This is an optimization exercise on Yosys and OpenROAD, whose aim is small area, a short achievable clock period and few clock cycles per item, not a production implementation.
At most, simulation tests tie the RTL to the original design; equivalence was not proved.
Not every run is shown, and edits may drop behaviour that the tests do not exercise.
Only the layout flow was run in run 2; the RTL was not checked for function there.

--- flow/design.v ---
package types;
typedef struct packed {
    logic [15:0] opid;
    logic [4:0] fu;
    logic [7:0] funct;
    logic [1:0][63:0] prsv;
} iss_bundle_t;
typedef struct packed {
    logic [15:0] opid;           
    logic [63:0] prdv;           
} exe_bundle_t;
typedef struct packed {
    logic [15:0] opid, topid;      
} red_bundle_t;
typedef struct packed {
    logic remuw, remw, divuw, divw, remu, rem, divu, div;
} div_funct_t;
endpackage
module firstk #(
    parameter width = 64,  
    parameter k     = 4    
)(
    input  logic [width-1:0] bits,
    output logic [k:1][$clog2(width):0] pos  
);
    localparam iw = $clog2(width);  
    logic [iw:0][width-1:0][k:1][iw:0] sel;
    always_comb begin
        sel = 0;
        for (int i = 0; i < width; i++) if (bits[i]) sel[0][i][1] = {1'b1, iw'(i)};
        for (int d = 1; d <= iw; d++)
            for (int i = 0; i < width / 2; i++)
                for (int j = 1; j <= k; j++) begin
                    sel[d][i][j] = sel[d-1][2*i+1][j];
                    for (int l = 1; l < k; l++)
                        if (l < j & sel[d-1][2*i][l][iw])  
                            sel[d][i][j] = sel[d-1][2*i+1][j-l];
                    if (sel[d-1][2*i][j][iw]) sel[d][i][j] = sel[d-1][2*i][j];
                end
    end
    always_comb pos = sel[iw][0];
endmodule
module mwpram #(parameter width = 64, parameter depth = 64,
    parameter rports = 2, parameter wports = 1) (
    input  logic clk,
    input  logic rst,
    input  logic [rports-1:0][$clog2(depth)-1:0] raddr,   
    output logic [rports-1:0]        [width-1:0] rvalue,  
    input  logic [wports-1:0][$clog2(depth)-1:0] waddr,   
    input  logic [wports-1:0]        [width-1:0] wvalue,  
    input  logic [wports-1:0]                    wena     
);
    localparam selwd = wports == 1 ? 1 : $clog2(wports);
    logic [selwd-1:0] sel[depth-1:0];  
    always_ff @(posedge clk)
        for (int i = 0; i < wports; i++) if (wena[i]) sel[waddr[i]] <= (selwd)'(i);
    for (genvar i = 0; i < wports; i++) begin : dupregs
        logic [width-1:0] regs[depth-1:0];  
        always_ff @(posedge clk)
            if (wena[i]) regs[waddr[i]] <= wvalue[i];  
    end
    for (genvar i = 0; i < rports; i++) begin
        logic [width-1:0] dupval[wports-1:0];
        for (genvar j = 0; j < wports; j++)
            always_comb dupval[j] = dupregs[j].regs[raddr[i]];
        always_comb rvalue[i] = dupval[sel[raddr[i]]];  
    end
endmodule
import types::*;
module div #(
    parameter ewd,   
    parameter opsz   
)(
    input  logic clk,
    input  logic rst,
    input  types::red_bundle_t redir,            
    output logic ready,                   
    input  types::iss_bundle_t req,             
    input  logic        claim,            
    output types::exe_bundle_t resp        
);
    function logic succeed(input logic [15:0] opid);
        succeed = redir.opid[15] & opid[15] &
            $clog2(opsz)'(opid)       - $clog2(opsz)'(redir.topid) >=
            $clog2(opsz)'(redir.opid) - $clog2(opsz)'(redir.topid) + $clog2(opsz)'(1);
    endfunction
    localparam eqsz = (1 << $clog2(3 * ewd));
    logic [$clog2(eqsz)-1:0] rr_front;
    logic [$clog2(eqsz):0] rr_num, rr_in, rr_out;
    logic [eqsz-1:0][15:0] rr_opid;
    logic [eqsz-1:0]       rr_bubble;
    types::iss_bundle_t           rr_rvalue;
    logic        [ewd-1:0][$clog2(eqsz)-1:0] rr_waddr;
    types::iss_bundle_t                             rr_wvalue;
    logic        [ewd-1:0]                   rr_wena;
    mwpram #(.width($bits(rr_rvalue)), .depth(eqsz), .rports(1), .wports(ewd))
        rr_inst(.clk(clk), .rst(rst),
            .raddr(rr_front), .rvalue(rr_rvalue),
            .waddr(rr_waddr), .wvalue(rr_wvalue), .wena(rr_wena));
    always_comb begin
        rr_in = 0; rr_wvalue = 0;
        if (req.opid[15] & req.fu[4]) begin  
            rr_wvalue = req;
            rr_in++;
        end
    end
    always_comb for (int i = 0; i < ewd; i++) rr_waddr[i] = rr_front + $clog2(eqsz)'(rr_num) + $clog2(eqsz)'(i);
    always_comb for (int i = 0; i < ewd; i++) rr_wena [i] = i < 32'(rr_in);
    always_ff @(posedge clk) if (rst) rr_opid <= 0;
        else for (int i = 0; i < ewd; i++) if (rr_wena[i]) rr_opid[rr_waddr[i]] <= rr_wvalue.opid;
    always_ff @(posedge clk) if (rst) rr_bubble <= 0; else begin
        for (int i = 0; i < eqsz; i++) if (succeed(rr_opid[i])) rr_bubble[i] <= 1;
        for (int i = 0; i < ewd; i++) if (rr_wena[i]) rr_bubble[rr_waddr[i]] <= 0;
    end
    always_ff @(posedge clk) if (rst) rr_front <= 0; else rr_front <= rr_front + $clog2(eqsz)'(rr_out);
    always_ff @(posedge clk) if (rst) rr_num   <= 0; else rr_num   <= rr_num + rr_in - rr_out;
    types::exe_bundle_t bundle;
    logic [63:0] a, b, r;  
    logic  [6:0] c;        
    logic ov, dz, an, bn;  
    logic d, u, w;         
    logic [1:0][63:0] o;   
    types::div_funct_t f;         
    logic  [6:0] topone;   
    logic [63:0] a_rev;    
    firstk #(.width(64), .k(1)) firstk_inst(.bits(a_rev), .pos(topone));
    always_comb o = rr_rvalue.prsv;
    always_comb f = rr_rvalue.funct[7:0];
    always_comb rr_out = c == 64 & |rr_num ? 1 : 0;
    always_comb for (int i = 0; i < 64; i++) a_rev[i] = a[63 - i];
    always_ff @(posedge clk) if (rst) begin bundle <= 0; a <= 0; b <= 0; r <= 0; c <= 64; end
        else if (|rr_out) begin
            bundle        <= 0;
            bundle.opid   <= rr_rvalue.opid;
            if (f.divw | f.remw | f.divuw | f.remuw) begin
                a[31:0] <= (f.divw | f.remw) & o[0][31] ? -o[0][31:0] : o[0][31:0];
                b[31:0] <= (f.divw | f.remw) & o[1][31] ? -o[1][31:0] : o[1][31:0];
                a[63:32] <= 0;
                b[63:32] <= 0;
                c <= 31;
            end else begin
                a <= (f.div | f.rem) & o[0][63] ? -o[0] : o[0];
                b <= (f.div | f.rem) & o[1][63] ? -o[1] : o[1];
                c <= 63;
            end
            r <= 0;
            if (f.divw | f.remw | f.divuw | f.remuw) begin an <= o[0][31]; bn <= o[1][31]; end
            else                                     begin an <= o[0][63]; bn <= o[1][63]; end
            d <= f.div  | f.divu | f.divw  | f.divuw;
            u <= f.divu | f.remu | f.divuw | f.remuw;
            w <= f.divw | f.remw | f.divuw | f.remuw;
            ov <= 0;
            dz <= 0;
            if ((f.divw | f.remw) & o[0][31:0] == 32'h80000000   & o[1][31:0] == 32'hffffffff |
                (f.div  | f.rem)  & o[0] == 64'h8000000000000000 & o[1] == 64'hffffffffffffffff) begin
                ov <= 1;
                a <= o[0];
                c <= -7'd2;
            end
            if ((f.divw | f.remw | f.divuw | f.remuw) & ~|o[1][31:0] |
               ~(f.divw | f.remw | f.divuw | f.remuw) & ~|o[1][63:0]) begin
                dz <= 1;
                a <= o[0];
                c <= -7'd2;
            end
            if (succeed(rr_opid[rr_front]) | rr_bubble[rr_front]) c <= 64;
        end else if (succeed(bundle.opid)) c <= 64;
        else if (~c[6]) begin
            if      (~topone[6])                       c <= -7'd1;
            else if (c > 0 & 63 - topone[5:0] < c - 1) c <= 63 - topone[5:0];
            else                                       c <= c - 1;
            if ((a >> c[5:0]) >= b) begin
                r[c[5:0]] <= 1;
                a <= a - (b << c[5:0]);
            end
        end else if (c == -7'd1) begin
            case ({w, u, d})
                3'b000: r <= an      ? -a : a;                                             
                3'b001: r <= an ^ bn ? -r : r;                                             
                3'b010: r <= a;                                                            
                3'b011: r <= r;                                                            
                3'b100: r <= an      ? {{32{~a[31]}}, -a[31:0]} : {{32{a[31]}}, a[31:0]};  
                3'b101: r <= an ^ bn ? {{32{~r[31]}}, -r[31:0]} : {{32{r[31]}}, r[31:0]};  
                3'b110: r <= {{32{a[31]}}, a[31:0]};                                       
                3'b111: r <= {{32{r[31]}}, r[31:0]};                                       
            endcase
            c <= -2;
        end else if (c == -7'd2)
            if (claim) c <= 7'd64;
    always_comb ready = ewd <= eqsz - 32'(rr_num);  
    always_comb begin
        resp      = bundle;
        resp.prdv = w ? {{32{r[31]}}, r[31:0]} : r;
        if (ov &  d) resp.prdv = w ? {{32{a[31]}}, a[31:0]} : a;
        if (ov & ~d) resp.prdv = 0;
        if (dz &  d) resp.prdv = -64'd1;
        if (dz & ~d) resp.prdv = w ? {{32{a[31]}}, a[31:0]} : a;
        if (c != -7'd2) resp.opid = 0;
    end
endmodule
import types::*;
module div_top (
    input  logic        clk,
    input  logic        rst,
    input  logic        in_valid,
    output logic        in_ready,
    input  logic  [2:0] in_op,
    input  logic [63:0] in_a,
    input  logic [63:0] in_b,
    output logic        out_valid,
    input  logic        out_ready,
    output logic [63:0] out_result
);
    types::red_bundle_t    redir;
    types::iss_bundle_t    req;
    types::exe_bundle_t    resp;
    logic           ready;
    always_comb redir = 0;  
    always_comb begin
        req          = 0;
        req.opid     = {in_valid & ready, 15'd0};
        req.fu       = 5'b10000;
        req.funct    = 8'd1 << in_op;
        req.prsv[0]  = in_a;
        req.prsv[1]  = in_b;
    end
    div #(.ewd(1), .opsz(64)) div_inst(
        .clk(clk), .rst(rst), .redir(redir), .ready(ready),
        .req(req), .claim(out_ready), .resp(resp));
    always_comb in_ready   = ready;
    always_comb out_valid  = resp.opid[15];
    always_comb out_result = resp.prdv;
endmodule
--- flow/run.sh ---
#!/bin/bash
# synth_recipe.tcl (not shown) runs the flow's synth.tcl, then flattens the netlist and writes it again
# the make line also repeats each setting of config.mk as NAME=value (left out here)
make -C /OpenROAD-flow-scripts/flow DESIGN_CONFIG=/design/flow/config.mk WORK_HOME=/design/flow/orfs CLKGATE_MAP_FILE= SYNTH_SCRIPT=/design/flow/synth_recipe.tcl finish
--- flow/config.mk ---
export PLATFORM = sky130hd
export DESIGN_NAME = div_top
export DESIGN_NICKNAME = div_top
export VERILOG_FILES = /design/flow/design.v
export SDC_FILE = /design/flow/constraint.sdc
export NUM_CORES = 4
export LEC_CHECK = 0
export CAP_MARGIN = 20
export CORE_MARGIN = 2
export CORE_UTILIZATION = 40
export SLEW_MARGIN = 20
--- flow/constraint.sdc ---
create_clock -name core_clock -period 8.0 [get_ports {clk}]
set_input_delay 1.6000 -clock core_clock [delete_from_list [all_inputs] [get_ports {clk}]]
set_output_delay 1.6000 -clock core_clock [all_outputs]
set_load 0.01 [all_outputs]
==> run_1/met1.png <==
Supply wires on this layer in gray.
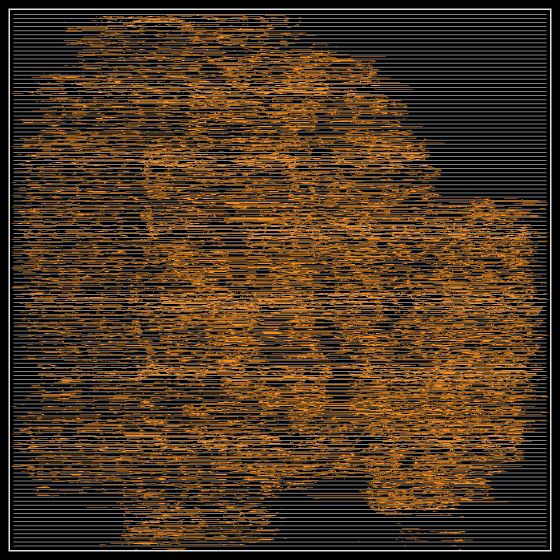
The layer carries 79.7 mm of wire. The longest straight run is 100 um. 5373 nets have wire on it.

==> run_1/met2.png <==
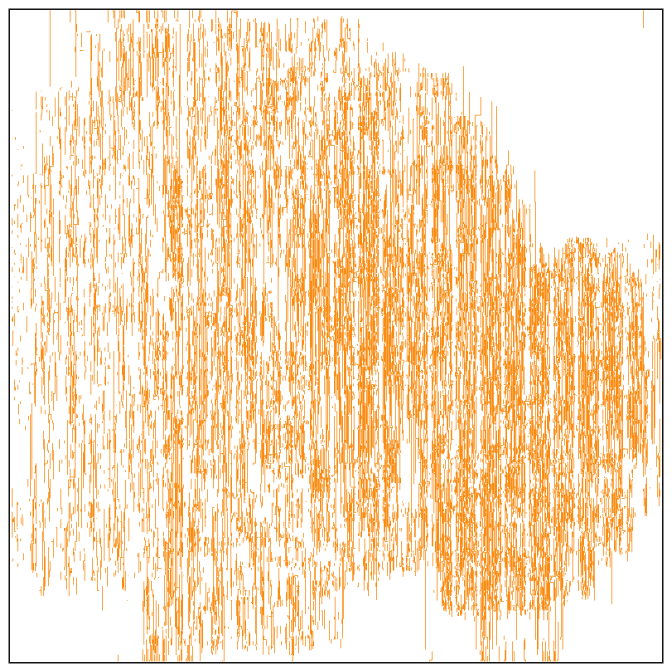
The longest straight run is 133 um. The layer carries 82.2 mm of wire. 4606 nets have wire on it.

==> impl_metrics.toml, run 1 <==
[status]
status = "complete, no violations"

[final_layout]
mostFrequentLayoutCell = "nand2_1"
sh_seq_area_pct = 36.3
final_core_util_pct = 45.1
layout.cells.non_filler = 7075
regArea_mm2 = 0.0209
largest_reg_flops = 548
biggestCellCategory = "multi-input gates"
design_area_mm2 = 0.0575
area_growth_pct = 12.1
final_nets = 5634

[logic_synthesis]
yosysUniqueCellTypes = 98
synth.top_cells.by_count = "nand2_1, nor2_1, edfxtp_1"
yosysSeqAreaShare_pct = 40.7
yosysWarningCount = 5
synth_seq_cells = 764
yosysTopAreaCell = "edfxtp_1"
synth_area_mm2 = 0.0513

[clock_network]
holdBufCountCts = 0
clk_latency_ns = 0.71
cts_made_buffers = 85

[sta]
finalHoldViolCount = 0
worst_hold_slack_ns = 0.453
finalCritPeriodShare_pct = 84.3
skew_ns = 0.0404
finalSetupViolCount = 0
slew_headroom_pct = 25.4

[drt]
drtIter0Drc = 5555
drt-met1-wl_mm = 79.7

[grt]
grt_usage_pct = 27.8
grt.busiest_layer = "met2"
grt_pass1_wl_mm = 276
grt_max_degree = 118
grt_use_met2_pct = 41.9

[critical_path]
cp_slowest_cell = "dfxtp_4"
rr_endpoint = "div_inst.a[48]"
cp_num_buf_inv = 2
cp-endpoint = "div_inst.a[48]"
path_max_fanout = 77

[placed_design]
placed_cells = 6920

[floorplanning]
die_h_um = 362

[min_path]
hold_end = "div_inst.bundle[79]"
hold_path_depth = 2
Testbench counts for the RTL of run 1, summed over its fixed seeds: cycles 65,419, divs 2,048.
==> run_1/met3.png <==
The bar under the picture is 100 um long.
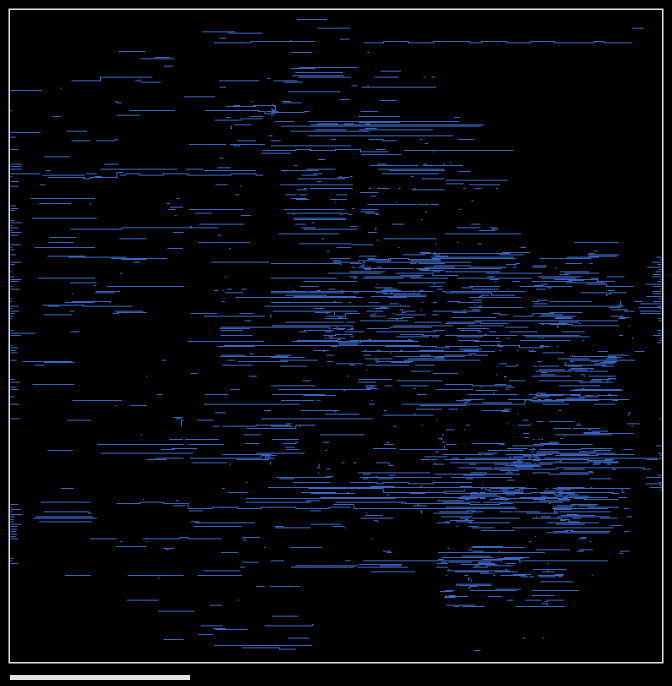
The layer holds 8.9% of the routed length. The wires run mostly horizontal. The longest straight run is 143 um.

==> run_1/met4.png <==
Supply wires on this layer in gray.
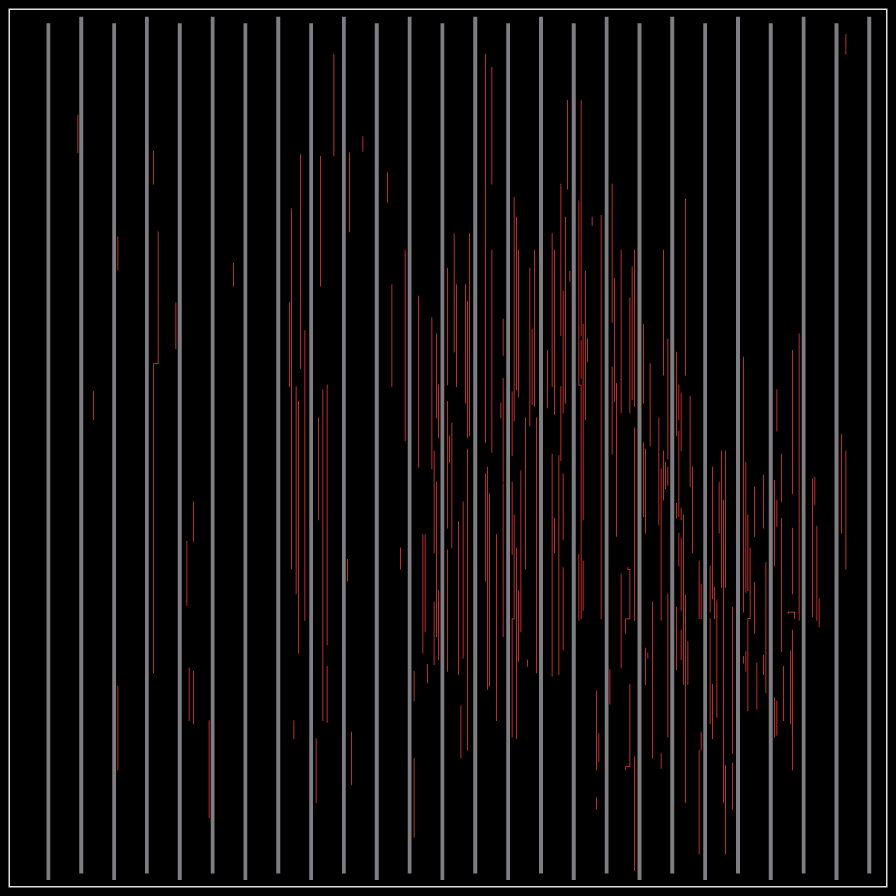
The wires run mostly vertical. 161 nets have wire on it. The longest straight run is 167 um. The layer carries 9410 um of wire.

==> run_1/final_all.png <==
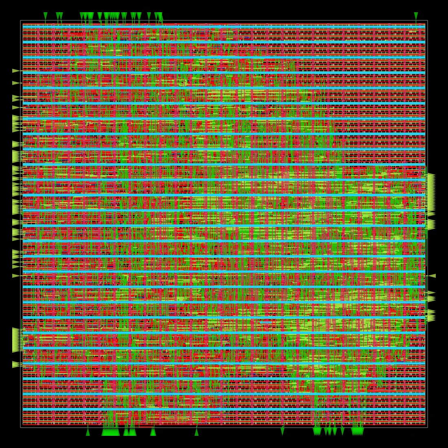

## Run 2: what changed since run 1
==> flow/design.v (replaced) <==
module div_top (
    input  logic        clk,
    input  logic        rst,
    input  logic        in_valid,
    output logic        in_ready,
    input  logic  [2:0] in_op,
    input  logic [63:0] in_a,
    input  logic [63:0] in_b,
    output logic        out_valid,
    input  logic        out_ready,
    output logic [63:0] out_result
);
    localparam [2:0] S_IDLE = 3'd0, S_P1 = 3'd1, S_P2 = 3'd2, S_ITER = 3'd3, S_POST = 3'd4;
    logic  [2:0] st;
    logic [64:0] R, V;      
    logic [63:0] Q;         
    logic  [6:0] cnt;       
    logic        w, rm, un;  
    logic        sa;        
    logic        cin;       
    logic        neg;       
    logic        zq;        
    logic        fst;       
    logic        ovld;
    function automatic [6:0] blen(input logic [63:0] x);
        logic [63:0] v [0:6];
        logic [5:0]  p [0:6][0:63];
        for (int i = 0; i < 64; i++) begin v[0][i] = x[i]; p[0][i] = 6'd0; end
        for (int l = 1; l <= 6; l++) begin
            for (int i = 0; i < 64; i++) begin v[l][i] = 1'b0; p[l][i] = 6'd0; end
            for (int i = 0; i < (64 >> l); i++) begin
                v[l][i] = v[l-1][2*i+1] | v[l-1][2*i];
                p[l][i] = v[l-1][2*i+1] ? (p[l-1][2*i+1] | (6'd1 << (l-1))) : p[l-1][2*i];
            end
        end
        blen = v[6][0] ? {1'b0, p[6][0]} + 7'd1 : 7'd0;
    endfunction
    logic [64:0] ea, eb;
    logic        sb, opadd;
    logic  [6:0] ma, mb;
    logic  [7:0] s;
    always_comb begin
        ea = w ? {{33{~un & R[31]}}, R[31:0]} : {~un & R[63], R[63:0]};
        eb = w ? {{33{~un & V[31]}}, V[31:0]} : {~un & V[63], V[63:0]};
        sb = eb[64];
        opadd = ea[64] ^ sb;
        ma = blen(ea[63:0] ^ {64{ea[64]}});
        mb = blen(eb[63:0] ^ {64{sb}});
        s  = {1'b0, ma} + {7'd0, ea[64]} - {1'b0, mb};
    end
    wire dz = (mb == 7'd0) & ~sb;
    logic [64:0] S;
    logic        zs, c;
    always_comb begin
        S  = R + V + {64'd0, cin};
        zs = &((R ^ V) ~^ {R[63:0] | V[63:0], cin});
        c  = sa ? (S[64] | zs) : ~S[64];
    end
    logic [64:0] Vsh;
    always_comb Vsh = (V << cnt) | (cin ? ~({65{1'b1}} << cnt) : 65'd0);
    logic [63:0] qv, r;
    always_comb begin
        qv = zq ? 64'd0 : Q;
        r  = rm ? R[63:0] : (neg ? ~qv : qv);
        if (w) r[63:32] = {32{r[31]}};
    end
    wire take = in_valid & in_ready;
    always_ff @(posedge clk) begin
        if (rst) begin
            st   <= S_IDLE;
            ovld <= 1'b0;
        end else begin
            if (ovld & out_ready) ovld <= 1'b0;
            case (st)
                S_IDLE: if (in_valid) st <= S_P1;
                S_P1: begin
                    if (dz | s[7]) st <= S_POST;
                    else           st <= S_P2;
                end
                S_P2: st <= c ? S_ITER : S_POST;
                S_ITER: if (~ovld && cnt == 7'd0) st <= S_POST;
                S_POST: if (~ovld) begin
                    ovld <= 1'b1;
                    st   <= in_valid ? S_P1 : S_IDLE;
                end
                default: st <= S_IDLE;
            endcase
        end
    end
    always_ff @(posedge clk) begin
        case (st)
            S_IDLE, S_POST: if (in_ready) begin
                R  <= {1'b0, in_a};
                V  <= {1'b0, in_b};
                w  <= in_op[2];
                rm <= in_op[1];
                un <= in_op[0];
            end
            S_P1: begin
                R   <= ea;
                V   <= opadd ? eb : ~eb;
                cin <= ~opadd;
                sa  <= ea[64];
                cnt <= s[6:0];
                neg <= dz | (opadd & ~rm & ~s[7]);
                zq  <= dz | s[7];
                fst <= 1'b1;
            end
            S_P2: begin
                V <= Vsh;
                if (c & neg) R <= S;
                if (~c) begin zq <= 1'b1; neg <= 1'b0; end
            end
            S_ITER: if (~ovld) begin
                if (c) R <= S;
                Q   <= {Q[62:0] & {63{~fst}}, c};
                fst <= 1'b0;
                V   <= {V[64], V[64:1]};
                cnt <= cnt - 7'd1;
            end
            default: ;
        endcase
        if (st == S_POST && ~ovld) Q <= r;
    end
    always_comb in_ready   = (st == S_IDLE) | (st == S_POST & ~ovld);
    always_comb out_valid  = ovld;
    always_comb out_result = Q;
endmodule
==> run_2/final_all.png <==
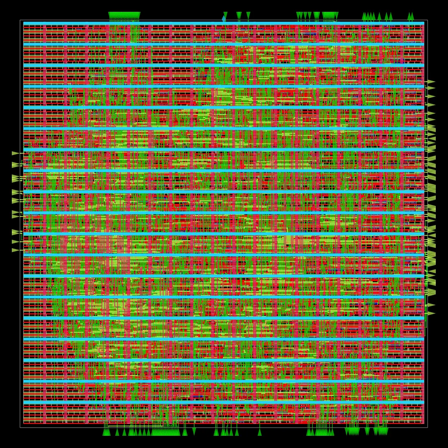
Die Footprint: 0.0693 mm^2
post-layout util: 45.0%
final instance area: 0.0301 mm^2
Die Span X: 263 um
Post-Route WL: 115 mm

==> run_2/met1.png <==
Supply wires on this layer in gray.
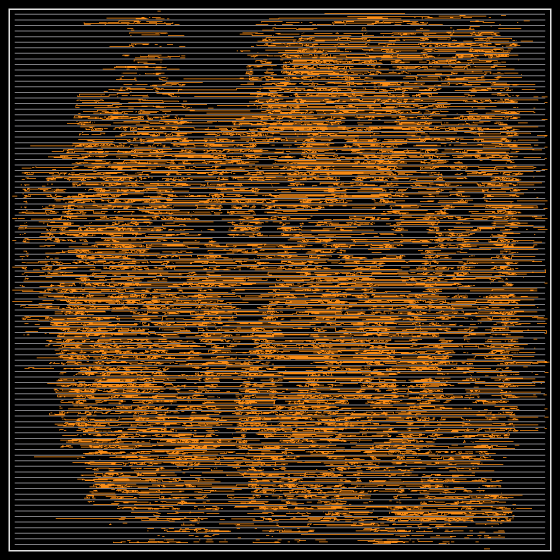
The longest straight run is 88.3 um. The layer carries 47.5 mm of wire. 3458 nets have wire on it. The layer holds 41% of the routed length.

==> impl_metrics.toml, run 2 <==
[final_layout]
mostFrequentLayoutCell = "nand2_1"
biggestCellCategory = "multi-input gates"
sh_seq_area_pct = 21.2
layout.cells.non_filler = 4347
regArea_mm2 = 0.00636
final_nets = 3734

[logic_synthesis]
synth_area_mm2 = 0.0269
yosysUniqueCellTypes = 98
synth_seq_cells = 213
yosysSeqAreaShare_pct = 23.6
yosysTopAreaCell = "edfxtp_1"
synth.top_cells.by_count = "nand2_1, o21ai_0, a21oi_1"
yosysWarningCount = 5

[sta]
finalHoldViolCount = 0
slew_headroom_pct = 28.2

[grt]
grt_pass1_wl_mm = 170
grt_use_met2_pct = 50.3

[status]
status = "complete, no violations"

[critical_path]
path_max_fanout = 22
cp_num_buf_inv = 2

[clock_network]
clk_latency_ns = 0.61

[drt]
drtIter0Drc = 3918
==> run_2/met3.png <==
The bar under the picture is 100 um long.
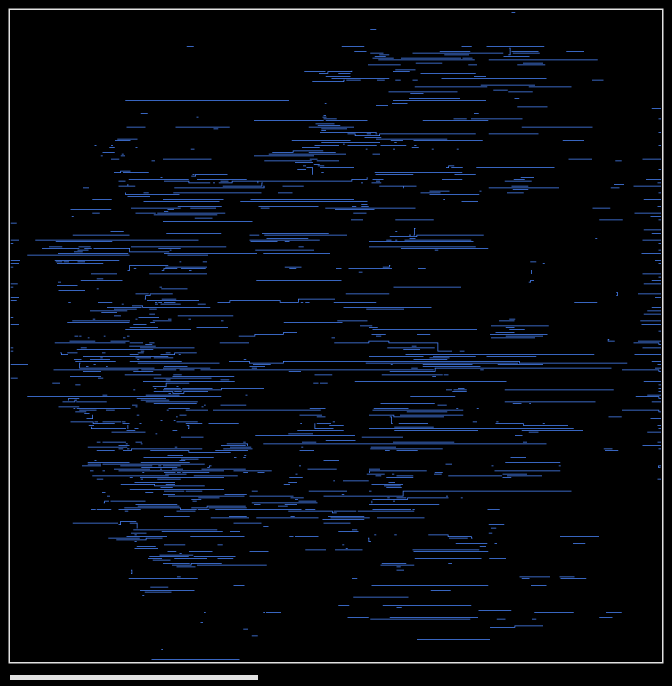

## Run 3: what changed since run 2
--- a/flow/design.v
+++ b/flow/design.v
@@ -16,4 +16,5 @@
     logic [63:0] Q;         
-    logic  [6:0] cnt;       
-    logic        w, rm, un;  
+    logic  [5:0] cnt;       
+    logic  [6:0] ma, mb;    
+    logic        w, rm;     
     logic        sa;        
@@ -37,16 +38,10 @@
     endfunction
-    logic [64:0] ea, eb;
-    logic        sb, opadd;
-    logic  [6:0] ma, mb;
-    logic  [7:0] s;
+    logic [64:0] ia, ib;
+    logic        iadd;
     always_comb begin
-        ea = w ? {{33{~un & R[31]}}, R[31:0]} : {~un & R[63], R[63:0]};
-        eb = w ? {{33{~un & V[31]}}, V[31:0]} : {~un & V[63], V[63:0]};
-        sb = eb[64];
-        opadd = ea[64] ^ sb;
-        ma = blen(ea[63:0] ^ {64{ea[64]}});
-        mb = blen(eb[63:0] ^ {64{sb}});
-        s  = {1'b0, ma} + {7'd0, ea[64]} - {1'b0, mb};
+        ia = in_op[2] ? {{33{~in_op[0] & in_a[31]}}, in_a[31:0]} : {~in_op[0] & in_a[63], in_a};
+        ib = in_op[2] ? {{33{~in_op[0] & in_b[31]}}, in_b[31:0]} : {~in_op[0] & in_b[63], in_b};
+        iadd = ia[64] ^ ib[64];
     end
-    wire dz = (mb == 7'd0) & ~sb;
+    logic [65:0] sum;
     logic [64:0] S;
@@ -54,8 +49,26 @@
     always_comb begin
-        S  = R + V + {64'd0, cin};
-        zs = &((R ^ V) ~^ {R[63:0] | V[63:0], cin});
-        c  = sa ? (S[64] | zs) : ~S[64];
+        sum = {R, 1'b1} + {V, cin};
+        S   = sum[65:1];
+        zs  = &((R ^ V) ~^ {R[63:0] | V[63:0], cin});
+        c   = sa ? (S[64] | zs) : ~S[64];
+    end
+    logic  [6:0] la, lb;
+    logic        dz;
+    always_comb begin
+        la = blen(R[63:0] ^ {64{R[64]}});
+        lb = blen(V[63:0] ^ {64{V[64]}});
+        dz = (V == {65{cin}});
+    end
+    logic  [7:0] s;
+    logic  [5:0] sh;
+    always_comb begin
+        s  = {1'b0, ma} + {7'd0, sa} - {1'b0, mb};
+        sh = s[6] ? 6'd63 : s[5:0];
     end
     logic [64:0] Vsh;
-    always_comb Vsh = (V << cnt) | (cin ? ~({65{1'b1}} << cnt) : 65'd0);
+    always_comb begin
+        Vsh = V;
+        for (int k = 0; k < 6; k++)
+            if (sh[k]) Vsh = (Vsh << (1 << k)) | (cin ? ~({65{1'b1}} << (1 << k)) : 65'd0);
+    end
     logic [63:0] qv, r;
@@ -66,3 +79,2 @@
     end
-    wire take = in_valid & in_ready;
     always_ff @(posedge clk) begin
@@ -76,7 +88,7 @@
                 S_P1: begin
-                    if (dz | s[7]) st <= S_POST;
-                    else           st <= S_P2;
+                    if (dz | ~c) st <= S_POST;
+                    else         st <= S_P2;
                 end
-                S_P2: st <= c ? S_ITER : S_POST;
-                S_ITER: if (~ovld && cnt == 7'd0) st <= S_POST;
+                S_P2: st <= S_ITER;
+                S_ITER: if (~ovld && cnt == 6'd0) st <= S_POST;
                 S_POST: if (~ovld) begin
@@ -92,22 +104,21 @@
             S_IDLE, S_POST: if (in_ready) begin
-                R  <= {1'b0, in_a};
-                V  <= {1'b0, in_b};
-                w  <= in_op[2];
-                rm <= in_op[1];
-                un <= in_op[0];
+                R   <= ia;
+                V   <= iadd ? ib : ~ib;
+                cin <= ~iadd;
+                sa  <= ia[64];
+                neg <= iadd & ~in_op[1];
+                w   <= in_op[2];
+                rm  <= in_op[1];
             end
             S_P1: begin
-                R   <= ea;
-                V   <= opadd ? eb : ~eb;
-                cin <= ~opadd;
-                sa  <= ea[64];
-                cnt <= s[6:0];
-                neg <= dz | (opadd & ~rm & ~s[7]);
-                zq  <= dz | s[7];
+                ma  <= la;
+                mb  <= lb;
                 fst <= 1'b1;
+                zq  <= dz | ~c;
+                if (dz | ~c) neg <= dz;
+                else if (neg) R <= S;
             end
             S_P2: begin
-                V <= Vsh;
-                if (c & neg) R <= S;
-                if (~c) begin zq <= 1'b1; neg <= 1'b0; end
+                V   <= Vsh;
+                cnt <= sh;
             end
@@ -118,3 +129,3 @@
                 V   <= {V[64], V[64:1]};
-                cnt <= cnt - 7'd1;
+                cnt <= cnt - 6'd1;
             end
--- a/flow/config.mk
+++ b/flow/config.mk
@@ -10,2 +10,3 @@
 export CORE_UTILIZATION = 40
+export SETUP_SLACK_MARGIN = 4.0
 export SLEW_MARGIN = 20
==> run_3/met3.png <==
The bar under the picture is 100 um long.
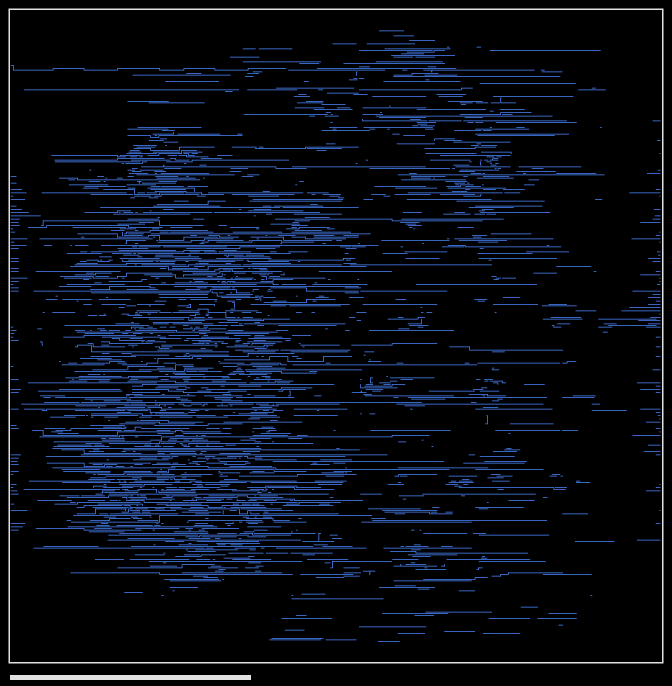
888 nets have wire on it. The layer carries 20.2 mm of wire.

==> impl_metrics.toml, run 3 <==
[final_layout]
layout.cells.non_filler = 4960
regArea_mm2 = 0.00672
final_core_util_pct = 53.8
sh_seq_area_pct = 17.8
final_nets = 4274
multi_input_cells = 2937
mostFrequentLayoutCell = "buf_4"
seq_cells = 225
biggestCellCategory = "multi-input gates"
largest_registers = "R x65, V x65, Q x64"
design_area_mm2 = 0.0378
area_growth_pct = 32.9

[status]
status = "complete, no violations"

[sta]
finalCritPeriodShare_pct = 54.5
slew_headroom_pct = 23.9
min_period_ns = 4.36
finalHoldViolCount = 0

[job]
max-cap-violations = 0

[placed_design]
portBuffers = 200

[logic_synthesis]
yosysTopAreaCell = "edfxtp_1"
synth_seq_cells = 225
yosysSeqAreaShare_pct = 23.6
yosysUniqueCellTypes = 98
postSynthCellCount = 3670

[grt]
grt_pass1_wl_mm = 209
use_met3_pct = 10.5
grt_use_met2_pct = 55.7

[critical_path]
cp_num_buf_inv = 6
crit_required_ns = 8.37
cp-end-kind = "flop"
path_max_fanout = 12
cp-endpoint = "V[59]"

[clock_network]
holdBufCountCts = 0
clock-sinks = 225
clk_latency_ns = 0.65

[drt]
drtIter0Drc = 5628
wirelength_mm = 154

[floorplanning]
die_w_um = 271
die_area_mm2 = 0.0733

[min_path]
hold_end = "Q[17]"
Testbench counts for the RTL of run 3, summed over its fixed seeds: cycles 22,095, divs 2,048.
==> run_3/met1.png <==
Supply wires on this layer in gray.
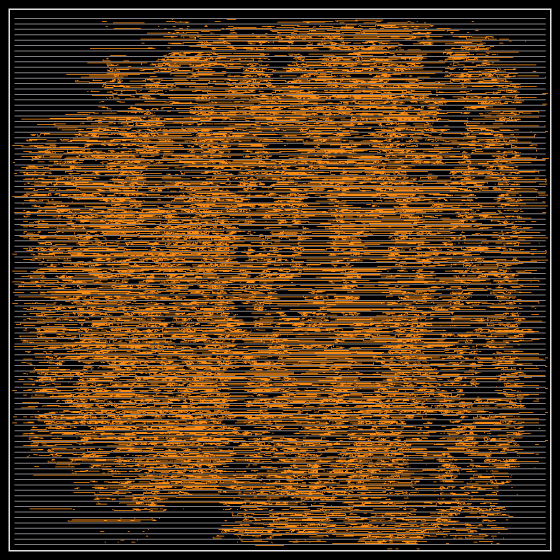
The layer holds 38% of the routed length. The longest straight run is 73.6 um. The layer carries 58.0 mm of wire. The wires run mostly horizontal. 3989 nets have wire on it.

==> run_3/met4.png <==
Supply wires on this layer in gray.
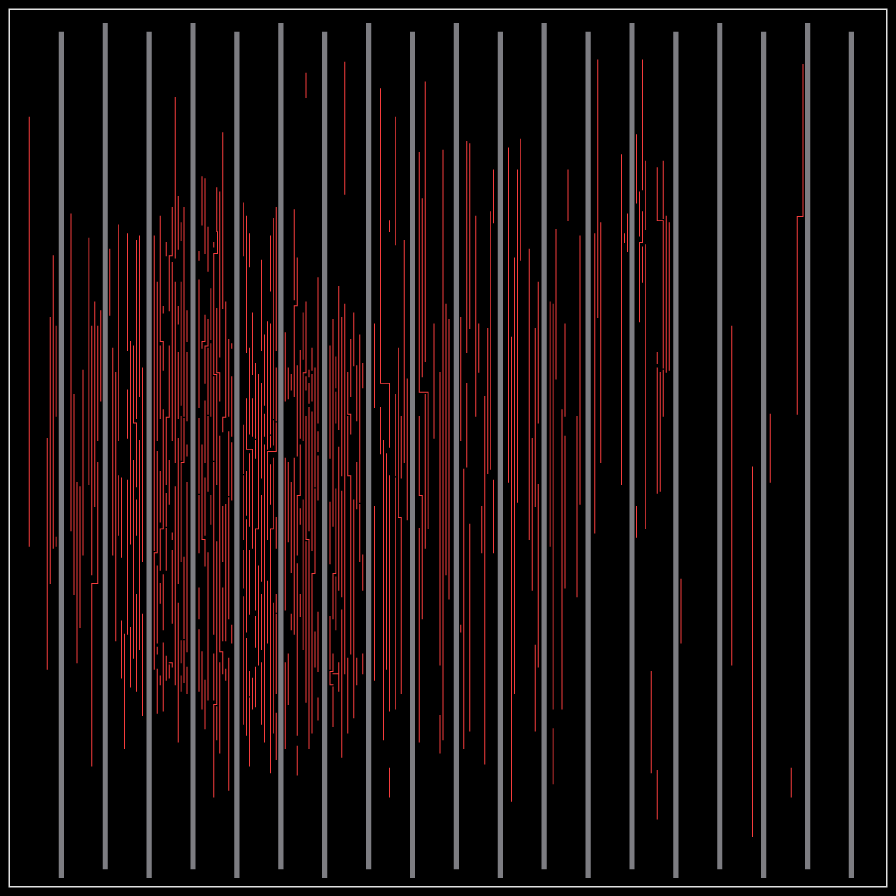

## Run 4: what changed since run 3
--- a/flow/config.mk
+++ b/flow/config.mk
@@ -7,2 +7,3 @@
 export LEC_CHECK = 0
+export ABC_AREA = 1
 export CAP_MARGIN = 20
@@ -10,3 +11,3 @@
 export CORE_UTILIZATION = 40
-export SETUP_SLACK_MARGIN = 4.0
+export SETUP_SLACK_MARGIN = 4.5
 export SLEW_MARGIN = 20
==> run_4/met4.png <==
Supply wires on this layer in gray.
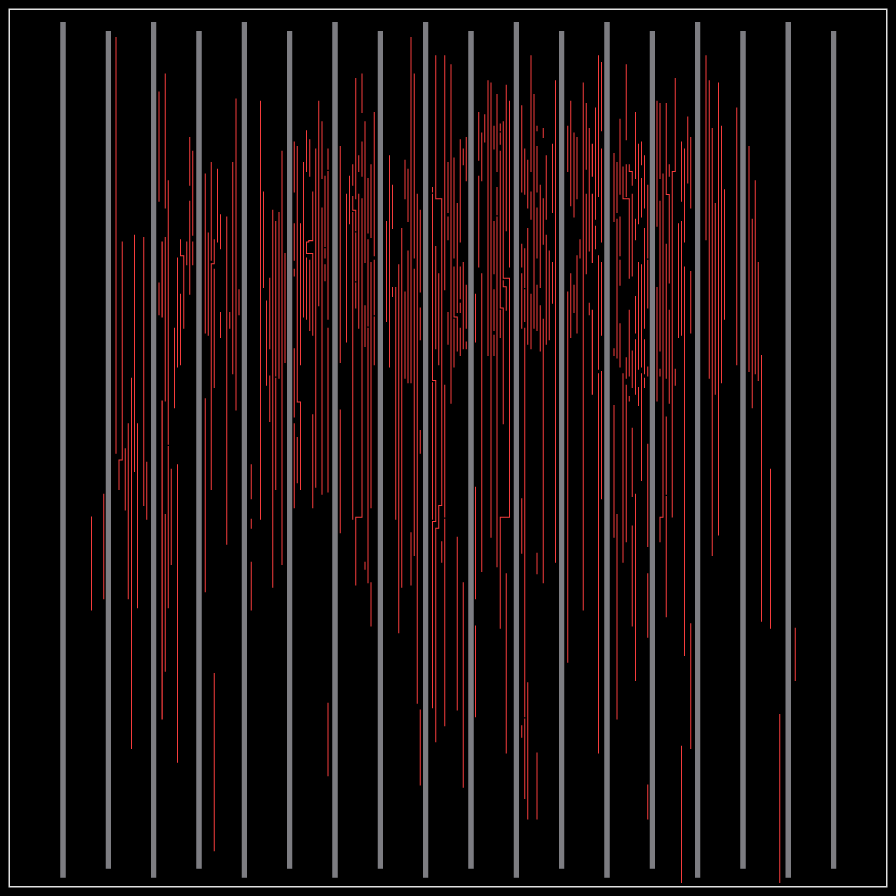
The longest straight run is 158 um. The wires run mostly vertical. The layer carries 12200 um of wire. 232 nets have wire on it. The layer holds 8.6% of the routed length.

==> run_4/met3.png <==
The bar under the picture is 100 um long.
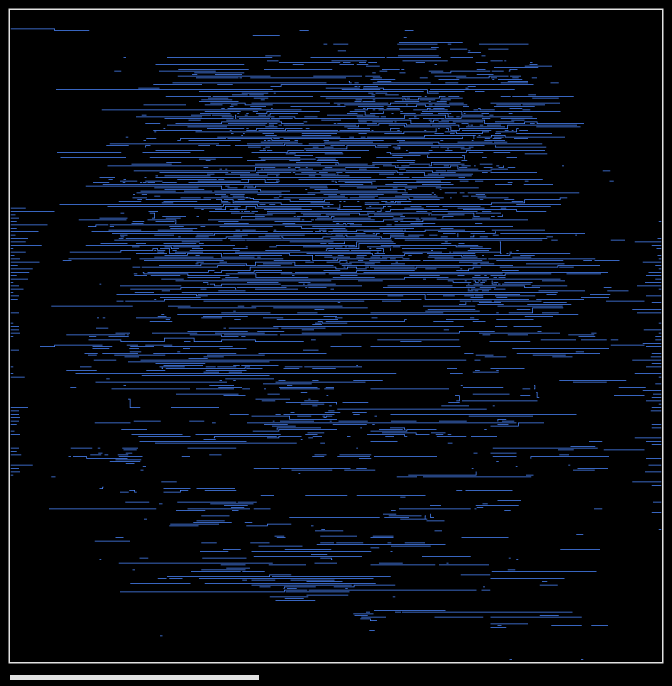
The longest straight run is 161 um. The layer carries 19800 um of wire. 810 nets have wire on it.

==> impl_metrics.toml, run 4 <==
[final_layout]
biggestCellCategory = "multi-input gates"
design_area_mm2 = 0.0359
buf_share_pct = 13.7
seq_cells = 225
sh_seq_area_pct = 18.7
layout.cells.non_filler = 5336
mostFrequentLayoutCell = "nand2_1"
final_nets = 4722
multi_input_cells = 3344
area_growth_pct = 34.5
largest_registers = "R x65, V x65, Q x64"
regArea_mm2 = 0.00672
final_core_util_pct = 54.5

[drt]
wirelength_mm = 143
drtIter0Drc = 5654

[clock_network]
holdBufCountCts = 0
clock-sinks = 225
clk_latency_ns = 0.63
htree_levels = 1

[min_path]
hold_end = "cnt[0]"

[sta]
finalCritPeriodShare_pct = 50.0
slew_headroom_pct = 38.9
min_period_ns = 4.00
finalHoldViolCount = 0

[critical_path]
path_max_fanout = 16
cp-end-kind = "flop"
crit_required_ns = 8.49
rrSetupSlack_ns = 4.00
cp_num_buf_inv = 6
cp-endpoint = "V[39]"

[job]
max-cap-violations = 0

[logic_synthesis]
synth_top_cell_area_share_pct = 24.9
postSynthCellCount = 4191
yosysTopAreaCell = "edfxtp_1"
synth_seq_cells = 225
synthFlopType = "edfxtp_1"
yosysUniqueCellTypes = 60
yosysSeqAreaShare_pct = 25.2

[floorplanning]
die_area_mm2 = 0.0688
die_w_um = 262

[status]
status = "complete, no violations"

[placed_design]
gp_congestion = 0.992
dpl_cell_area_mm2 = 0.0293
portBuffers = 200

[grt]
grt_overflow = 0
grt_pass1_wl_mm = 192
use_met3_pct = 10.1
==> run_4/met1.png <==
Supply wires on this layer in gray.
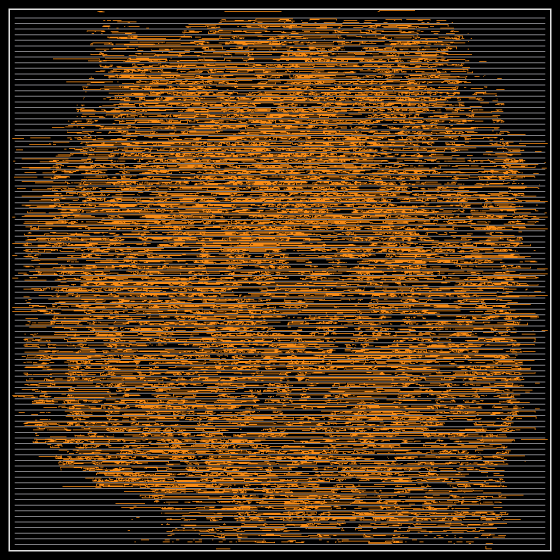

## Run 5: what changed since run 4
--- a/flow/design.v
+++ b/flow/design.v
@@ -17,3 +17,3 @@
     logic  [5:0] cnt;       
-    logic  [6:0] ma, mb;    
+    logic  [5:0] pa, pb;    
     logic        w, rm;     
@@ -23,5 +23,4 @@
     logic        zq;        
-    logic        fst;       
     logic        ovld;
-    function automatic [6:0] blen(input logic [63:0] x);
+    function automatic [5:0] hpos(input logic [63:0] x);
         logic [63:0] v [0:6];
@@ -36,3 +35,3 @@
         end
-        blen = v[6][0] ? {1'b0, p[6][0]} + 7'd1 : 7'd0;
+        hpos = p[6][0];
     endfunction
@@ -54,15 +53,11 @@
     end
-    logic  [6:0] la, lb;
+    logic  [5:0] ha, hb;
     logic        dz;
     always_comb begin
-        la = blen(R[63:0] ^ {64{R[64]}});
-        lb = blen(V[63:0] ^ {64{V[64]}});
+        ha = hpos(sa ? {~R[62:0], 1'b1} : R[63:0]);
+        hb = hpos(V[63:0] ^ {64{V[64]}});
         dz = (V == {65{cin}});
     end
-    logic  [7:0] s;
     logic  [5:0] sh;
-    always_comb begin
-        s  = {1'b0, ma} + {7'd0, sa} - {1'b0, mb};
-        sh = s[6] ? 6'd63 : s[5:0];
-    end
+    always_comb sh = pa - pb;
     logic [64:0] Vsh;
@@ -91,4 +86,4 @@
                 end
-                S_P2: st <= S_ITER;
-                S_ITER: if (~ovld && cnt == 6'd0) st <= S_POST;
+                S_P2: if (~ovld) st <= S_ITER;
+                S_ITER: if (cnt == 6'd0) st <= S_POST;
                 S_POST: if (~ovld) begin
@@ -113,5 +108,4 @@
             S_P1: begin
-                ma  <= la;
-                mb  <= lb;
-                fst <= 1'b1;
+                pa  <= ha;
+                pb  <= hb;
                 zq  <= dz | ~c;
@@ -120,10 +114,10 @@
             end
-            S_P2: begin
+            S_P2: if (~ovld) begin
                 V   <= Vsh;
                 cnt <= sh;
+                Q   <= 64'd0;
             end
-            S_ITER: if (~ovld) begin
+            S_ITER: begin
                 if (c) R <= S;
-                Q   <= {Q[62:0] & {63{~fst}}, c};
-                fst <= 1'b0;
+                Q   <= {Q[62:0], c};
                 V   <= {V[64], V[64:1]};
==> run_5/met1.png <==
Supply wires on this layer in gray.
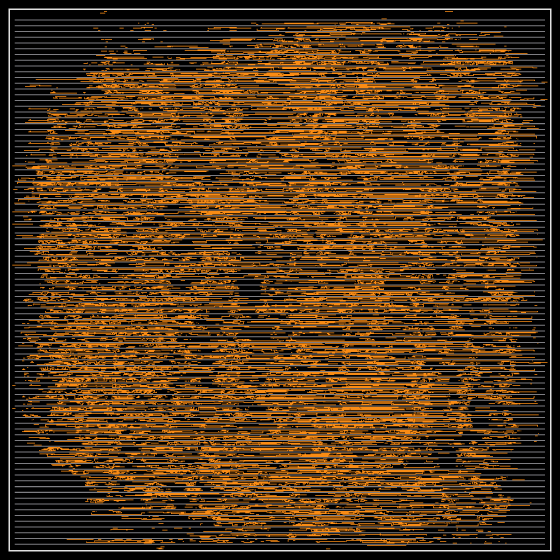
Via Count: 28500
grt met1 use: 50.2%
Post-Route WL: 118 mm

==> run_5/met3.png <==
The bar under the picture is 100 um long.
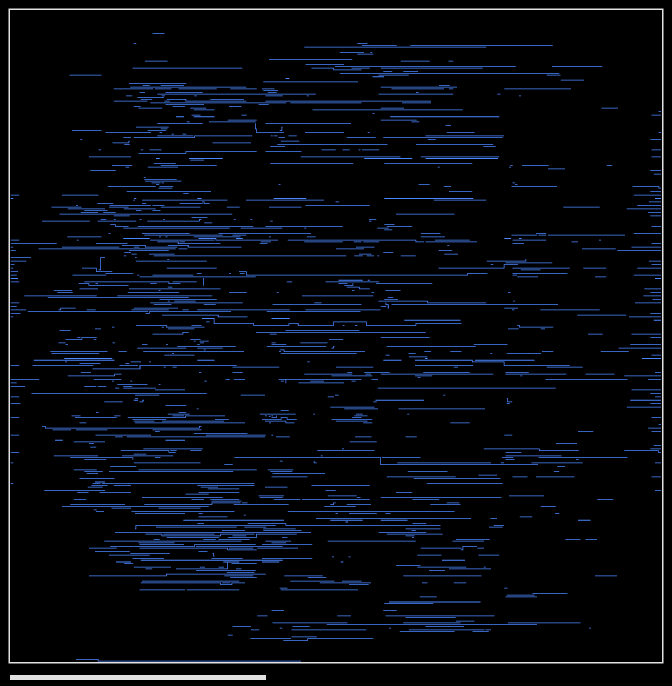
met3 global-route usage: 4.31%

==> impl_metrics.toml, run 5 <==
[status]
status = "complete, no violations"

[clock_network]
clk_latency_ns = 0.61
holdBufCountCts = 0
clock-sinks = 222

[placed_design]
portBuffers = 200
gp_congestion = 0.994
dpl_cell_area_mm2 = 0.0280

[final_layout]
biggestCellCategory = "multi-input gates"
layout.cells.non_filler = 4820
final_core_util_pct = 50.1
area_growth_pct = 23.3
multi_input_cells = 2967
final_nets = 4231
regArea_mm2 = 0.00663
sh_seq_area_pct = 21.3
design_area_mm2 = 0.0310
largest_registers = "R x65, V x65, Q x64"
mostFrequentLayoutCell = "nand2_1"
buf_share_pct = 12.0

[logic_synthesis]
yosysUniqueCellTypes = 61
synth_top_cell_area_share_pct = 26.0
postSynthCellCount = 3752
yosysTopAreaCell = "edfxtp_1"

[critical_path]
crit_required_ns = 8.36
rrSetupSlack_ns = 4.53
cp_num_buf_inv = 5
cp-endpoint = "R[63]"
path_max_fanout = 10
cp-end-kind = "flop"

[floorplanning]
die_w_um = 255
die_area_mm2 = 0.0650

[sta]
finalHoldViolCount = 0
slew_headroom_pct = 21.3
min_period_ns = 3.47
finalCritPeriodShare_pct = 43.4

[grt]
grt_pass1_wl_mm = 166
grt_overflow = 0

[min_path]
hold_end = "st[1]"

[job]
max-cap-violations = 0
Testbench counts for the RTL of run 5, summed over its fixed seeds: cycles 22,091, divs 2,048.
==> run_5/final_all.png <==
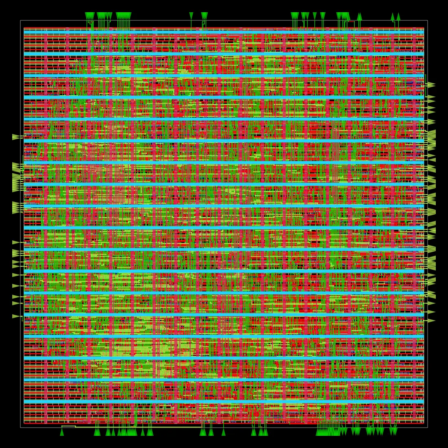

## Run 6: what changed since run 5
--- a/flow/design.v
+++ b/flow/design.v
@@ -74,2 +74,19 @@
     end
+    logic  [2:0] st_n;
+    logic        ovld_n, rdy;
+    always_comb begin
+        st_n   = st;
+        ovld_n = ovld & ~out_ready;
+        case (st)
+            S_IDLE: if (in_valid) st_n = S_P1;
+            S_P1:   st_n = (dz | ~c) ? S_POST : S_P2;
+            S_P2:   if (~ovld) st_n = S_ITER;
+            S_ITER: if (cnt == 6'd0) st_n = S_POST;
+            S_POST: if (~ovld) begin
+                ovld_n = 1'b1;
+                st_n   = in_valid ? S_P1 : S_IDLE;
+            end
+            default: st_n = S_IDLE;
+        endcase
+    end
     always_ff @(posedge clk) begin
@@ -78,18 +95,7 @@
             ovld <= 1'b0;
+            rdy  <= 1'b1;
         end else begin
-            if (ovld & out_ready) ovld <= 1'b0;
-            case (st)
-                S_IDLE: if (in_valid) st <= S_P1;
-                S_P1: begin
-                    if (dz | ~c) st <= S_POST;
-                    else         st <= S_P2;
-                end
-                S_P2: if (~ovld) st <= S_ITER;
-                S_ITER: if (cnt == 6'd0) st <= S_POST;
-                S_POST: if (~ovld) begin
-                    ovld <= 1'b1;
-                    st   <= in_valid ? S_P1 : S_IDLE;
-                end
-                default: st <= S_IDLE;
-            endcase
+            st   <= st_n;
+            ovld <= ovld_n;
+            rdy  <= (st_n == S_IDLE) | (st_n == S_POST & ~ovld_n);
         end
@@ -129,3 +135,3 @@
     end
-    always_comb in_ready   = (st == S_IDLE) | (st == S_POST & ~ovld);
+    always_comb in_ready   = rdy;
     always_comb out_valid  = ovld;
==> flow/flow/run.sh (new file) <==
#!/bin/bash
set -euo pipefail
bash standard.sh SETUP_SLACK_MARGIN=4.5 cts > run_cts.log 2>&1
bash standard.sh SETUP_SLACK_MARGIN=4.3 finish > run_finish.log 2>&1
==> flow/standard.sh (new file) <==
#!/bin/bash
# synth_recipe.tcl (not shown) runs the flow's synth.tcl, then flattens the netlist and writes it again
# the make line also repeats each setting of config.mk as NAME=value (left out here)
make -C /OpenROAD-flow-scripts/flow DESIGN_CONFIG=/design/flow/config.mk WORK_HOME=/design/flow/orfs CLKGATE_MAP_FILE= SYNTH_SCRIPT=/design/flow/synth_recipe.tcl "${@:-finish}"
--- a/flow/config.mk
+++ b/flow/config.mk
@@ -11,3 +11,2 @@
 export CORE_UTILIZATION = 40
-export SETUP_SLACK_MARGIN = 4.5
 export SLEW_MARGIN = 20
removed: flow/run.sh
==> run_6/final_all.png <==
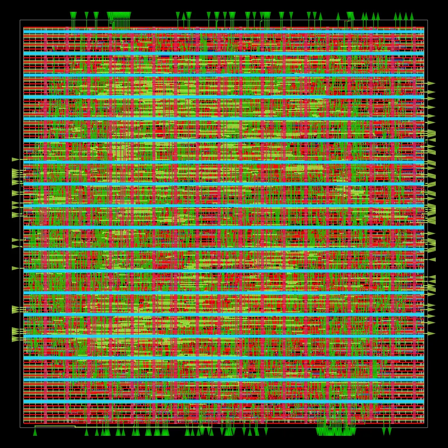
Post-Route WL: 117 mm
Die Ht: 255 um
num ports: 201

==> run_6/met3.png <==
The bar under the picture is 100 um long.
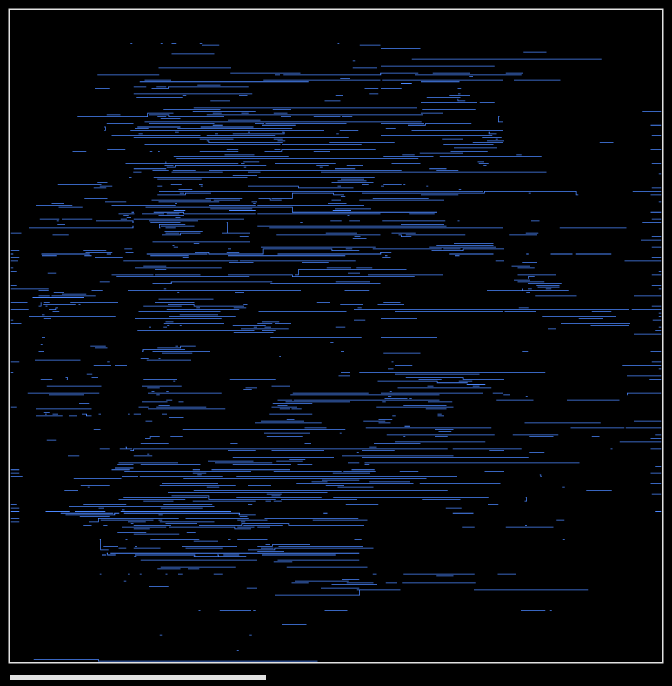
The longest straight run is 126 um. The wires run mostly horizontal. The layer holds 10% of the routed length. The layer carries 11900 um of wire. 541 nets have wire on it.

==> impl_metrics.toml, run 6 <==
[grt]
use_met3_pct = 5.45
grt_pass1_wl_mm = 169
grt_overflow = 0
antenna_found_initial = 1
use_met1_pct = 50.5

[sta]
worst_hold_slack_ns = 0.581
finalCritPeriodShare_pct = 45.0
slew_headroom_pct = 28.7
finalHoldViolCount = 0
min_period_ns = 3.60

[final_layout]
biggestCellCategory = "multi-input gates"
sh_seq_area_pct = 21.7
final_nets = 4268
multi_input_cells = 3005
layout.cells.non_filler = 4857
final_core_util_pct = 49.3
regArea_mm2 = 0.00665
area_growth_pct = 21.4
largest_registers = "R x65, V x65, Q x64"
buf_share_pct = 11.9
design_area_mm2 = 0.0306
mostFrequentLayoutCell = "nand2_1"

[critical_path]
start_kind = "flop"
rrSetupSlack_ns = 4.40
crit_required_ns = 8.29
cp_common_cell = "nand2_1"
path_max_fanout = 16
worstPathArrival_ns = 3.90
cp-end-kind = "flop"
cp_num_buf_inv = 4
critPathKind = "flop to flop"
cp-endpoint = "R[8]"

[clock_network]
ctsResizeCount = 206
clock-sinks = 223
clk_latency_ns = 0.62
holdBufCountCts = 0

[logic_synthesis]
synth_top_cell_area_share_pct = 26.0
yosysTopAreaCell = "edfxtp_1"
yosysSeqAreaShare_pct = 26.4
postSynthCellCount = 3805
synthesis.nets = 4077
yosysUniqueCellTypes = 66
synth_area_mm2 = 0.0252

[floorplanning]
die_area_mm2 = 0.0649
placeableCoreArea_mm2 = 0.0619
die_w_um = 255

[placed_design]
dpl_cell_area_mm2 = 0.0277
post-dp-hpwl_mm = 84.2
gp_congestion = 1.02
portBuffers = 200

[drt]
dr.pass1.iters = 7
num_vias = 28300
drc = 0
drt-met1-wl_mm = 50.5

[min_path]
hold_class = "flop to flop"
hold_end = "Q[22]"

[job]
max-cap-violations = 0

[status]
status = "complete, no violations"
Testbench counts for the RTL of run 6, summed over its fixed seeds: cycles 22,091, divs 2,048.
==> run_6/met1.png <==
Supply wires on this layer in gray.
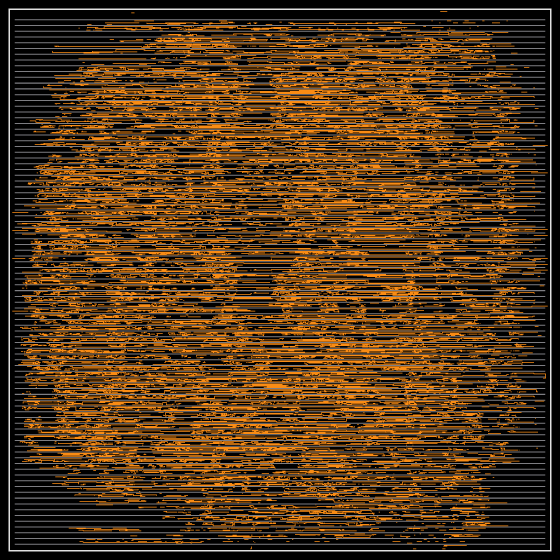

## Run 7: what changed since run 6
--- a/flow/design.v
+++ b/flow/design.v
@@ -17,3 +17,3 @@
     logic  [5:0] cnt;       
-    logic  [5:0] pa, pb;    
+    logic  [5:0] pb;        
     logic        w, rm;     
@@ -24,3 +24,3 @@
     logic        ovld;
-    function automatic [5:0] hpos(input logic [63:0] x);
+    function automatic [6:0] hpos(input logic [63:0] x);
         logic [63:0] v [0:6];
@@ -35,3 +35,3 @@
         end
-        hpos = p[6][0];
+        hpos = {v[6][0], p[6][0]};    
     endfunction
@@ -53,3 +53,3 @@
     end
-    logic  [5:0] ha, hb;
+    logic  [6:0] ha, hb;
     logic        dz;
@@ -58,6 +58,10 @@
         hb = hpos(V[63:0] ^ {64{V[64]}});
-        dz = (V == {65{cin}});
+        dz = ~hb[6] & (V[64] == cin);
     end
     logic  [5:0] sh;
-    always_comb sh = pa - pb;
+    logic        sh0;       
+    always_comb begin
+        sh  = cnt - pb;
+        sh0 = cnt == pb;
+    end
     logic [64:0] Vsh;
@@ -82,3 +86,3 @@
             S_P1:   st_n = (dz | ~c) ? S_POST : S_P2;
-            S_P2:   if (~ovld) st_n = S_ITER;
+            S_P2:   if (~ovld) st_n = sh0 ? S_POST : S_ITER;
             S_ITER: if (cnt == 6'd0) st_n = S_POST;
@@ -114,4 +118,4 @@
             S_P1: begin
-                pa  <= ha;
-                pb  <= hb;
+                cnt <= ha[5:0];
+                pb  <= hb[5:0];
                 zq  <= dz | ~c;
@@ -121,5 +125,10 @@
             S_P2: if (~ovld) begin
-                V   <= Vsh;
-                cnt <= sh;
-                Q   <= 64'd0;
+                if (sh0) begin
+                    if (c) R <= S;
+                    Q <= {63'd0, c};
+                end else begin
+                    V   <= Vsh;
+                    cnt <= sh;
+                    Q   <= 64'd0;
+                end
             end
==> flow/run.sh (new file) <==
#!/bin/bash
# synth_recipe.tcl (not shown) runs the flow's synth.tcl, then flattens the netlist and writes it again
# the make line also repeats each setting of config.mk as NAME=value (left out here)
make -C /OpenROAD-flow-scripts/flow DESIGN_CONFIG=/design/flow/config.mk WORK_HOME=/design/flow/orfs CLKGATE_MAP_FILE= SYNTH_SCRIPT=/design/flow/synth_recipe.tcl finish
--- a/flow/config.mk
+++ b/flow/config.mk
@@ -11,2 +11,3 @@
 export CORE_UTILIZATION = 40
+export SETUP_SLACK_MARGIN = 4.5
 export SLEW_MARGIN = 20
removed: flow/flow/run.sh
removed: flow/standard.sh
==> run_7/met1.png <==
Supply wires on this layer in gray.
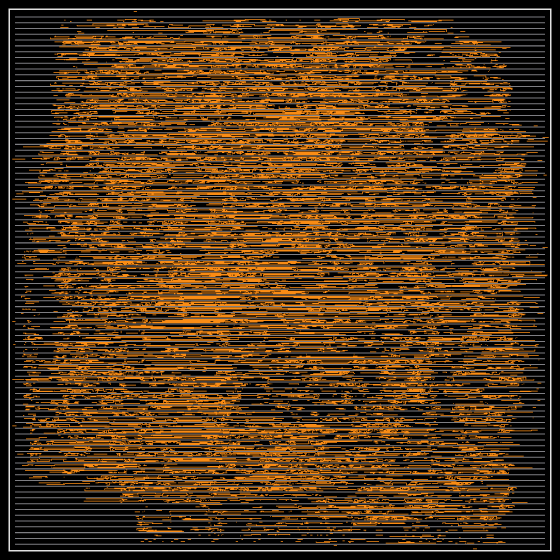
Via Count: 28200
Post-Route WL: 126 mm

==> run_7/met2.png <==
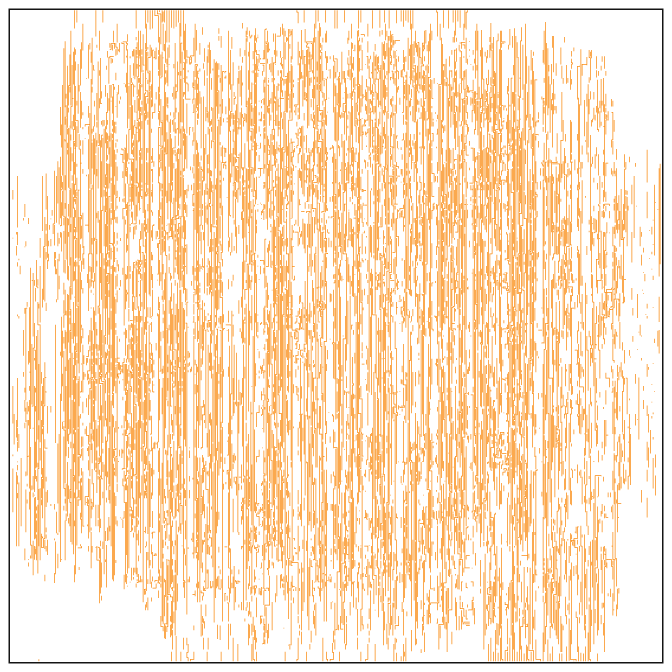
3299 nets have wire on it. The longest straight run is 120 um.

==> impl_metrics.toml, run 7 <==
[sta]
worst_hold_slack_ns = 0.584
min_period_ns = 3.59
finalCritPeriodShare_pct = 44.9
slew_headroom_pct = 25.4

[logic_synthesis]
postSynthCellCount = 3716
yosysSeqAreaShare_pct = 26.0
synth_area_mm2 = 0.0249
yosysUniqueCellTypes = 65
yosysTopAreaCell = "edfxtp_1"

[grt]
use_met1_pct = 50.6
grt_pass1_wl_mm = 176
antenna_found_initial = 11
use_met3_pct = 7.28

[critical_path]
cp_common_cell = "nor2_1"
start_kind = "flop"
crit_required_ns = 8.31
cp-endpoint = "R[55]"
cp_num_buf_inv = 2
worstPathArrival_ns = 3.91
rrSetupSlack_ns = 4.41
path_max_fanout = 14
critPathKind = "flop to flop"
cp-end-kind = "flop"

[clock_network]
ctsResizeCount = 153
clk_latency_ns = 0.63
clock-sinks = 217

[final_layout]
layout.cells.non_filler = 4776
sh_seq_area_pct = 21.4
mostFrequentLayoutCell = "nand2_1"
final_nets = 4185
design_area_mm2 = 0.0303
largest_registers = "R x65, V x65, Q x64"
final_core_util_pct = 49.2

[floorplanning]
placeableCoreArea_mm2 = 0.0616
die_w_um = 253
die_h_um = 253
num_io_pins = 201

[drt]
dr.pass1.iters = 10
drc = 0
drt-met1-wl_mm = 49.6

[status]
status = "complete, no violations"

[job]
max-cap-violations = 0

[placed_design]
post-dp-hpwl_mm = 93.2
portBuffers = 200
Testbench counts for the RTL of run 7, summed over its fixed seeds: cycles 22,018, divs 2,048.
==> run_7/final_all.png <==
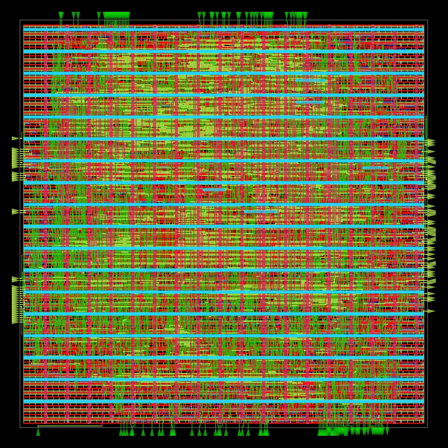

## Run 8: what changed since run 7
--- a/flow/design.v
+++ b/flow/design.v
@@ -72,6 +72,5 @@
     end
-    logic [63:0] qv, r;
+    logic [63:0] r;
     always_comb begin
-        qv = zq ? 64'd0 : Q;
-        r  = rm ? R[63:0] : (neg ? ~qv : qv);
+        r = rm ? R[63:0] : (zq ? {64{neg}} : Q);
         if (w) r[63:32] = {32{r[31]}};
@@ -127,3 +126,3 @@
                     if (c) R <= S;
-                    Q <= {63'd0, c};
+                    Q <= {{63{neg}}, c ^ neg};
                 end else begin
@@ -131,3 +130,3 @@
                     cnt <= sh;
-                    Q   <= 64'd0;
+                    Q   <= {64{neg}};
                 end
@@ -136,3 +135,3 @@
                 if (c) R <= S;
-                Q   <= {Q[62:0], c};
+                Q   <= {Q[62:0], c ^ neg};
                 V   <= {V[64], V[64:1]};
==> run_8/final_all.png <==
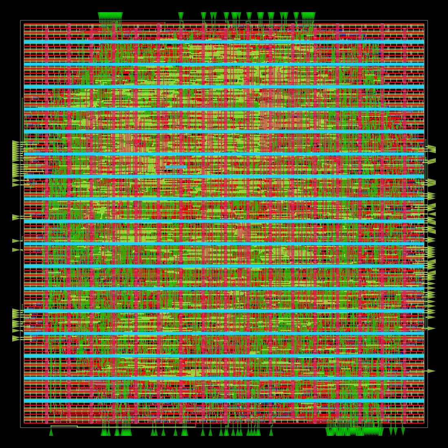
Die Footprint: 0.0610 mm^2
final instance area: 0.0299 mm^2
post-layout util: 50.9%
Row Count: 89

==> run_8/met1.png <==
Supply wires on this layer in gray.
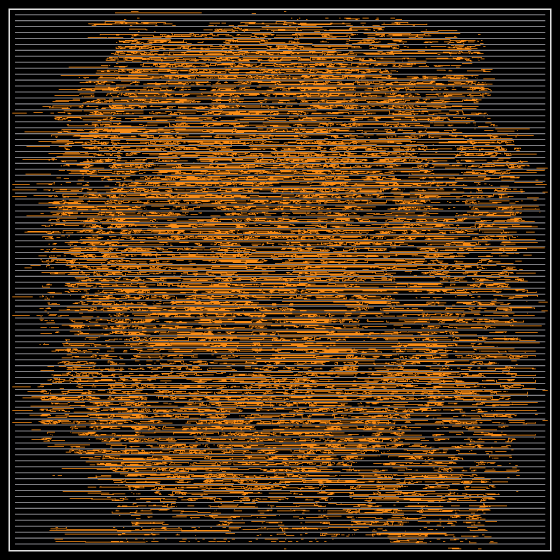
The longest straight run is 160 um. 3810 nets have wire on it. The layer holds 38% of the routed length. The layer carries 45.3 mm of wire.

==> impl_metrics.toml, run 8 <==
[clock_network]
clk_latency_ns = 0.61
clock-sinks = 217
ctsResizeCount = 190

[critical_path]
cp-end-kind = "flop"
cp_num_buf_inv = 2
rr_worst_depth = 10
crit_chain = "buf_6, inv_4, nor3_1, o21ai_0, nor2_1, nand2_1, or2_2, o2111ai_1, o21ai_1, nand2_1"
cp_top_family = "compound AO/OA/AOI/OAI gates"
crit_required_ns = 8.32
cp-endpoint = "cnt[1]"
cp_common_cell = "nand2_1"
rrSetupSlack_ns = 4.47
start_kind = "flop"
path_max_fanout = 59
worstPathArrival_ns = 3.85

[drt]
vias_per_cell = 5.98
wirelength_mm = 118
num_vias = 27400
drt-met1-wl_mm = 45.3
drc = 0

[sta]
skew_ns = 0.0154
finalHoldViolCount = 0
worst_hold_slack_ns = 0.623
min_period_ns = 3.53
finalCritPeriodShare_pct = 44.1

[placed_design]
post-dp-hpwl_mm = 85.1
portBuffers = 200

[final_layout]
mostFrequentLayoutCells = "nand2_1, o21ai_0, a21oi_1"
sh_seq_area_pct = 21.7
layout.cells.non_filler = 4588
largest_registers = "R x65, V x65, Q x64"
clock_cell_area_share_pct = 3.11
n_all_inverters = 349
mostFrequentLayoutCell = "nand2_1"
antennaDiodeCount = 2
final_nets = 4063

[grt]
grt_pass1_vias = 24600
use_met3_pct = 6.50
use_met1_pct = 48.7
grt_pass1_wl_mm = 165
grt_overflow = 0
antenna_found_initial = 9

[logic_synthesis]
yosysUniqueCellTypes = 61
yosysSeqAreaShare_pct = 27.4
synth_area_mm2 = 0.0236
postSynthCellCount = 3526
yosysTopAreaCell = "edfxtp_1"

[floorplanning]
num_io_pins = 201
placeableCoreArea_mm2 = 0.0587
die_h_um = 247
die_w_um = 247
start_util_pct = 40.2

[status]
status = "complete, no violations"

[min_path]
hold_class = "flop to flop"

[job]
max-cap-violations = 0
Testbench counts for the RTL of run 8, summed over its fixed seeds: cycles 22,018, divs 2,048.
==> run_8/met3.png <==
The bar under the picture is 50 um long.
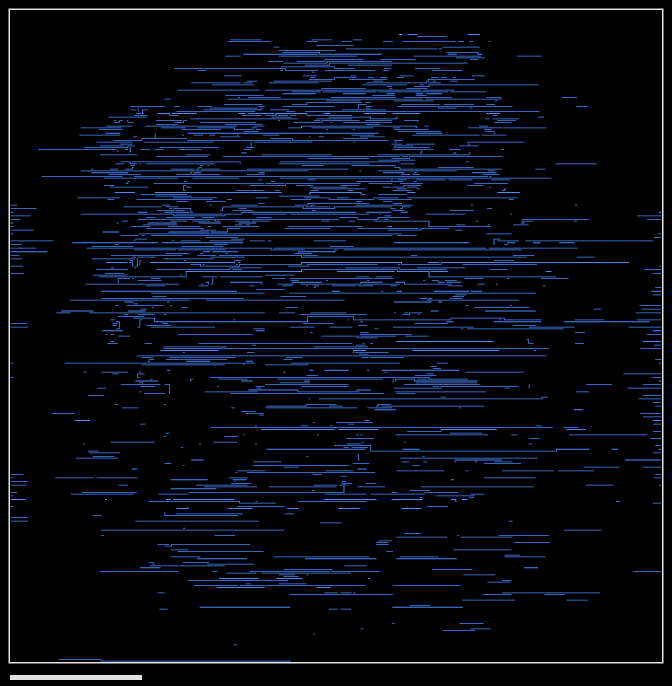

## Run 9: what changed since run 8
==> flow/flow/run.sh (new file) <==
#!/bin/bash
# Layout: the standard flow (standard.sh) with one change: the port
# buffers that global placement inserts on every input and output are
# sky130_fd_sc_hd__buf_2 cells instead of the default pick,
# sky130_fd_sc_hd__clkdlybuf4s50_1 (a delay buffer: larger and about 0.4 ns
# slower on every path from an input or to an output).  Timing repair aims
# at 4.5 ns of setup slack, as SETUP_SLACK_MARGIN does in config.mk.
# The whole make output goes to run_flow.log in this folder; ORFS keeps each
# step's own log under orfs/logs/.
set -euo pipefail
bash standard.sh SETUP_SLACK_MARGIN=4.5 "BUFFER_PORTS_ARGS=-buffer_cell sky130_fd_sc_hd__buf_2" finish > run_flow.log 2>&1
==> flow/standard.sh (new file) <==
#!/bin/bash
# synth_recipe.tcl (not shown) runs the flow's synth.tcl, then flattens the netlist and writes it again
# the make line also repeats each setting of config.mk as NAME=value (left out here)
make -C /OpenROAD-flow-scripts/flow DESIGN_CONFIG=/design/flow/config.mk WORK_HOME=/design/flow/orfs CLKGATE_MAP_FILE= SYNTH_SCRIPT=/design/flow/synth_recipe.tcl "${@:-finish}"
--- a/flow/config.mk
+++ b/flow/config.mk
@@ -11,3 +11,2 @@
 export CORE_UTILIZATION = 40
-export SETUP_SLACK_MARGIN = 4.5
 export SLEW_MARGIN = 20
removed: flow/run.sh
==> run_9/met3.png <==
The bar under the picture is 50 um long.
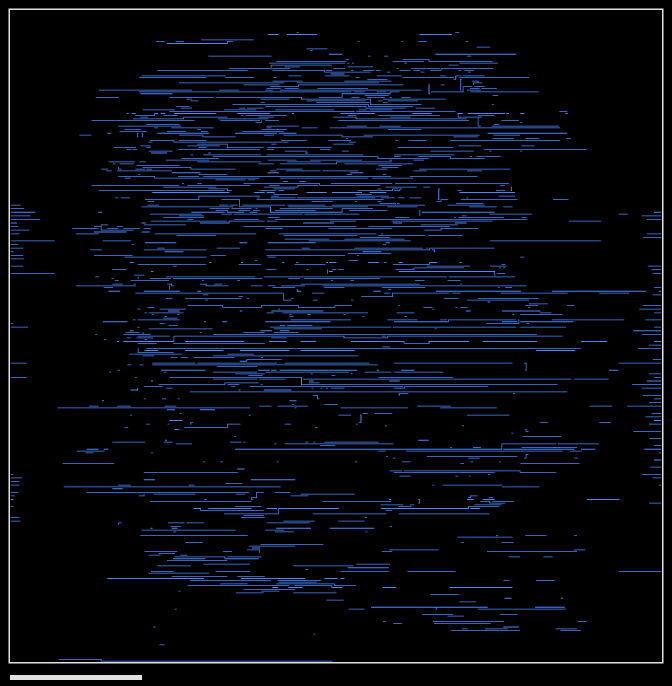
The wires run mostly horizontal. The longest straight run is 164 um. 639 nets have wire on it.

==> impl_metrics.toml, run 9 <==
[floorplanning]
die_w_um = 247
num_io_pins = 201
start_util_pct = 40.2
die_area_mm2 = 0.0610
die_h_um = 247
placeableCoreArea_mm2 = 0.0587

[critical_path]
rrSetupSlack_ns = 4.50
cp_common_cell = "nand2_1"
worstPathArrival_ns = 3.85
crit_required_ns = 8.34
rr_worst_depth = 16
cp-end-kind = "flop"

[final_layout]
antennaDiodeCount = 2
clock_cell_area_share_pct = 3.40
design_area_mm2 = 0.0286
final_nets = 4034

[grt]
antenna_found_initial = 8
use_met3_pct = 6.72
grt_overflow = 0
grt_pass1_vias = 24600

[logic_synthesis]
synth_area_mm2 = 0.0236
postSynthCellCount = 3526
yosysSeqAreaShare_pct = 27.4

[placed_design]
portBuffers = 200

[sta]
worst_hold_slack_ns = 0.615
finalHoldViolCount = 0
finalCritPeriodShare_pct = 43.8

[drt]
wirelength_mm = 116

[job]
max-cap-violations = 0

[status]
status = "complete, no violations"
==> run_9/met4.png <==
Supply wires on this layer in gray.
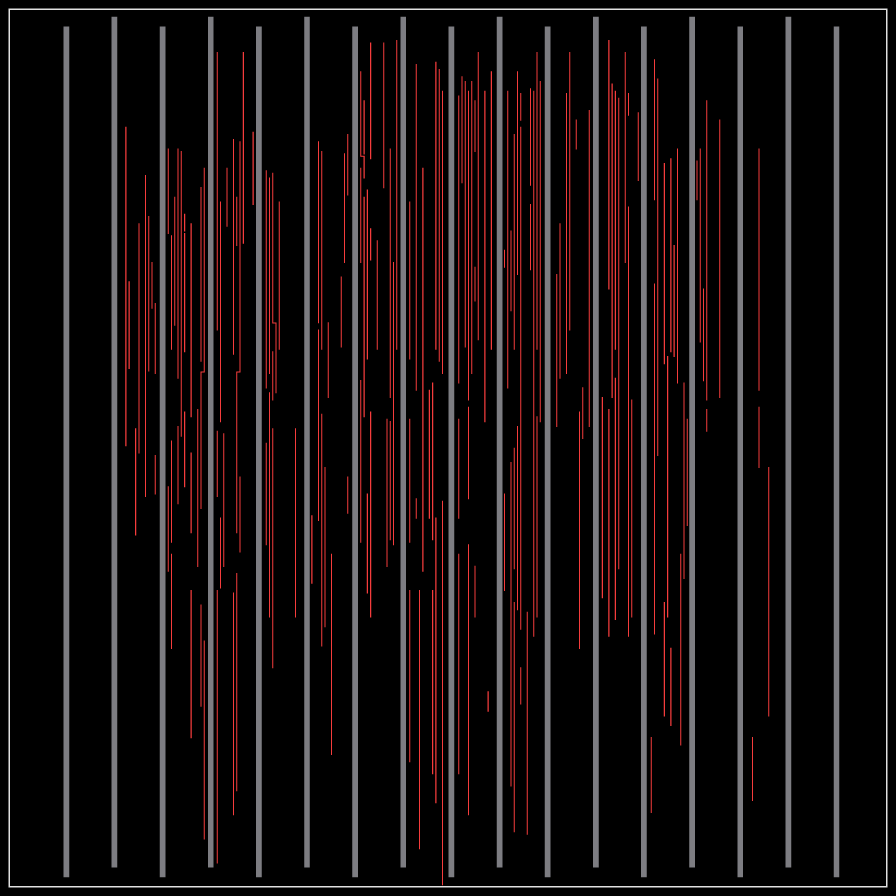
The longest straight run is 154 um. The wires run mostly vertical. The layer carries 8900 um of wire. 150 nets have wire on it.

==> run_9/met2.png <==
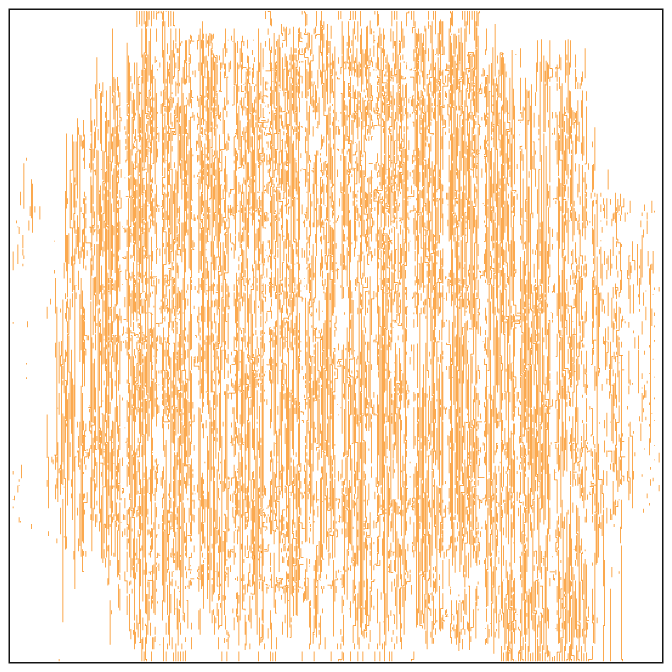

## Run 10: what changed since run 9
--- a/flow/flow/run.sh
+++ b/flow/flow/run.sh
@@ -6,3 +6,3 @@
 # slower on every path from an input or to an output).  Timing repair aims
-# at 4.5 ns of setup slack, as SETUP_SLACK_MARGIN does in config.mk.
+# at 4.75 ns of setup slack, as SETUP_SLACK_MARGIN does in config.mk.
 # The whole make output goes to run_flow.log in this folder; ORFS keeps each
@@ -10,2 +10,2 @@
 set -euo pipefail
-bash standard.sh SETUP_SLACK_MARGIN=4.5 "BUFFER_PORTS_ARGS=-buffer_cell sky130_fd_sc_hd__buf_2" finish > run_flow.log 2>&1
+bash standard.sh SETUP_SLACK_MARGIN=4.75 "BUFFER_PORTS_ARGS=-buffer_cell sky130_fd_sc_hd__buf_2" finish > run_flow.log 2>&1
==> run_10/met2.png <==
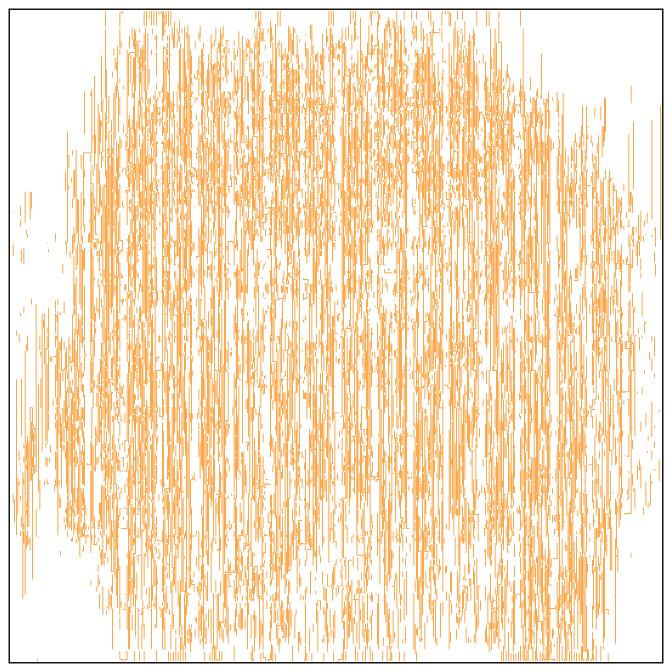
The longest straight run is 94.5 um. The layer holds 43% of the routed length.

==> impl_metrics.toml, run 10 <==
[final_layout]
biggestCellCategory = "multi-input gates"
nClkBuffers = 32
design_area_mm2 = 0.0300
regArea_mm2 = 0.00647
final_nets = 4084
clock_cell_area_share_pct = 3.25
antennaDiodeCount = 1

[job]
max-cap-violations = 0

[floorplanning]
placeableCoreArea_mm2 = 0.0587
start_util_pct = 40.2
die_w_um = 247
die_area_mm2 = 0.0610
tap_cells = 773
num_io_pins = 201

[grt]
grt_pass1_vias = 24400
antenna_found_initial = 9
grt.busiest_layer = "met2"
grt_usage_pct = 36.8
grt_overflow = 0
use_met3_pct = 8.14

[logic_synthesis]
yosysSeqAreaShare_pct = 27.4
postSynthCellCount = 3526
synth_area_mm2 = 0.0236
synth_top_family_by_area = "compound AO/OA/AOI/OAI gates"
synthFlopType = "edfxtp_1"
yosysUniqueCellTypes = 61

[clock_network]
post_cts_buffers = 86

[critical_path]
rrSetupSlack_ns = 4.43
cp-end-kind = "flop"
crit_required_ns = 8.34
cp_common_cell = "nand2_1"
rr_worst_depth = 16
worstPathArrival_ns = 3.91
cp_top_family = "compound AO/OA/AOI/OAI gates"
critPathKind = "flop to flop"

[placed_design]
dpl_cell_area_mm2 = 0.0253
portBuffers = 200

[sta]
finalHoldViolCount = 0
finalCritPeriodShare_pct = 44.6
worst_hold_slack_ns = 0.611

[min_path]
hold_class = "flop to flop"
min_from = "Q[48]"

[drt]
wirelength_mm = 121
wl_met2_mm = 51.8

[status]
status = "complete, no violations"
==> run_10/final_all.png <==
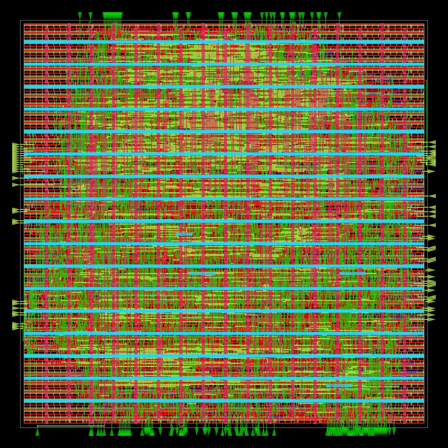
Die Ht: 247 um
post-layout util: 51.0%

==> run_10/met1.png <==
Supply wires on this layer in gray.
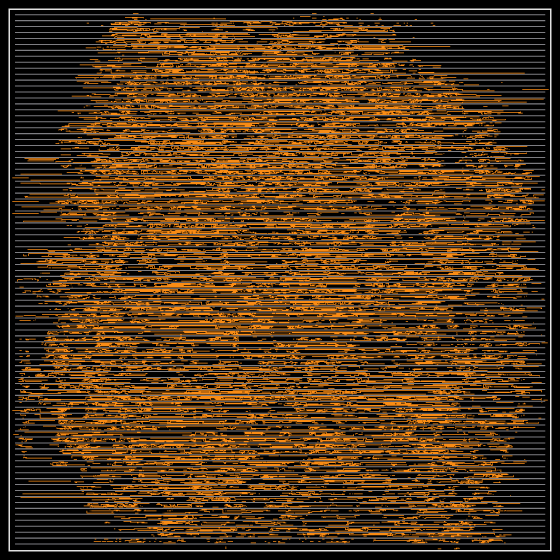

## Run 11: what changed since run 10
--- a/flow/design.v
+++ b/flow/design.v
@@ -37,8 +37,10 @@
     endfunction
-    logic [64:0] ia, ib;
-    logic        iadd;
+    logic [64:0] ia, ib;    
+    logic        isa, isb, iinv;
     always_comb begin
-        ia = in_op[2] ? {{33{~in_op[0] & in_a[31]}}, in_a[31:0]} : {~in_op[0] & in_a[63], in_a};
-        ib = in_op[2] ? {{33{~in_op[0] & in_b[31]}}, in_b[31:0]} : {~in_op[0] & in_b[63], in_b};
-        iadd = ia[64] ^ ib[64];
+        isa  = ~in_op[0] & (in_op[2] ? in_a[31] : in_a[63]);
+        isb  = ~in_op[0] & (in_op[2] ? in_b[31] : in_b[63]);
+        iinv = ~(isa ^ isb);
+        ia   = {isa, in_op[2] ? {32{isa}} : in_a[63:32], in_a[31:0]};
+        ib   = {~isa, in_op[2] ? {32{~isa}} : in_b[63:32] ^ {32{iinv}}, in_b[31:0] ^ {32{iinv}}};
     end
@@ -109,6 +111,6 @@
                 R   <= ia;
-                V   <= iadd ? ib : ~ib;
-                cin <= ~iadd;
-                sa  <= ia[64];
-                neg <= iadd & ~in_op[1];
+                V   <= ib;
+                cin <= iinv;
+                sa  <= isa;
+                neg <= ~iinv & ~in_op[1];
                 w   <= in_op[2];
--- a/flow/flow/run.sh
+++ b/flow/flow/run.sh
@@ -6,3 +6,3 @@
 # slower on every path from an input or to an output).  Timing repair aims
-# at 4.75 ns of setup slack, as SETUP_SLACK_MARGIN does in config.mk.
+# at 4.5 ns of setup slack, as SETUP_SLACK_MARGIN does in config.mk.
 # The whole make output goes to run_flow.log in this folder; ORFS keeps each
@@ -10,2 +10,2 @@
 set -euo pipefail
-bash standard.sh SETUP_SLACK_MARGIN=4.75 "BUFFER_PORTS_ARGS=-buffer_cell sky130_fd_sc_hd__buf_2" finish > run_flow.log 2>&1
+bash standard.sh SETUP_SLACK_MARGIN=4.5 "BUFFER_PORTS_ARGS=-buffer_cell sky130_fd_sc_hd__buf_2" finish > run_flow.log 2>&1
==> run_11/met1.png <==
Supply wires on this layer in gray.
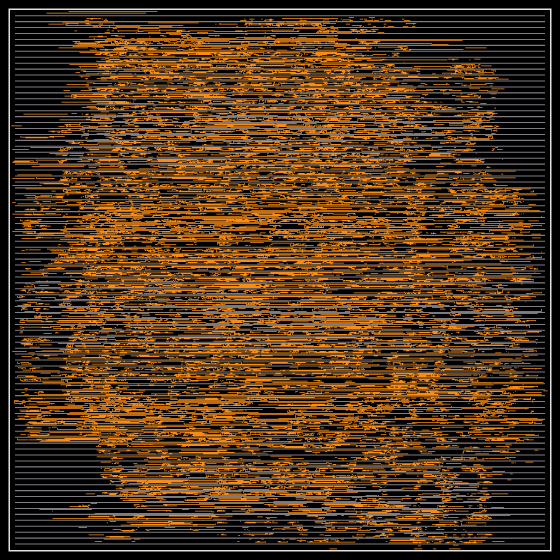
The wires run mostly horizontal. The longest straight run is 147 um. The layer holds 40% of the routed length. 3734 nets have wire on it. The layer carries 46.6 mm of wire.

==> impl_metrics.toml, run 11 <==
[status]
status = "complete, no violations"

[critical_path]
cp_top_family = "buffers and inverters"
worstPathArrival_ns = 3.86
critPathKind = "flop to flop"
rr_worst_depth = 13
crit_required_ns = 8.32
rrSetupSlack_ns = 4.46
cp-end-kind = "flop"

[floorplanning]
num_io_pins = 201
die_w_um = 247
die_area_mm2 = 0.0612
placeableCoreArea_mm2 = 0.0588
die_h_um = 247
tap_cells = 773

[grt]
grt_overflow = 0
antenna_found_initial = 8
grt_usage_pct = 37.0
grt_pass1_vias = 24400
use_met3_pct = 8.19
grt.busiest_layer = "met2"

[drt]
wirelength_mm = 118

[logic_synthesis]
yosysUniqueCellTypes = 62
synthFlopType = "edfxtp_1"
yosysSeqAreaShare_pct = 27.3
synth_top_family_by_area = "compound AO/OA/AOI/OAI gates"

[min_path]
hold_class = "flop to flop"

[clock_network]
post_cts_buffers = 65

[placed_design]
portBuffers = 200

[sta]
finalCritPeriodShare_pct = 44.2

[job]
max-cap-violations = 0
Testbench counts for the RTL of run 11, summed over its fixed seeds: cycles 22,018, divs 2,048.
==> run_11/met3.png <==
The bar under the picture is 50 um long.
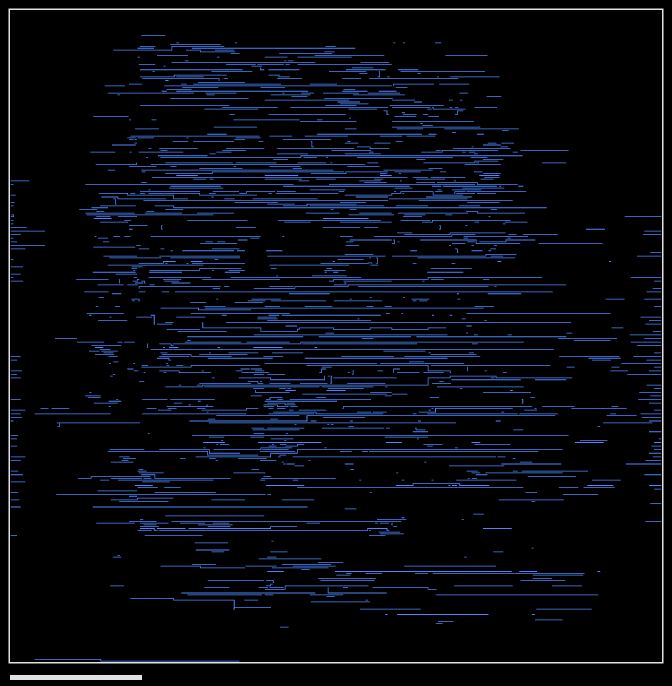
702 nets have wire on it. The wires run mostly horizontal.

==> run_11/final_all.png <==
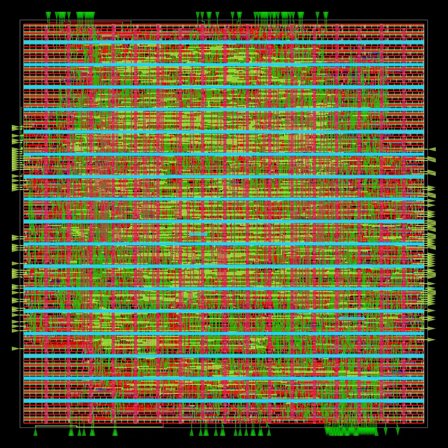

## Run 12: what changed since run 11
--- a/flow/config.mk
+++ b/flow/config.mk
@@ -10,3 +10,3 @@
 export CORE_MARGIN = 2
-export CORE_UTILIZATION = 40
+export CORE_UTILIZATION = 55
 export SLEW_MARGIN = 20
==> run_12/final_all.png <==
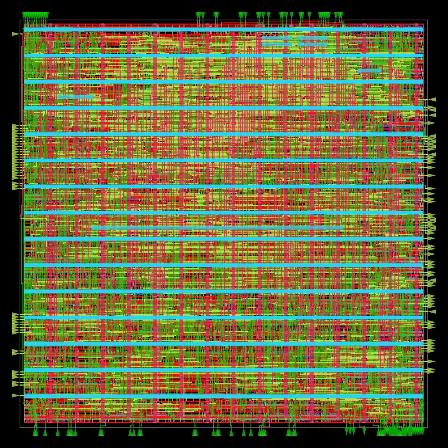
Row Count: 76
Die Footprint: 0.0448 mm^2
post-layout util: 66.0%

==> impl_metrics.toml, run 12 <==
[job]
max-cap-violations = 0

[drt]
drc = 0
route.met3.wl_mm = 18.6

[sta]
fmax_mhz = 268
worstMarginPinSlew_ns = 1.09
finalCritPeriodShare_pct = 46.7

[critical_path]
cp_top_family = "simple AND/OR/NAND/NOR gates"
slowest_delay_ns = 0.85
start_kind = "flop"
crit_required_ns = 8.21
rrSetupSlack_ns = 4.26
worstPathArrival_ns = 3.95
rr_worst_depth = 12
critPathKind = "flop to flop"
cp-end-kind = "flop"

[grt]
grt.busiest_layer = "met2"
grt_usage_pct = 50.9
grt_overflow = 0
grt_pass1_vias = 25600
use_met3_pct = 18.2
antenna_found_initial = 14

[logic_synthesis]
synthFlopType = "edfxtp_1"
yosysSeqAreaShare_pct = 27.3
synth_top_family_by_area = "compound AO/OA/AOI/OAI gates"
synth_seq_cells = 217
synth_xor_area_share_pct = 4.84
yosysUniqueCellTypes = 62

[final_layout]
fill_cells = 3677
buf_share_pct = 9.57

[min_path]
hold_class = "flop to flop"

[clock_network]
htree_levels = 1
post_cts_buffers = 98

[status]
status = "complete, no violations"

[placed_design]
portBuffers = 200

[floorplanning]
placeableCoreArea_mm2 = 0.0428
tap_cells = 546
die_h_um = 212
num_io_pins = 201
==> run_12/met4.png <==
Supply wires on this layer in gray.
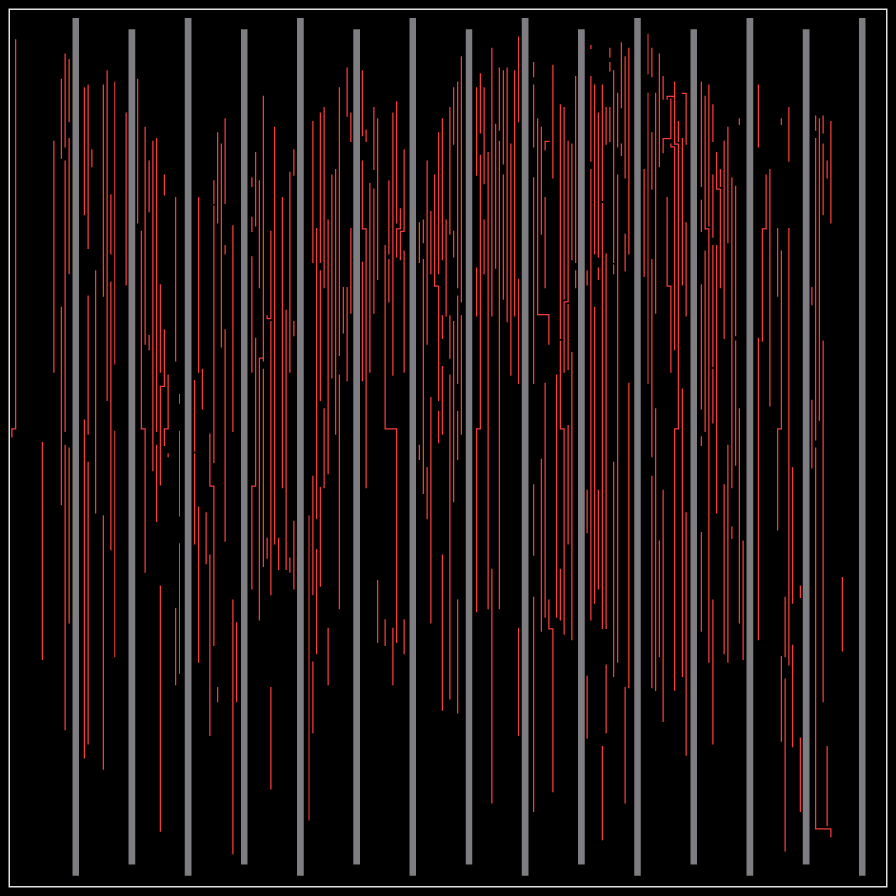
Post-Route WL: 119 mm
Via Count: 28900

==> run_12/met2.png <==
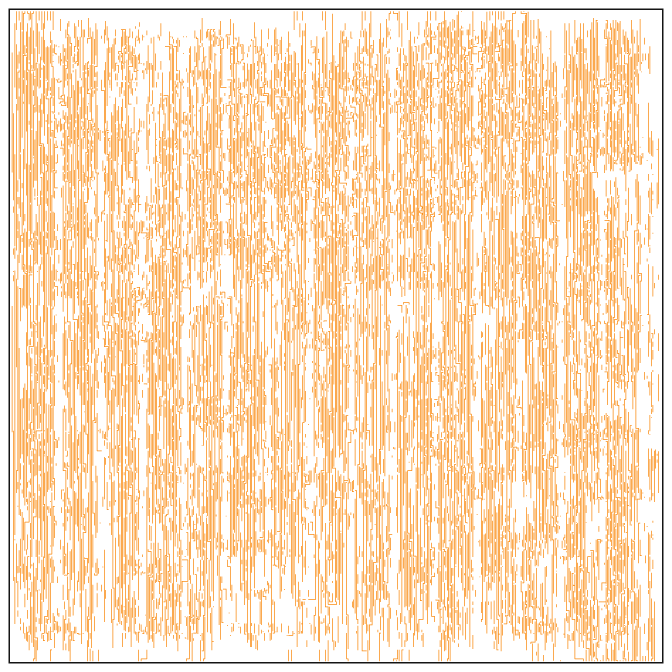

## Run 13: what changed since run 12
--- a/flow/design.v
+++ b/flow/design.v
@@ -16,3 +16,3 @@
     logic [63:0] Q;         
-    logic  [5:0] cnt;       
+    logic  [6:0] cnt;       
     logic  [5:0] pb;        
@@ -55,9 +55,13 @@
     end
-    logic  [6:0] ha, hb;
+    logic  [6:0] ha, hb, ht;
+    logic [64:0] ta;
     logic        dz;
     always_comb begin
-        ha = hpos(sa ? {~R[62:0], 1'b1} : R[63:0]);
-        hb = hpos(V[63:0] ^ {64{V[64]}});
+        ta = R ^ {R[63:0], 1'b0};
+        ht = hpos(ta[63:0]);
+        ha = ta[64] ? 7'd64 : {1'b0, ht[5:0]};
+        hb = hpos(V[64:1] ^ V[63:0]);
         dz = ~hb[6] & (V[64] == cin);
     end
+    logic  [6:0] s7;
     logic  [5:0] sh;
@@ -65,4 +69,5 @@
     always_comb begin
-        sh  = cnt - pb;
-        sh0 = cnt == pb;
+        s7  = cnt + {1'b1, ~pb} + {6'd0, sa};
+        sh  = s7[5:0];
+        sh0 = sh == 6'd0;
     end
@@ -88,3 +93,3 @@
             S_P2:   if (~ovld) st_n = sh0 ? S_POST : S_ITER;
-            S_ITER: if (cnt == 6'd0) st_n = S_POST;
+            S_ITER: if (cnt == 7'd0) st_n = S_POST;
             S_POST: if (~ovld) begin
@@ -119,3 +124,3 @@
             S_P1: begin
-                cnt <= ha[5:0];
+                cnt <= ha;
                 pb  <= hb[5:0];
@@ -131,3 +136,3 @@
                     V   <= Vsh;
-                    cnt <= sh;
+                    cnt <= {1'b0, sh};
                     Q   <= {64{neg}};
@@ -139,3 +144,3 @@
                 V   <= {V[64], V[64:1]};
-                cnt <= cnt - 6'd1;
+                cnt <= cnt - 7'd1;
             end
--- a/flow/config.mk
+++ b/flow/config.mk
@@ -10,3 +10,3 @@
 export CORE_MARGIN = 2
-export CORE_UTILIZATION = 55
+export CORE_UTILIZATION = 40
 export SLEW_MARGIN = 20
==> run_13/met2.png <==
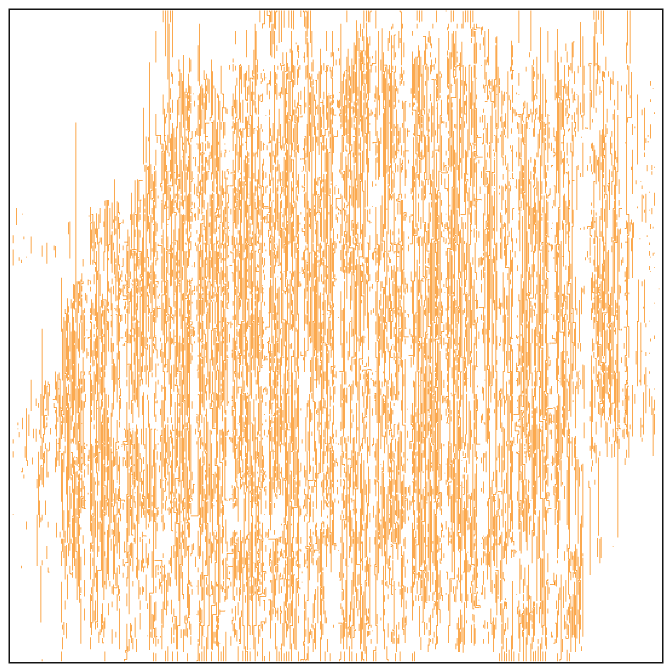
The wires run mostly vertical. 3407 nets have wire on it.

==> impl_metrics.toml, run 13 <==
[status]
status = "complete, no violations"

[grt]
grt_pass1_vias = 24500
antenna_found_initial = 1
grt_usage_pct = 33.5
grt.busiest_layer = "met2"

[sta]
finalCritPeriodShare_pct = 42.9
fmax_mhz = 291
slew_headroom_pct = 23.2
worstMarginPinSlew_ns = 1.15

[logic_synthesis]
synthFlopType = "edfxtp_1"
synth_seq_cells = 218
yosysSeqAreaShare_pct = 27.3
synth_xor_area_share_pct = 5.60
synth_top_family_by_area = "compound AO/OA/AOI/OAI gates"
synth.top_cells.by_count = "nand2_1, o21ai_0, a21oi_1"

[drt]
route.met3.wl_mm = 11.7
drt-met1-wl_mm = 44.0
num_vias = 27200
wirelength_mm = 109
drc = 0

[clock_network]
htree_levels = 1
post_cts_buffers = 63

[critical_path]
slowest_delay_ns = 0.51
critPathKind = "flop to flop"
cp_num_buf_inv = 4
start_kind = "flop"
cp_top_family = "adder cells"
rr_worst_depth = 14
cp-end-kind = "flop"
worstPathArrival_ns = 3.77
rrSetupSlack_ns = 4.57

[floorplanning]
die_h_um = 248
die_area_mm2 = 0.0614
num_io_pins = 201
rows = 89
tap_cells = 773
placeableCoreArea_mm2 = 0.0589

[placed_design]
portBuffers = 200

[job]
max-cap-violations = 0

[min_path]
hold_class = "flop to flop"

[final_layout]
fill_cells = 6094
final_core_util_pct = 49.5
buf_share_pct = 11.0
Testbench counts for the RTL of run 13, summed over its fixed seeds: cycles 22,018, divs 2,048.
==> run_13/met3.png <==
The bar under the picture is 50 um long.
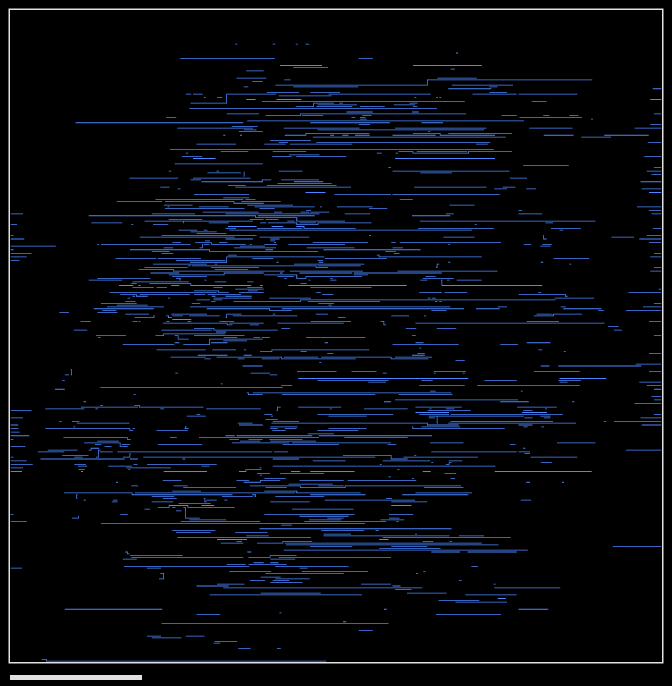
The layer carries 11700 um of wire. The layer holds 11% of the routed length.

==> run_13/met1.png <==
Supply wires on this layer in gray.
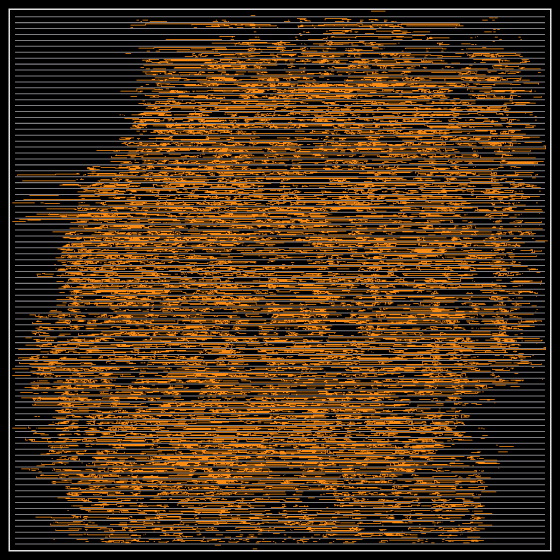

## Run 14: what changed since run 13
--- a/flow/design.v
+++ b/flow/design.v
@@ -65,8 +65,8 @@
     end
-    logic  [6:0] s7;
-    logic  [5:0] sh;
+    logic  [5:0] sh, d0, d1;
     logic        sh0;       
     always_comb begin
-        s7  = cnt + {1'b1, ~pb} + {6'd0, sa};
-        sh  = s7[5:0];
+        d0  = cnt[5:0] + ~pb;   
+        d1  = cnt[5:0] - pb;
+        sh  = sa ? d1 : d0;
         sh0 = sh == 6'd0;
==> run_14/met1.png <==
Supply wires on this layer in gray.
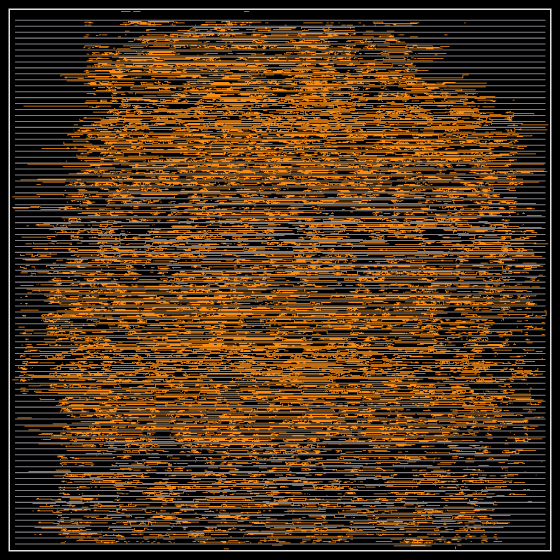
Post-Route WL: 118 mm
Via Count: 27700
grt met1 use: 46.9%

==> impl_metrics.toml, run 14 <==
[critical_path]
start_kind = "flop"
critPathKind = "flop to flop"
cp_num_buf_inv = 4
cp-end-kind = "flop"
rrSetupSlack_ns = 4.34
cp_top_family = "simple AND/OR/NAND/NOR gates"

[sta]
worstMarginPinSlew_ns = 1.11
fmax_mhz = 273
slew_headroom_pct = 25.7
finalCritPeriodShare_pct = 45.8

[logic_synthesis]
synth_seq_cells = 218
synth_top_family_by_area = "compound AO/OA/AOI/OAI gates"
yosysSeqAreaShare_pct = 27.6
synthFlopType = "edfxtp_1"
synth.top_cells.by_count = "nand2_1, o21ai_0, a21oi_1"

[clock_network]
htree_levels = 1
post_cts_buffers = 91

[drt]
drt-met1-wl_mm = 46.3
drc = 0

[job]
max-cap-violations = 0

[grt]
grt_usage_pct = 36.1
antenna_found_initial = 4

[placed_design]
portBuffers = 200

[status]
status = "complete, no violations"

[floorplanning]
die_area_mm2 = 0.0609
rows = 88

[final_layout]
buf_share_pct = 11.7
fill_cells = 5951
Testbench counts for the RTL of run 14, summed over its fixed seeds: cycles 22,018, divs 2,048.
==> run_14/met4.png <==
Supply wires on this layer in gray.
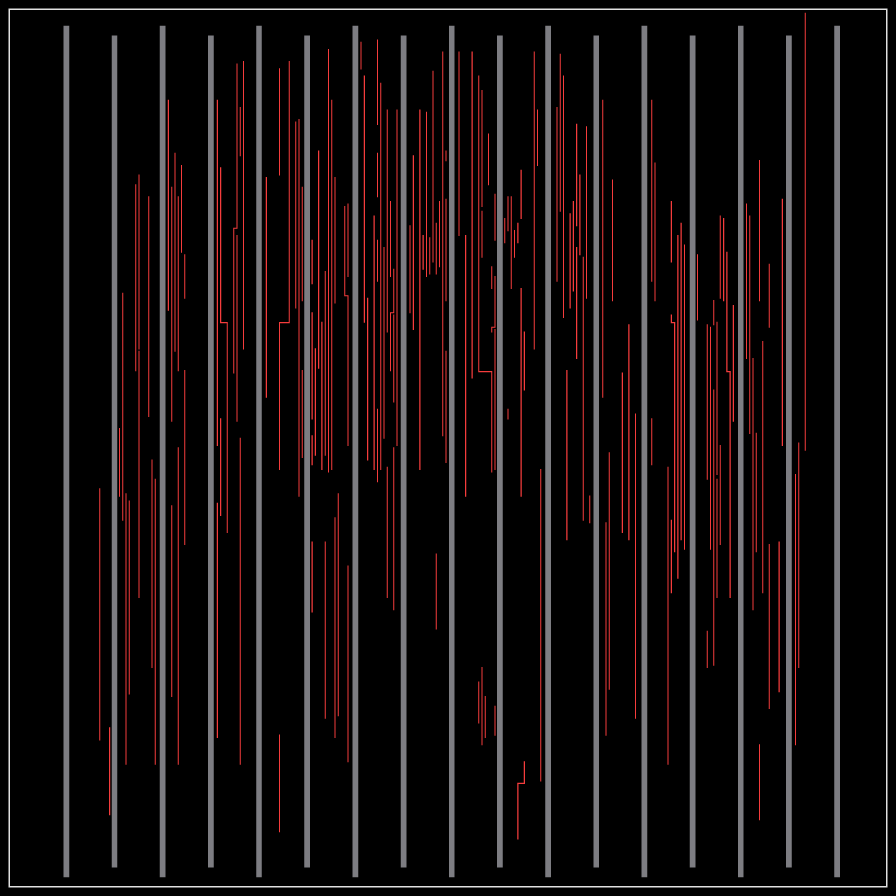
140 nets have wire on it. The wires run mostly vertical. The layer holds 6.7% of the routed length.

==> run_14/final_all.png <==
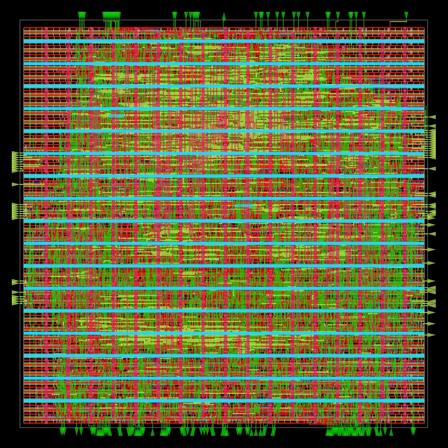

## Run 15: what changed since run 14
--- a/flow/flow/run.sh
+++ b/flow/flow/run.sh
@@ -6,3 +6,3 @@
 # slower on every path from an input or to an output).  Timing repair aims
-# at 4.5 ns of setup slack, as SETUP_SLACK_MARGIN does in config.mk.
+# at 4.75 ns of setup slack, as SETUP_SLACK_MARGIN does in config.mk.
 # The whole make output goes to run_flow.log in this folder; ORFS keeps each
@@ -10,2 +10,2 @@
 set -euo pipefail
-bash standard.sh SETUP_SLACK_MARGIN=4.5 "BUFFER_PORTS_ARGS=-buffer_cell sky130_fd_sc_hd__buf_2" finish > run_flow.log 2>&1
+bash standard.sh SETUP_SLACK_MARGIN=4.75 "BUFFER_PORTS_ARGS=-buffer_cell sky130_fd_sc_hd__buf_2" finish > run_flow.log 2>&1
==> run_15/final_all.png <==
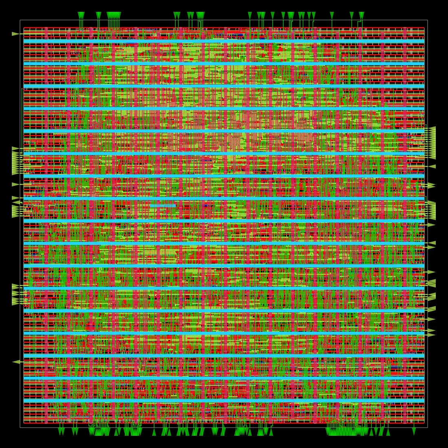
Die Footprint: 0.0609 mm^2
Non-Filler Instances: 4669
final instance area: 0.0312 mm^2

==> impl_metrics.toml, run 15 <==
[drt]
num_vias = 28300
drt-met1-wl_mm = 46.0
drc = 0
wirelength_mm = 121

[critical_path]
cp_top_family = "simple AND/OR/NAND/NOR gates"
cp_num_buf_inv = 5
rrSetupSlack_ns = 4.40
critPathKind = "flop to flop"
start_kind = "flop"

[logic_synthesis]
synth.top_cells.by_count = "nand2_1, o21ai_0, a21oi_1"
synth_seq_cells = 218
yosysSeqAreaShare_pct = 27.6
synthFlopType = "edfxtp_1"
synth_top_family_by_area = "compound AO/OA/AOI/OAI gates"

[final_layout]
fill_cells = 5598

[placed_design]
portBuffers = 200

[sta]
finalCritPeriodShare_pct = 45.0
worstMarginPinSlew_ns = 1.07

[grt]
use_met1_pct = 47.9
antenna_found_initial = 2

[status]
status = "complete, no violations"

[clock_network]
htree_levels = 1
==> run_15/met1.png <==
Supply wires on this layer in gray.
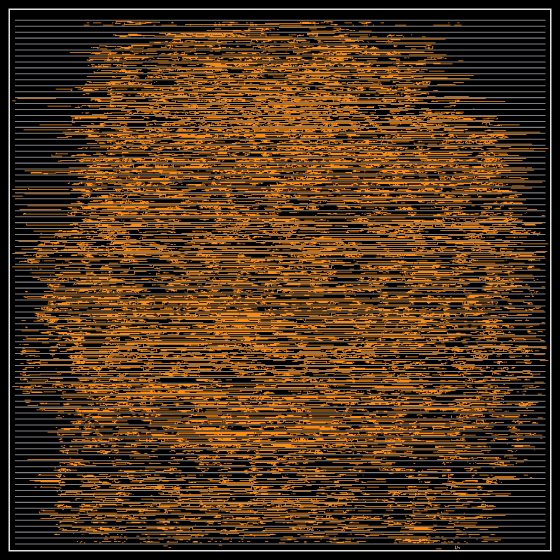
The wires run mostly horizontal. The layer carries 46.0 mm of wire. 3876 nets have wire on it.


## Gallery

M2 wires.
shot_01.png
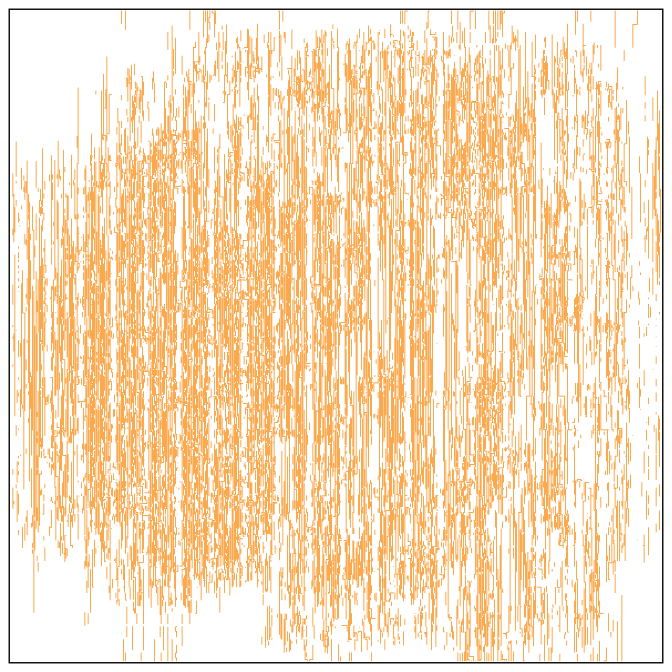
shot_02.png
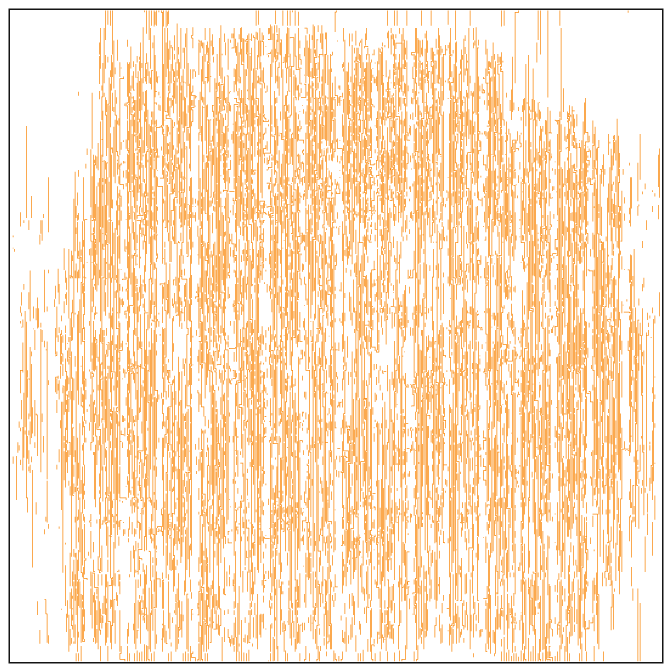
shot_03.png
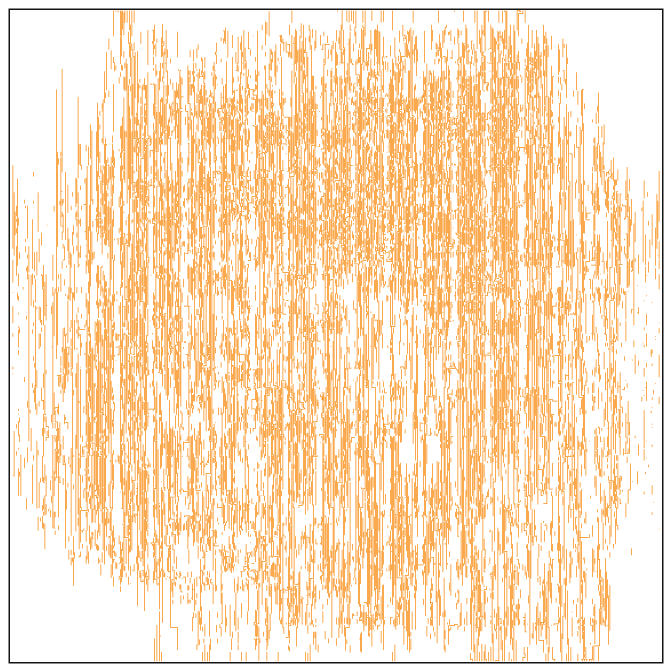
shot_04.png
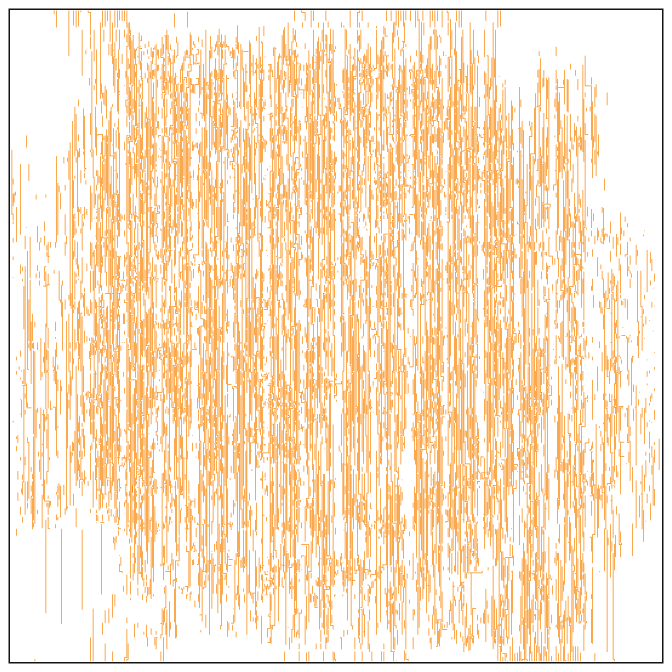
shot_05.png
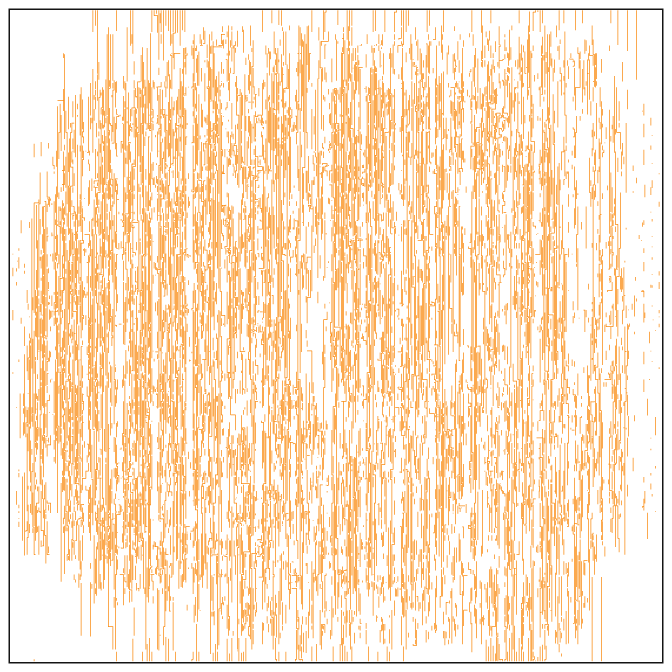
shot_06.png
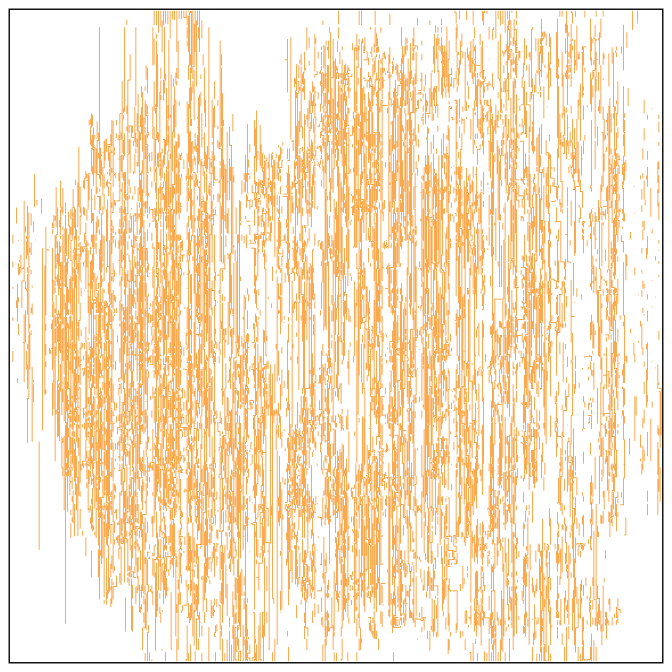
run 6 -> shot_05.png
run 14 -> shot_02.png
run 2 -> shot_06.png
run 4 -> shot_03.png
run 11 -> shot_04.png
run 3 -> shot_01.png


==> gallery <==
Signal wires on met3.
image #1
The bar under the picture is 50 um long.
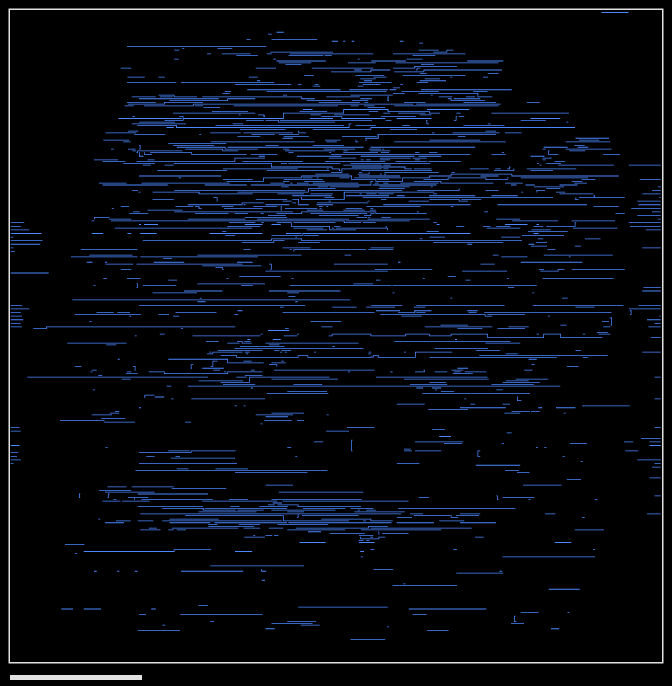
image #2
The bar under the picture is 50 um long.
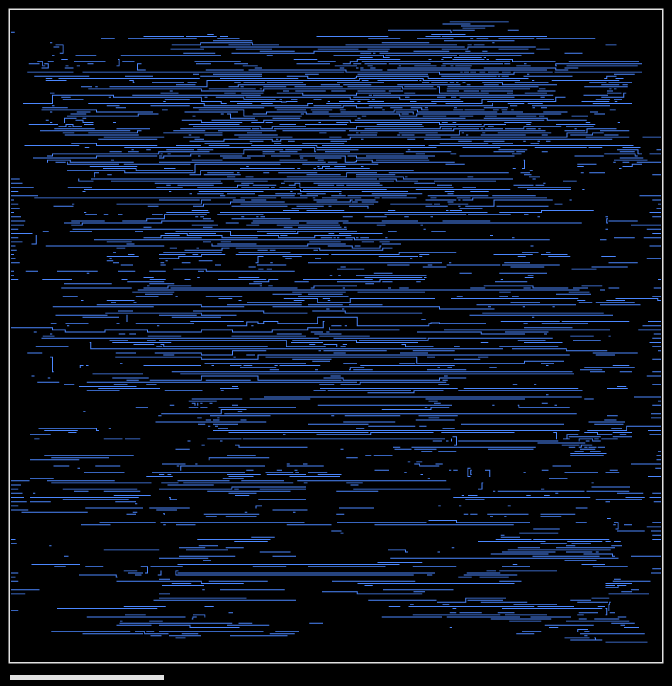
image #3
The bar under the picture is 100 um long.
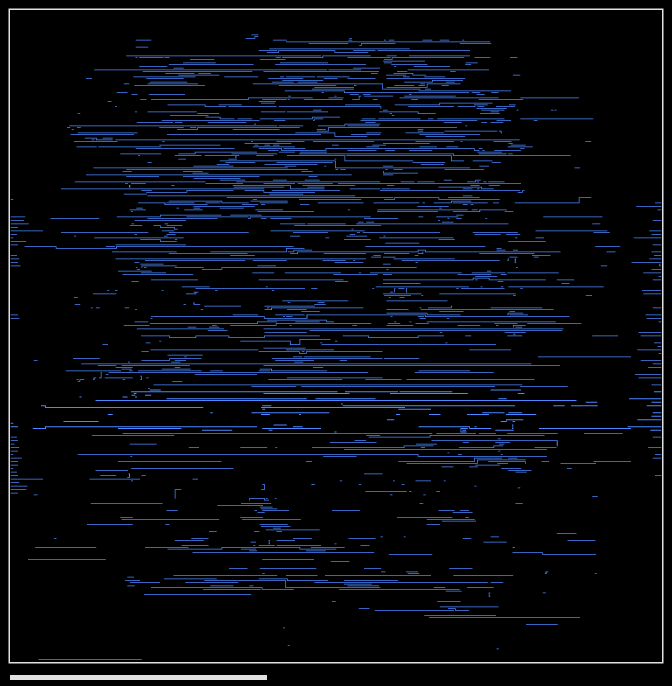
- image #2 = run 12
- image #3 = run 7
- image #1 = run 14
- smallest die: image #2

Key to image #3:
651 nets have wire on it. The layer holds 12% of the routed length.

port drivers added, routing unchanged:
The results above use ideal ports. As a check the final layouts listed here were re-extracted and re-timed, cells and wires unchanged. Step 1, drivers: a clkbuf_16 drives clk and a buf_2 each remaining input, both assumed. Step 2 moves the port delays by t, midway between the first and last clock arrival at a register: inputs arrive t later, outputs are due t later. That takes back most of the time a late clock gives input paths. Slacks: ideal ports / drivers / drivers and shift; pairs: ideal ports / drivers.
run	t, ns	setup slack, ns	clock arrival spread, ns
run 1	0.766	1.255 / 1.255 / 1.255	0.040 / 0.041
run 2	0.657	1.614 / 1.614 / 1.614	0.022 / 0.023
run 3	0.694	3.638 / 3.638 / 3.277	0.038 / 0.038
run 4	0.684	4.000 / 4.000 / 3.868	0.028 / 0.028
run 5	0.659	4.526 / 4.513 / 4.001	0.024 / 0.025
run 6	0.663	4.397 / 4.397 / 3.802	0.041 / 0.041
run 7	0.682	4.408 / 4.408 / 4.003	0.017 / 0.017
run 8	0.655	4.469 / 4.469 / 3.915	0.015 / 0.016
run 9	0.661	4.496 / 4.496 / 3.972	0.023 / 0.023
run 10	0.671	4.433 / 4.433 / 3.948	0.041 / 0.041
run 11	0.663	4.461 / 4.461 / 4.113	0.024 / 0.025
run 12	0.658	4.262 / 4.262 / 3.991	0.016 / 0.016
run 13	0.660	4.568 / 4.568 / 4.066	0.013 / 0.014
run 14	0.667	4.338 / 4.338 / 4.008	0.021 / 0.021
run 15	0.659	4.400 / 4.400 / 4.133	0.023 / 0.023
After both steps setup and hold are still met in every run listed. For run 6, which loses most, drivers alone change the setup slack by 0.000 ns; drivers and shift together by -0.595 ns.
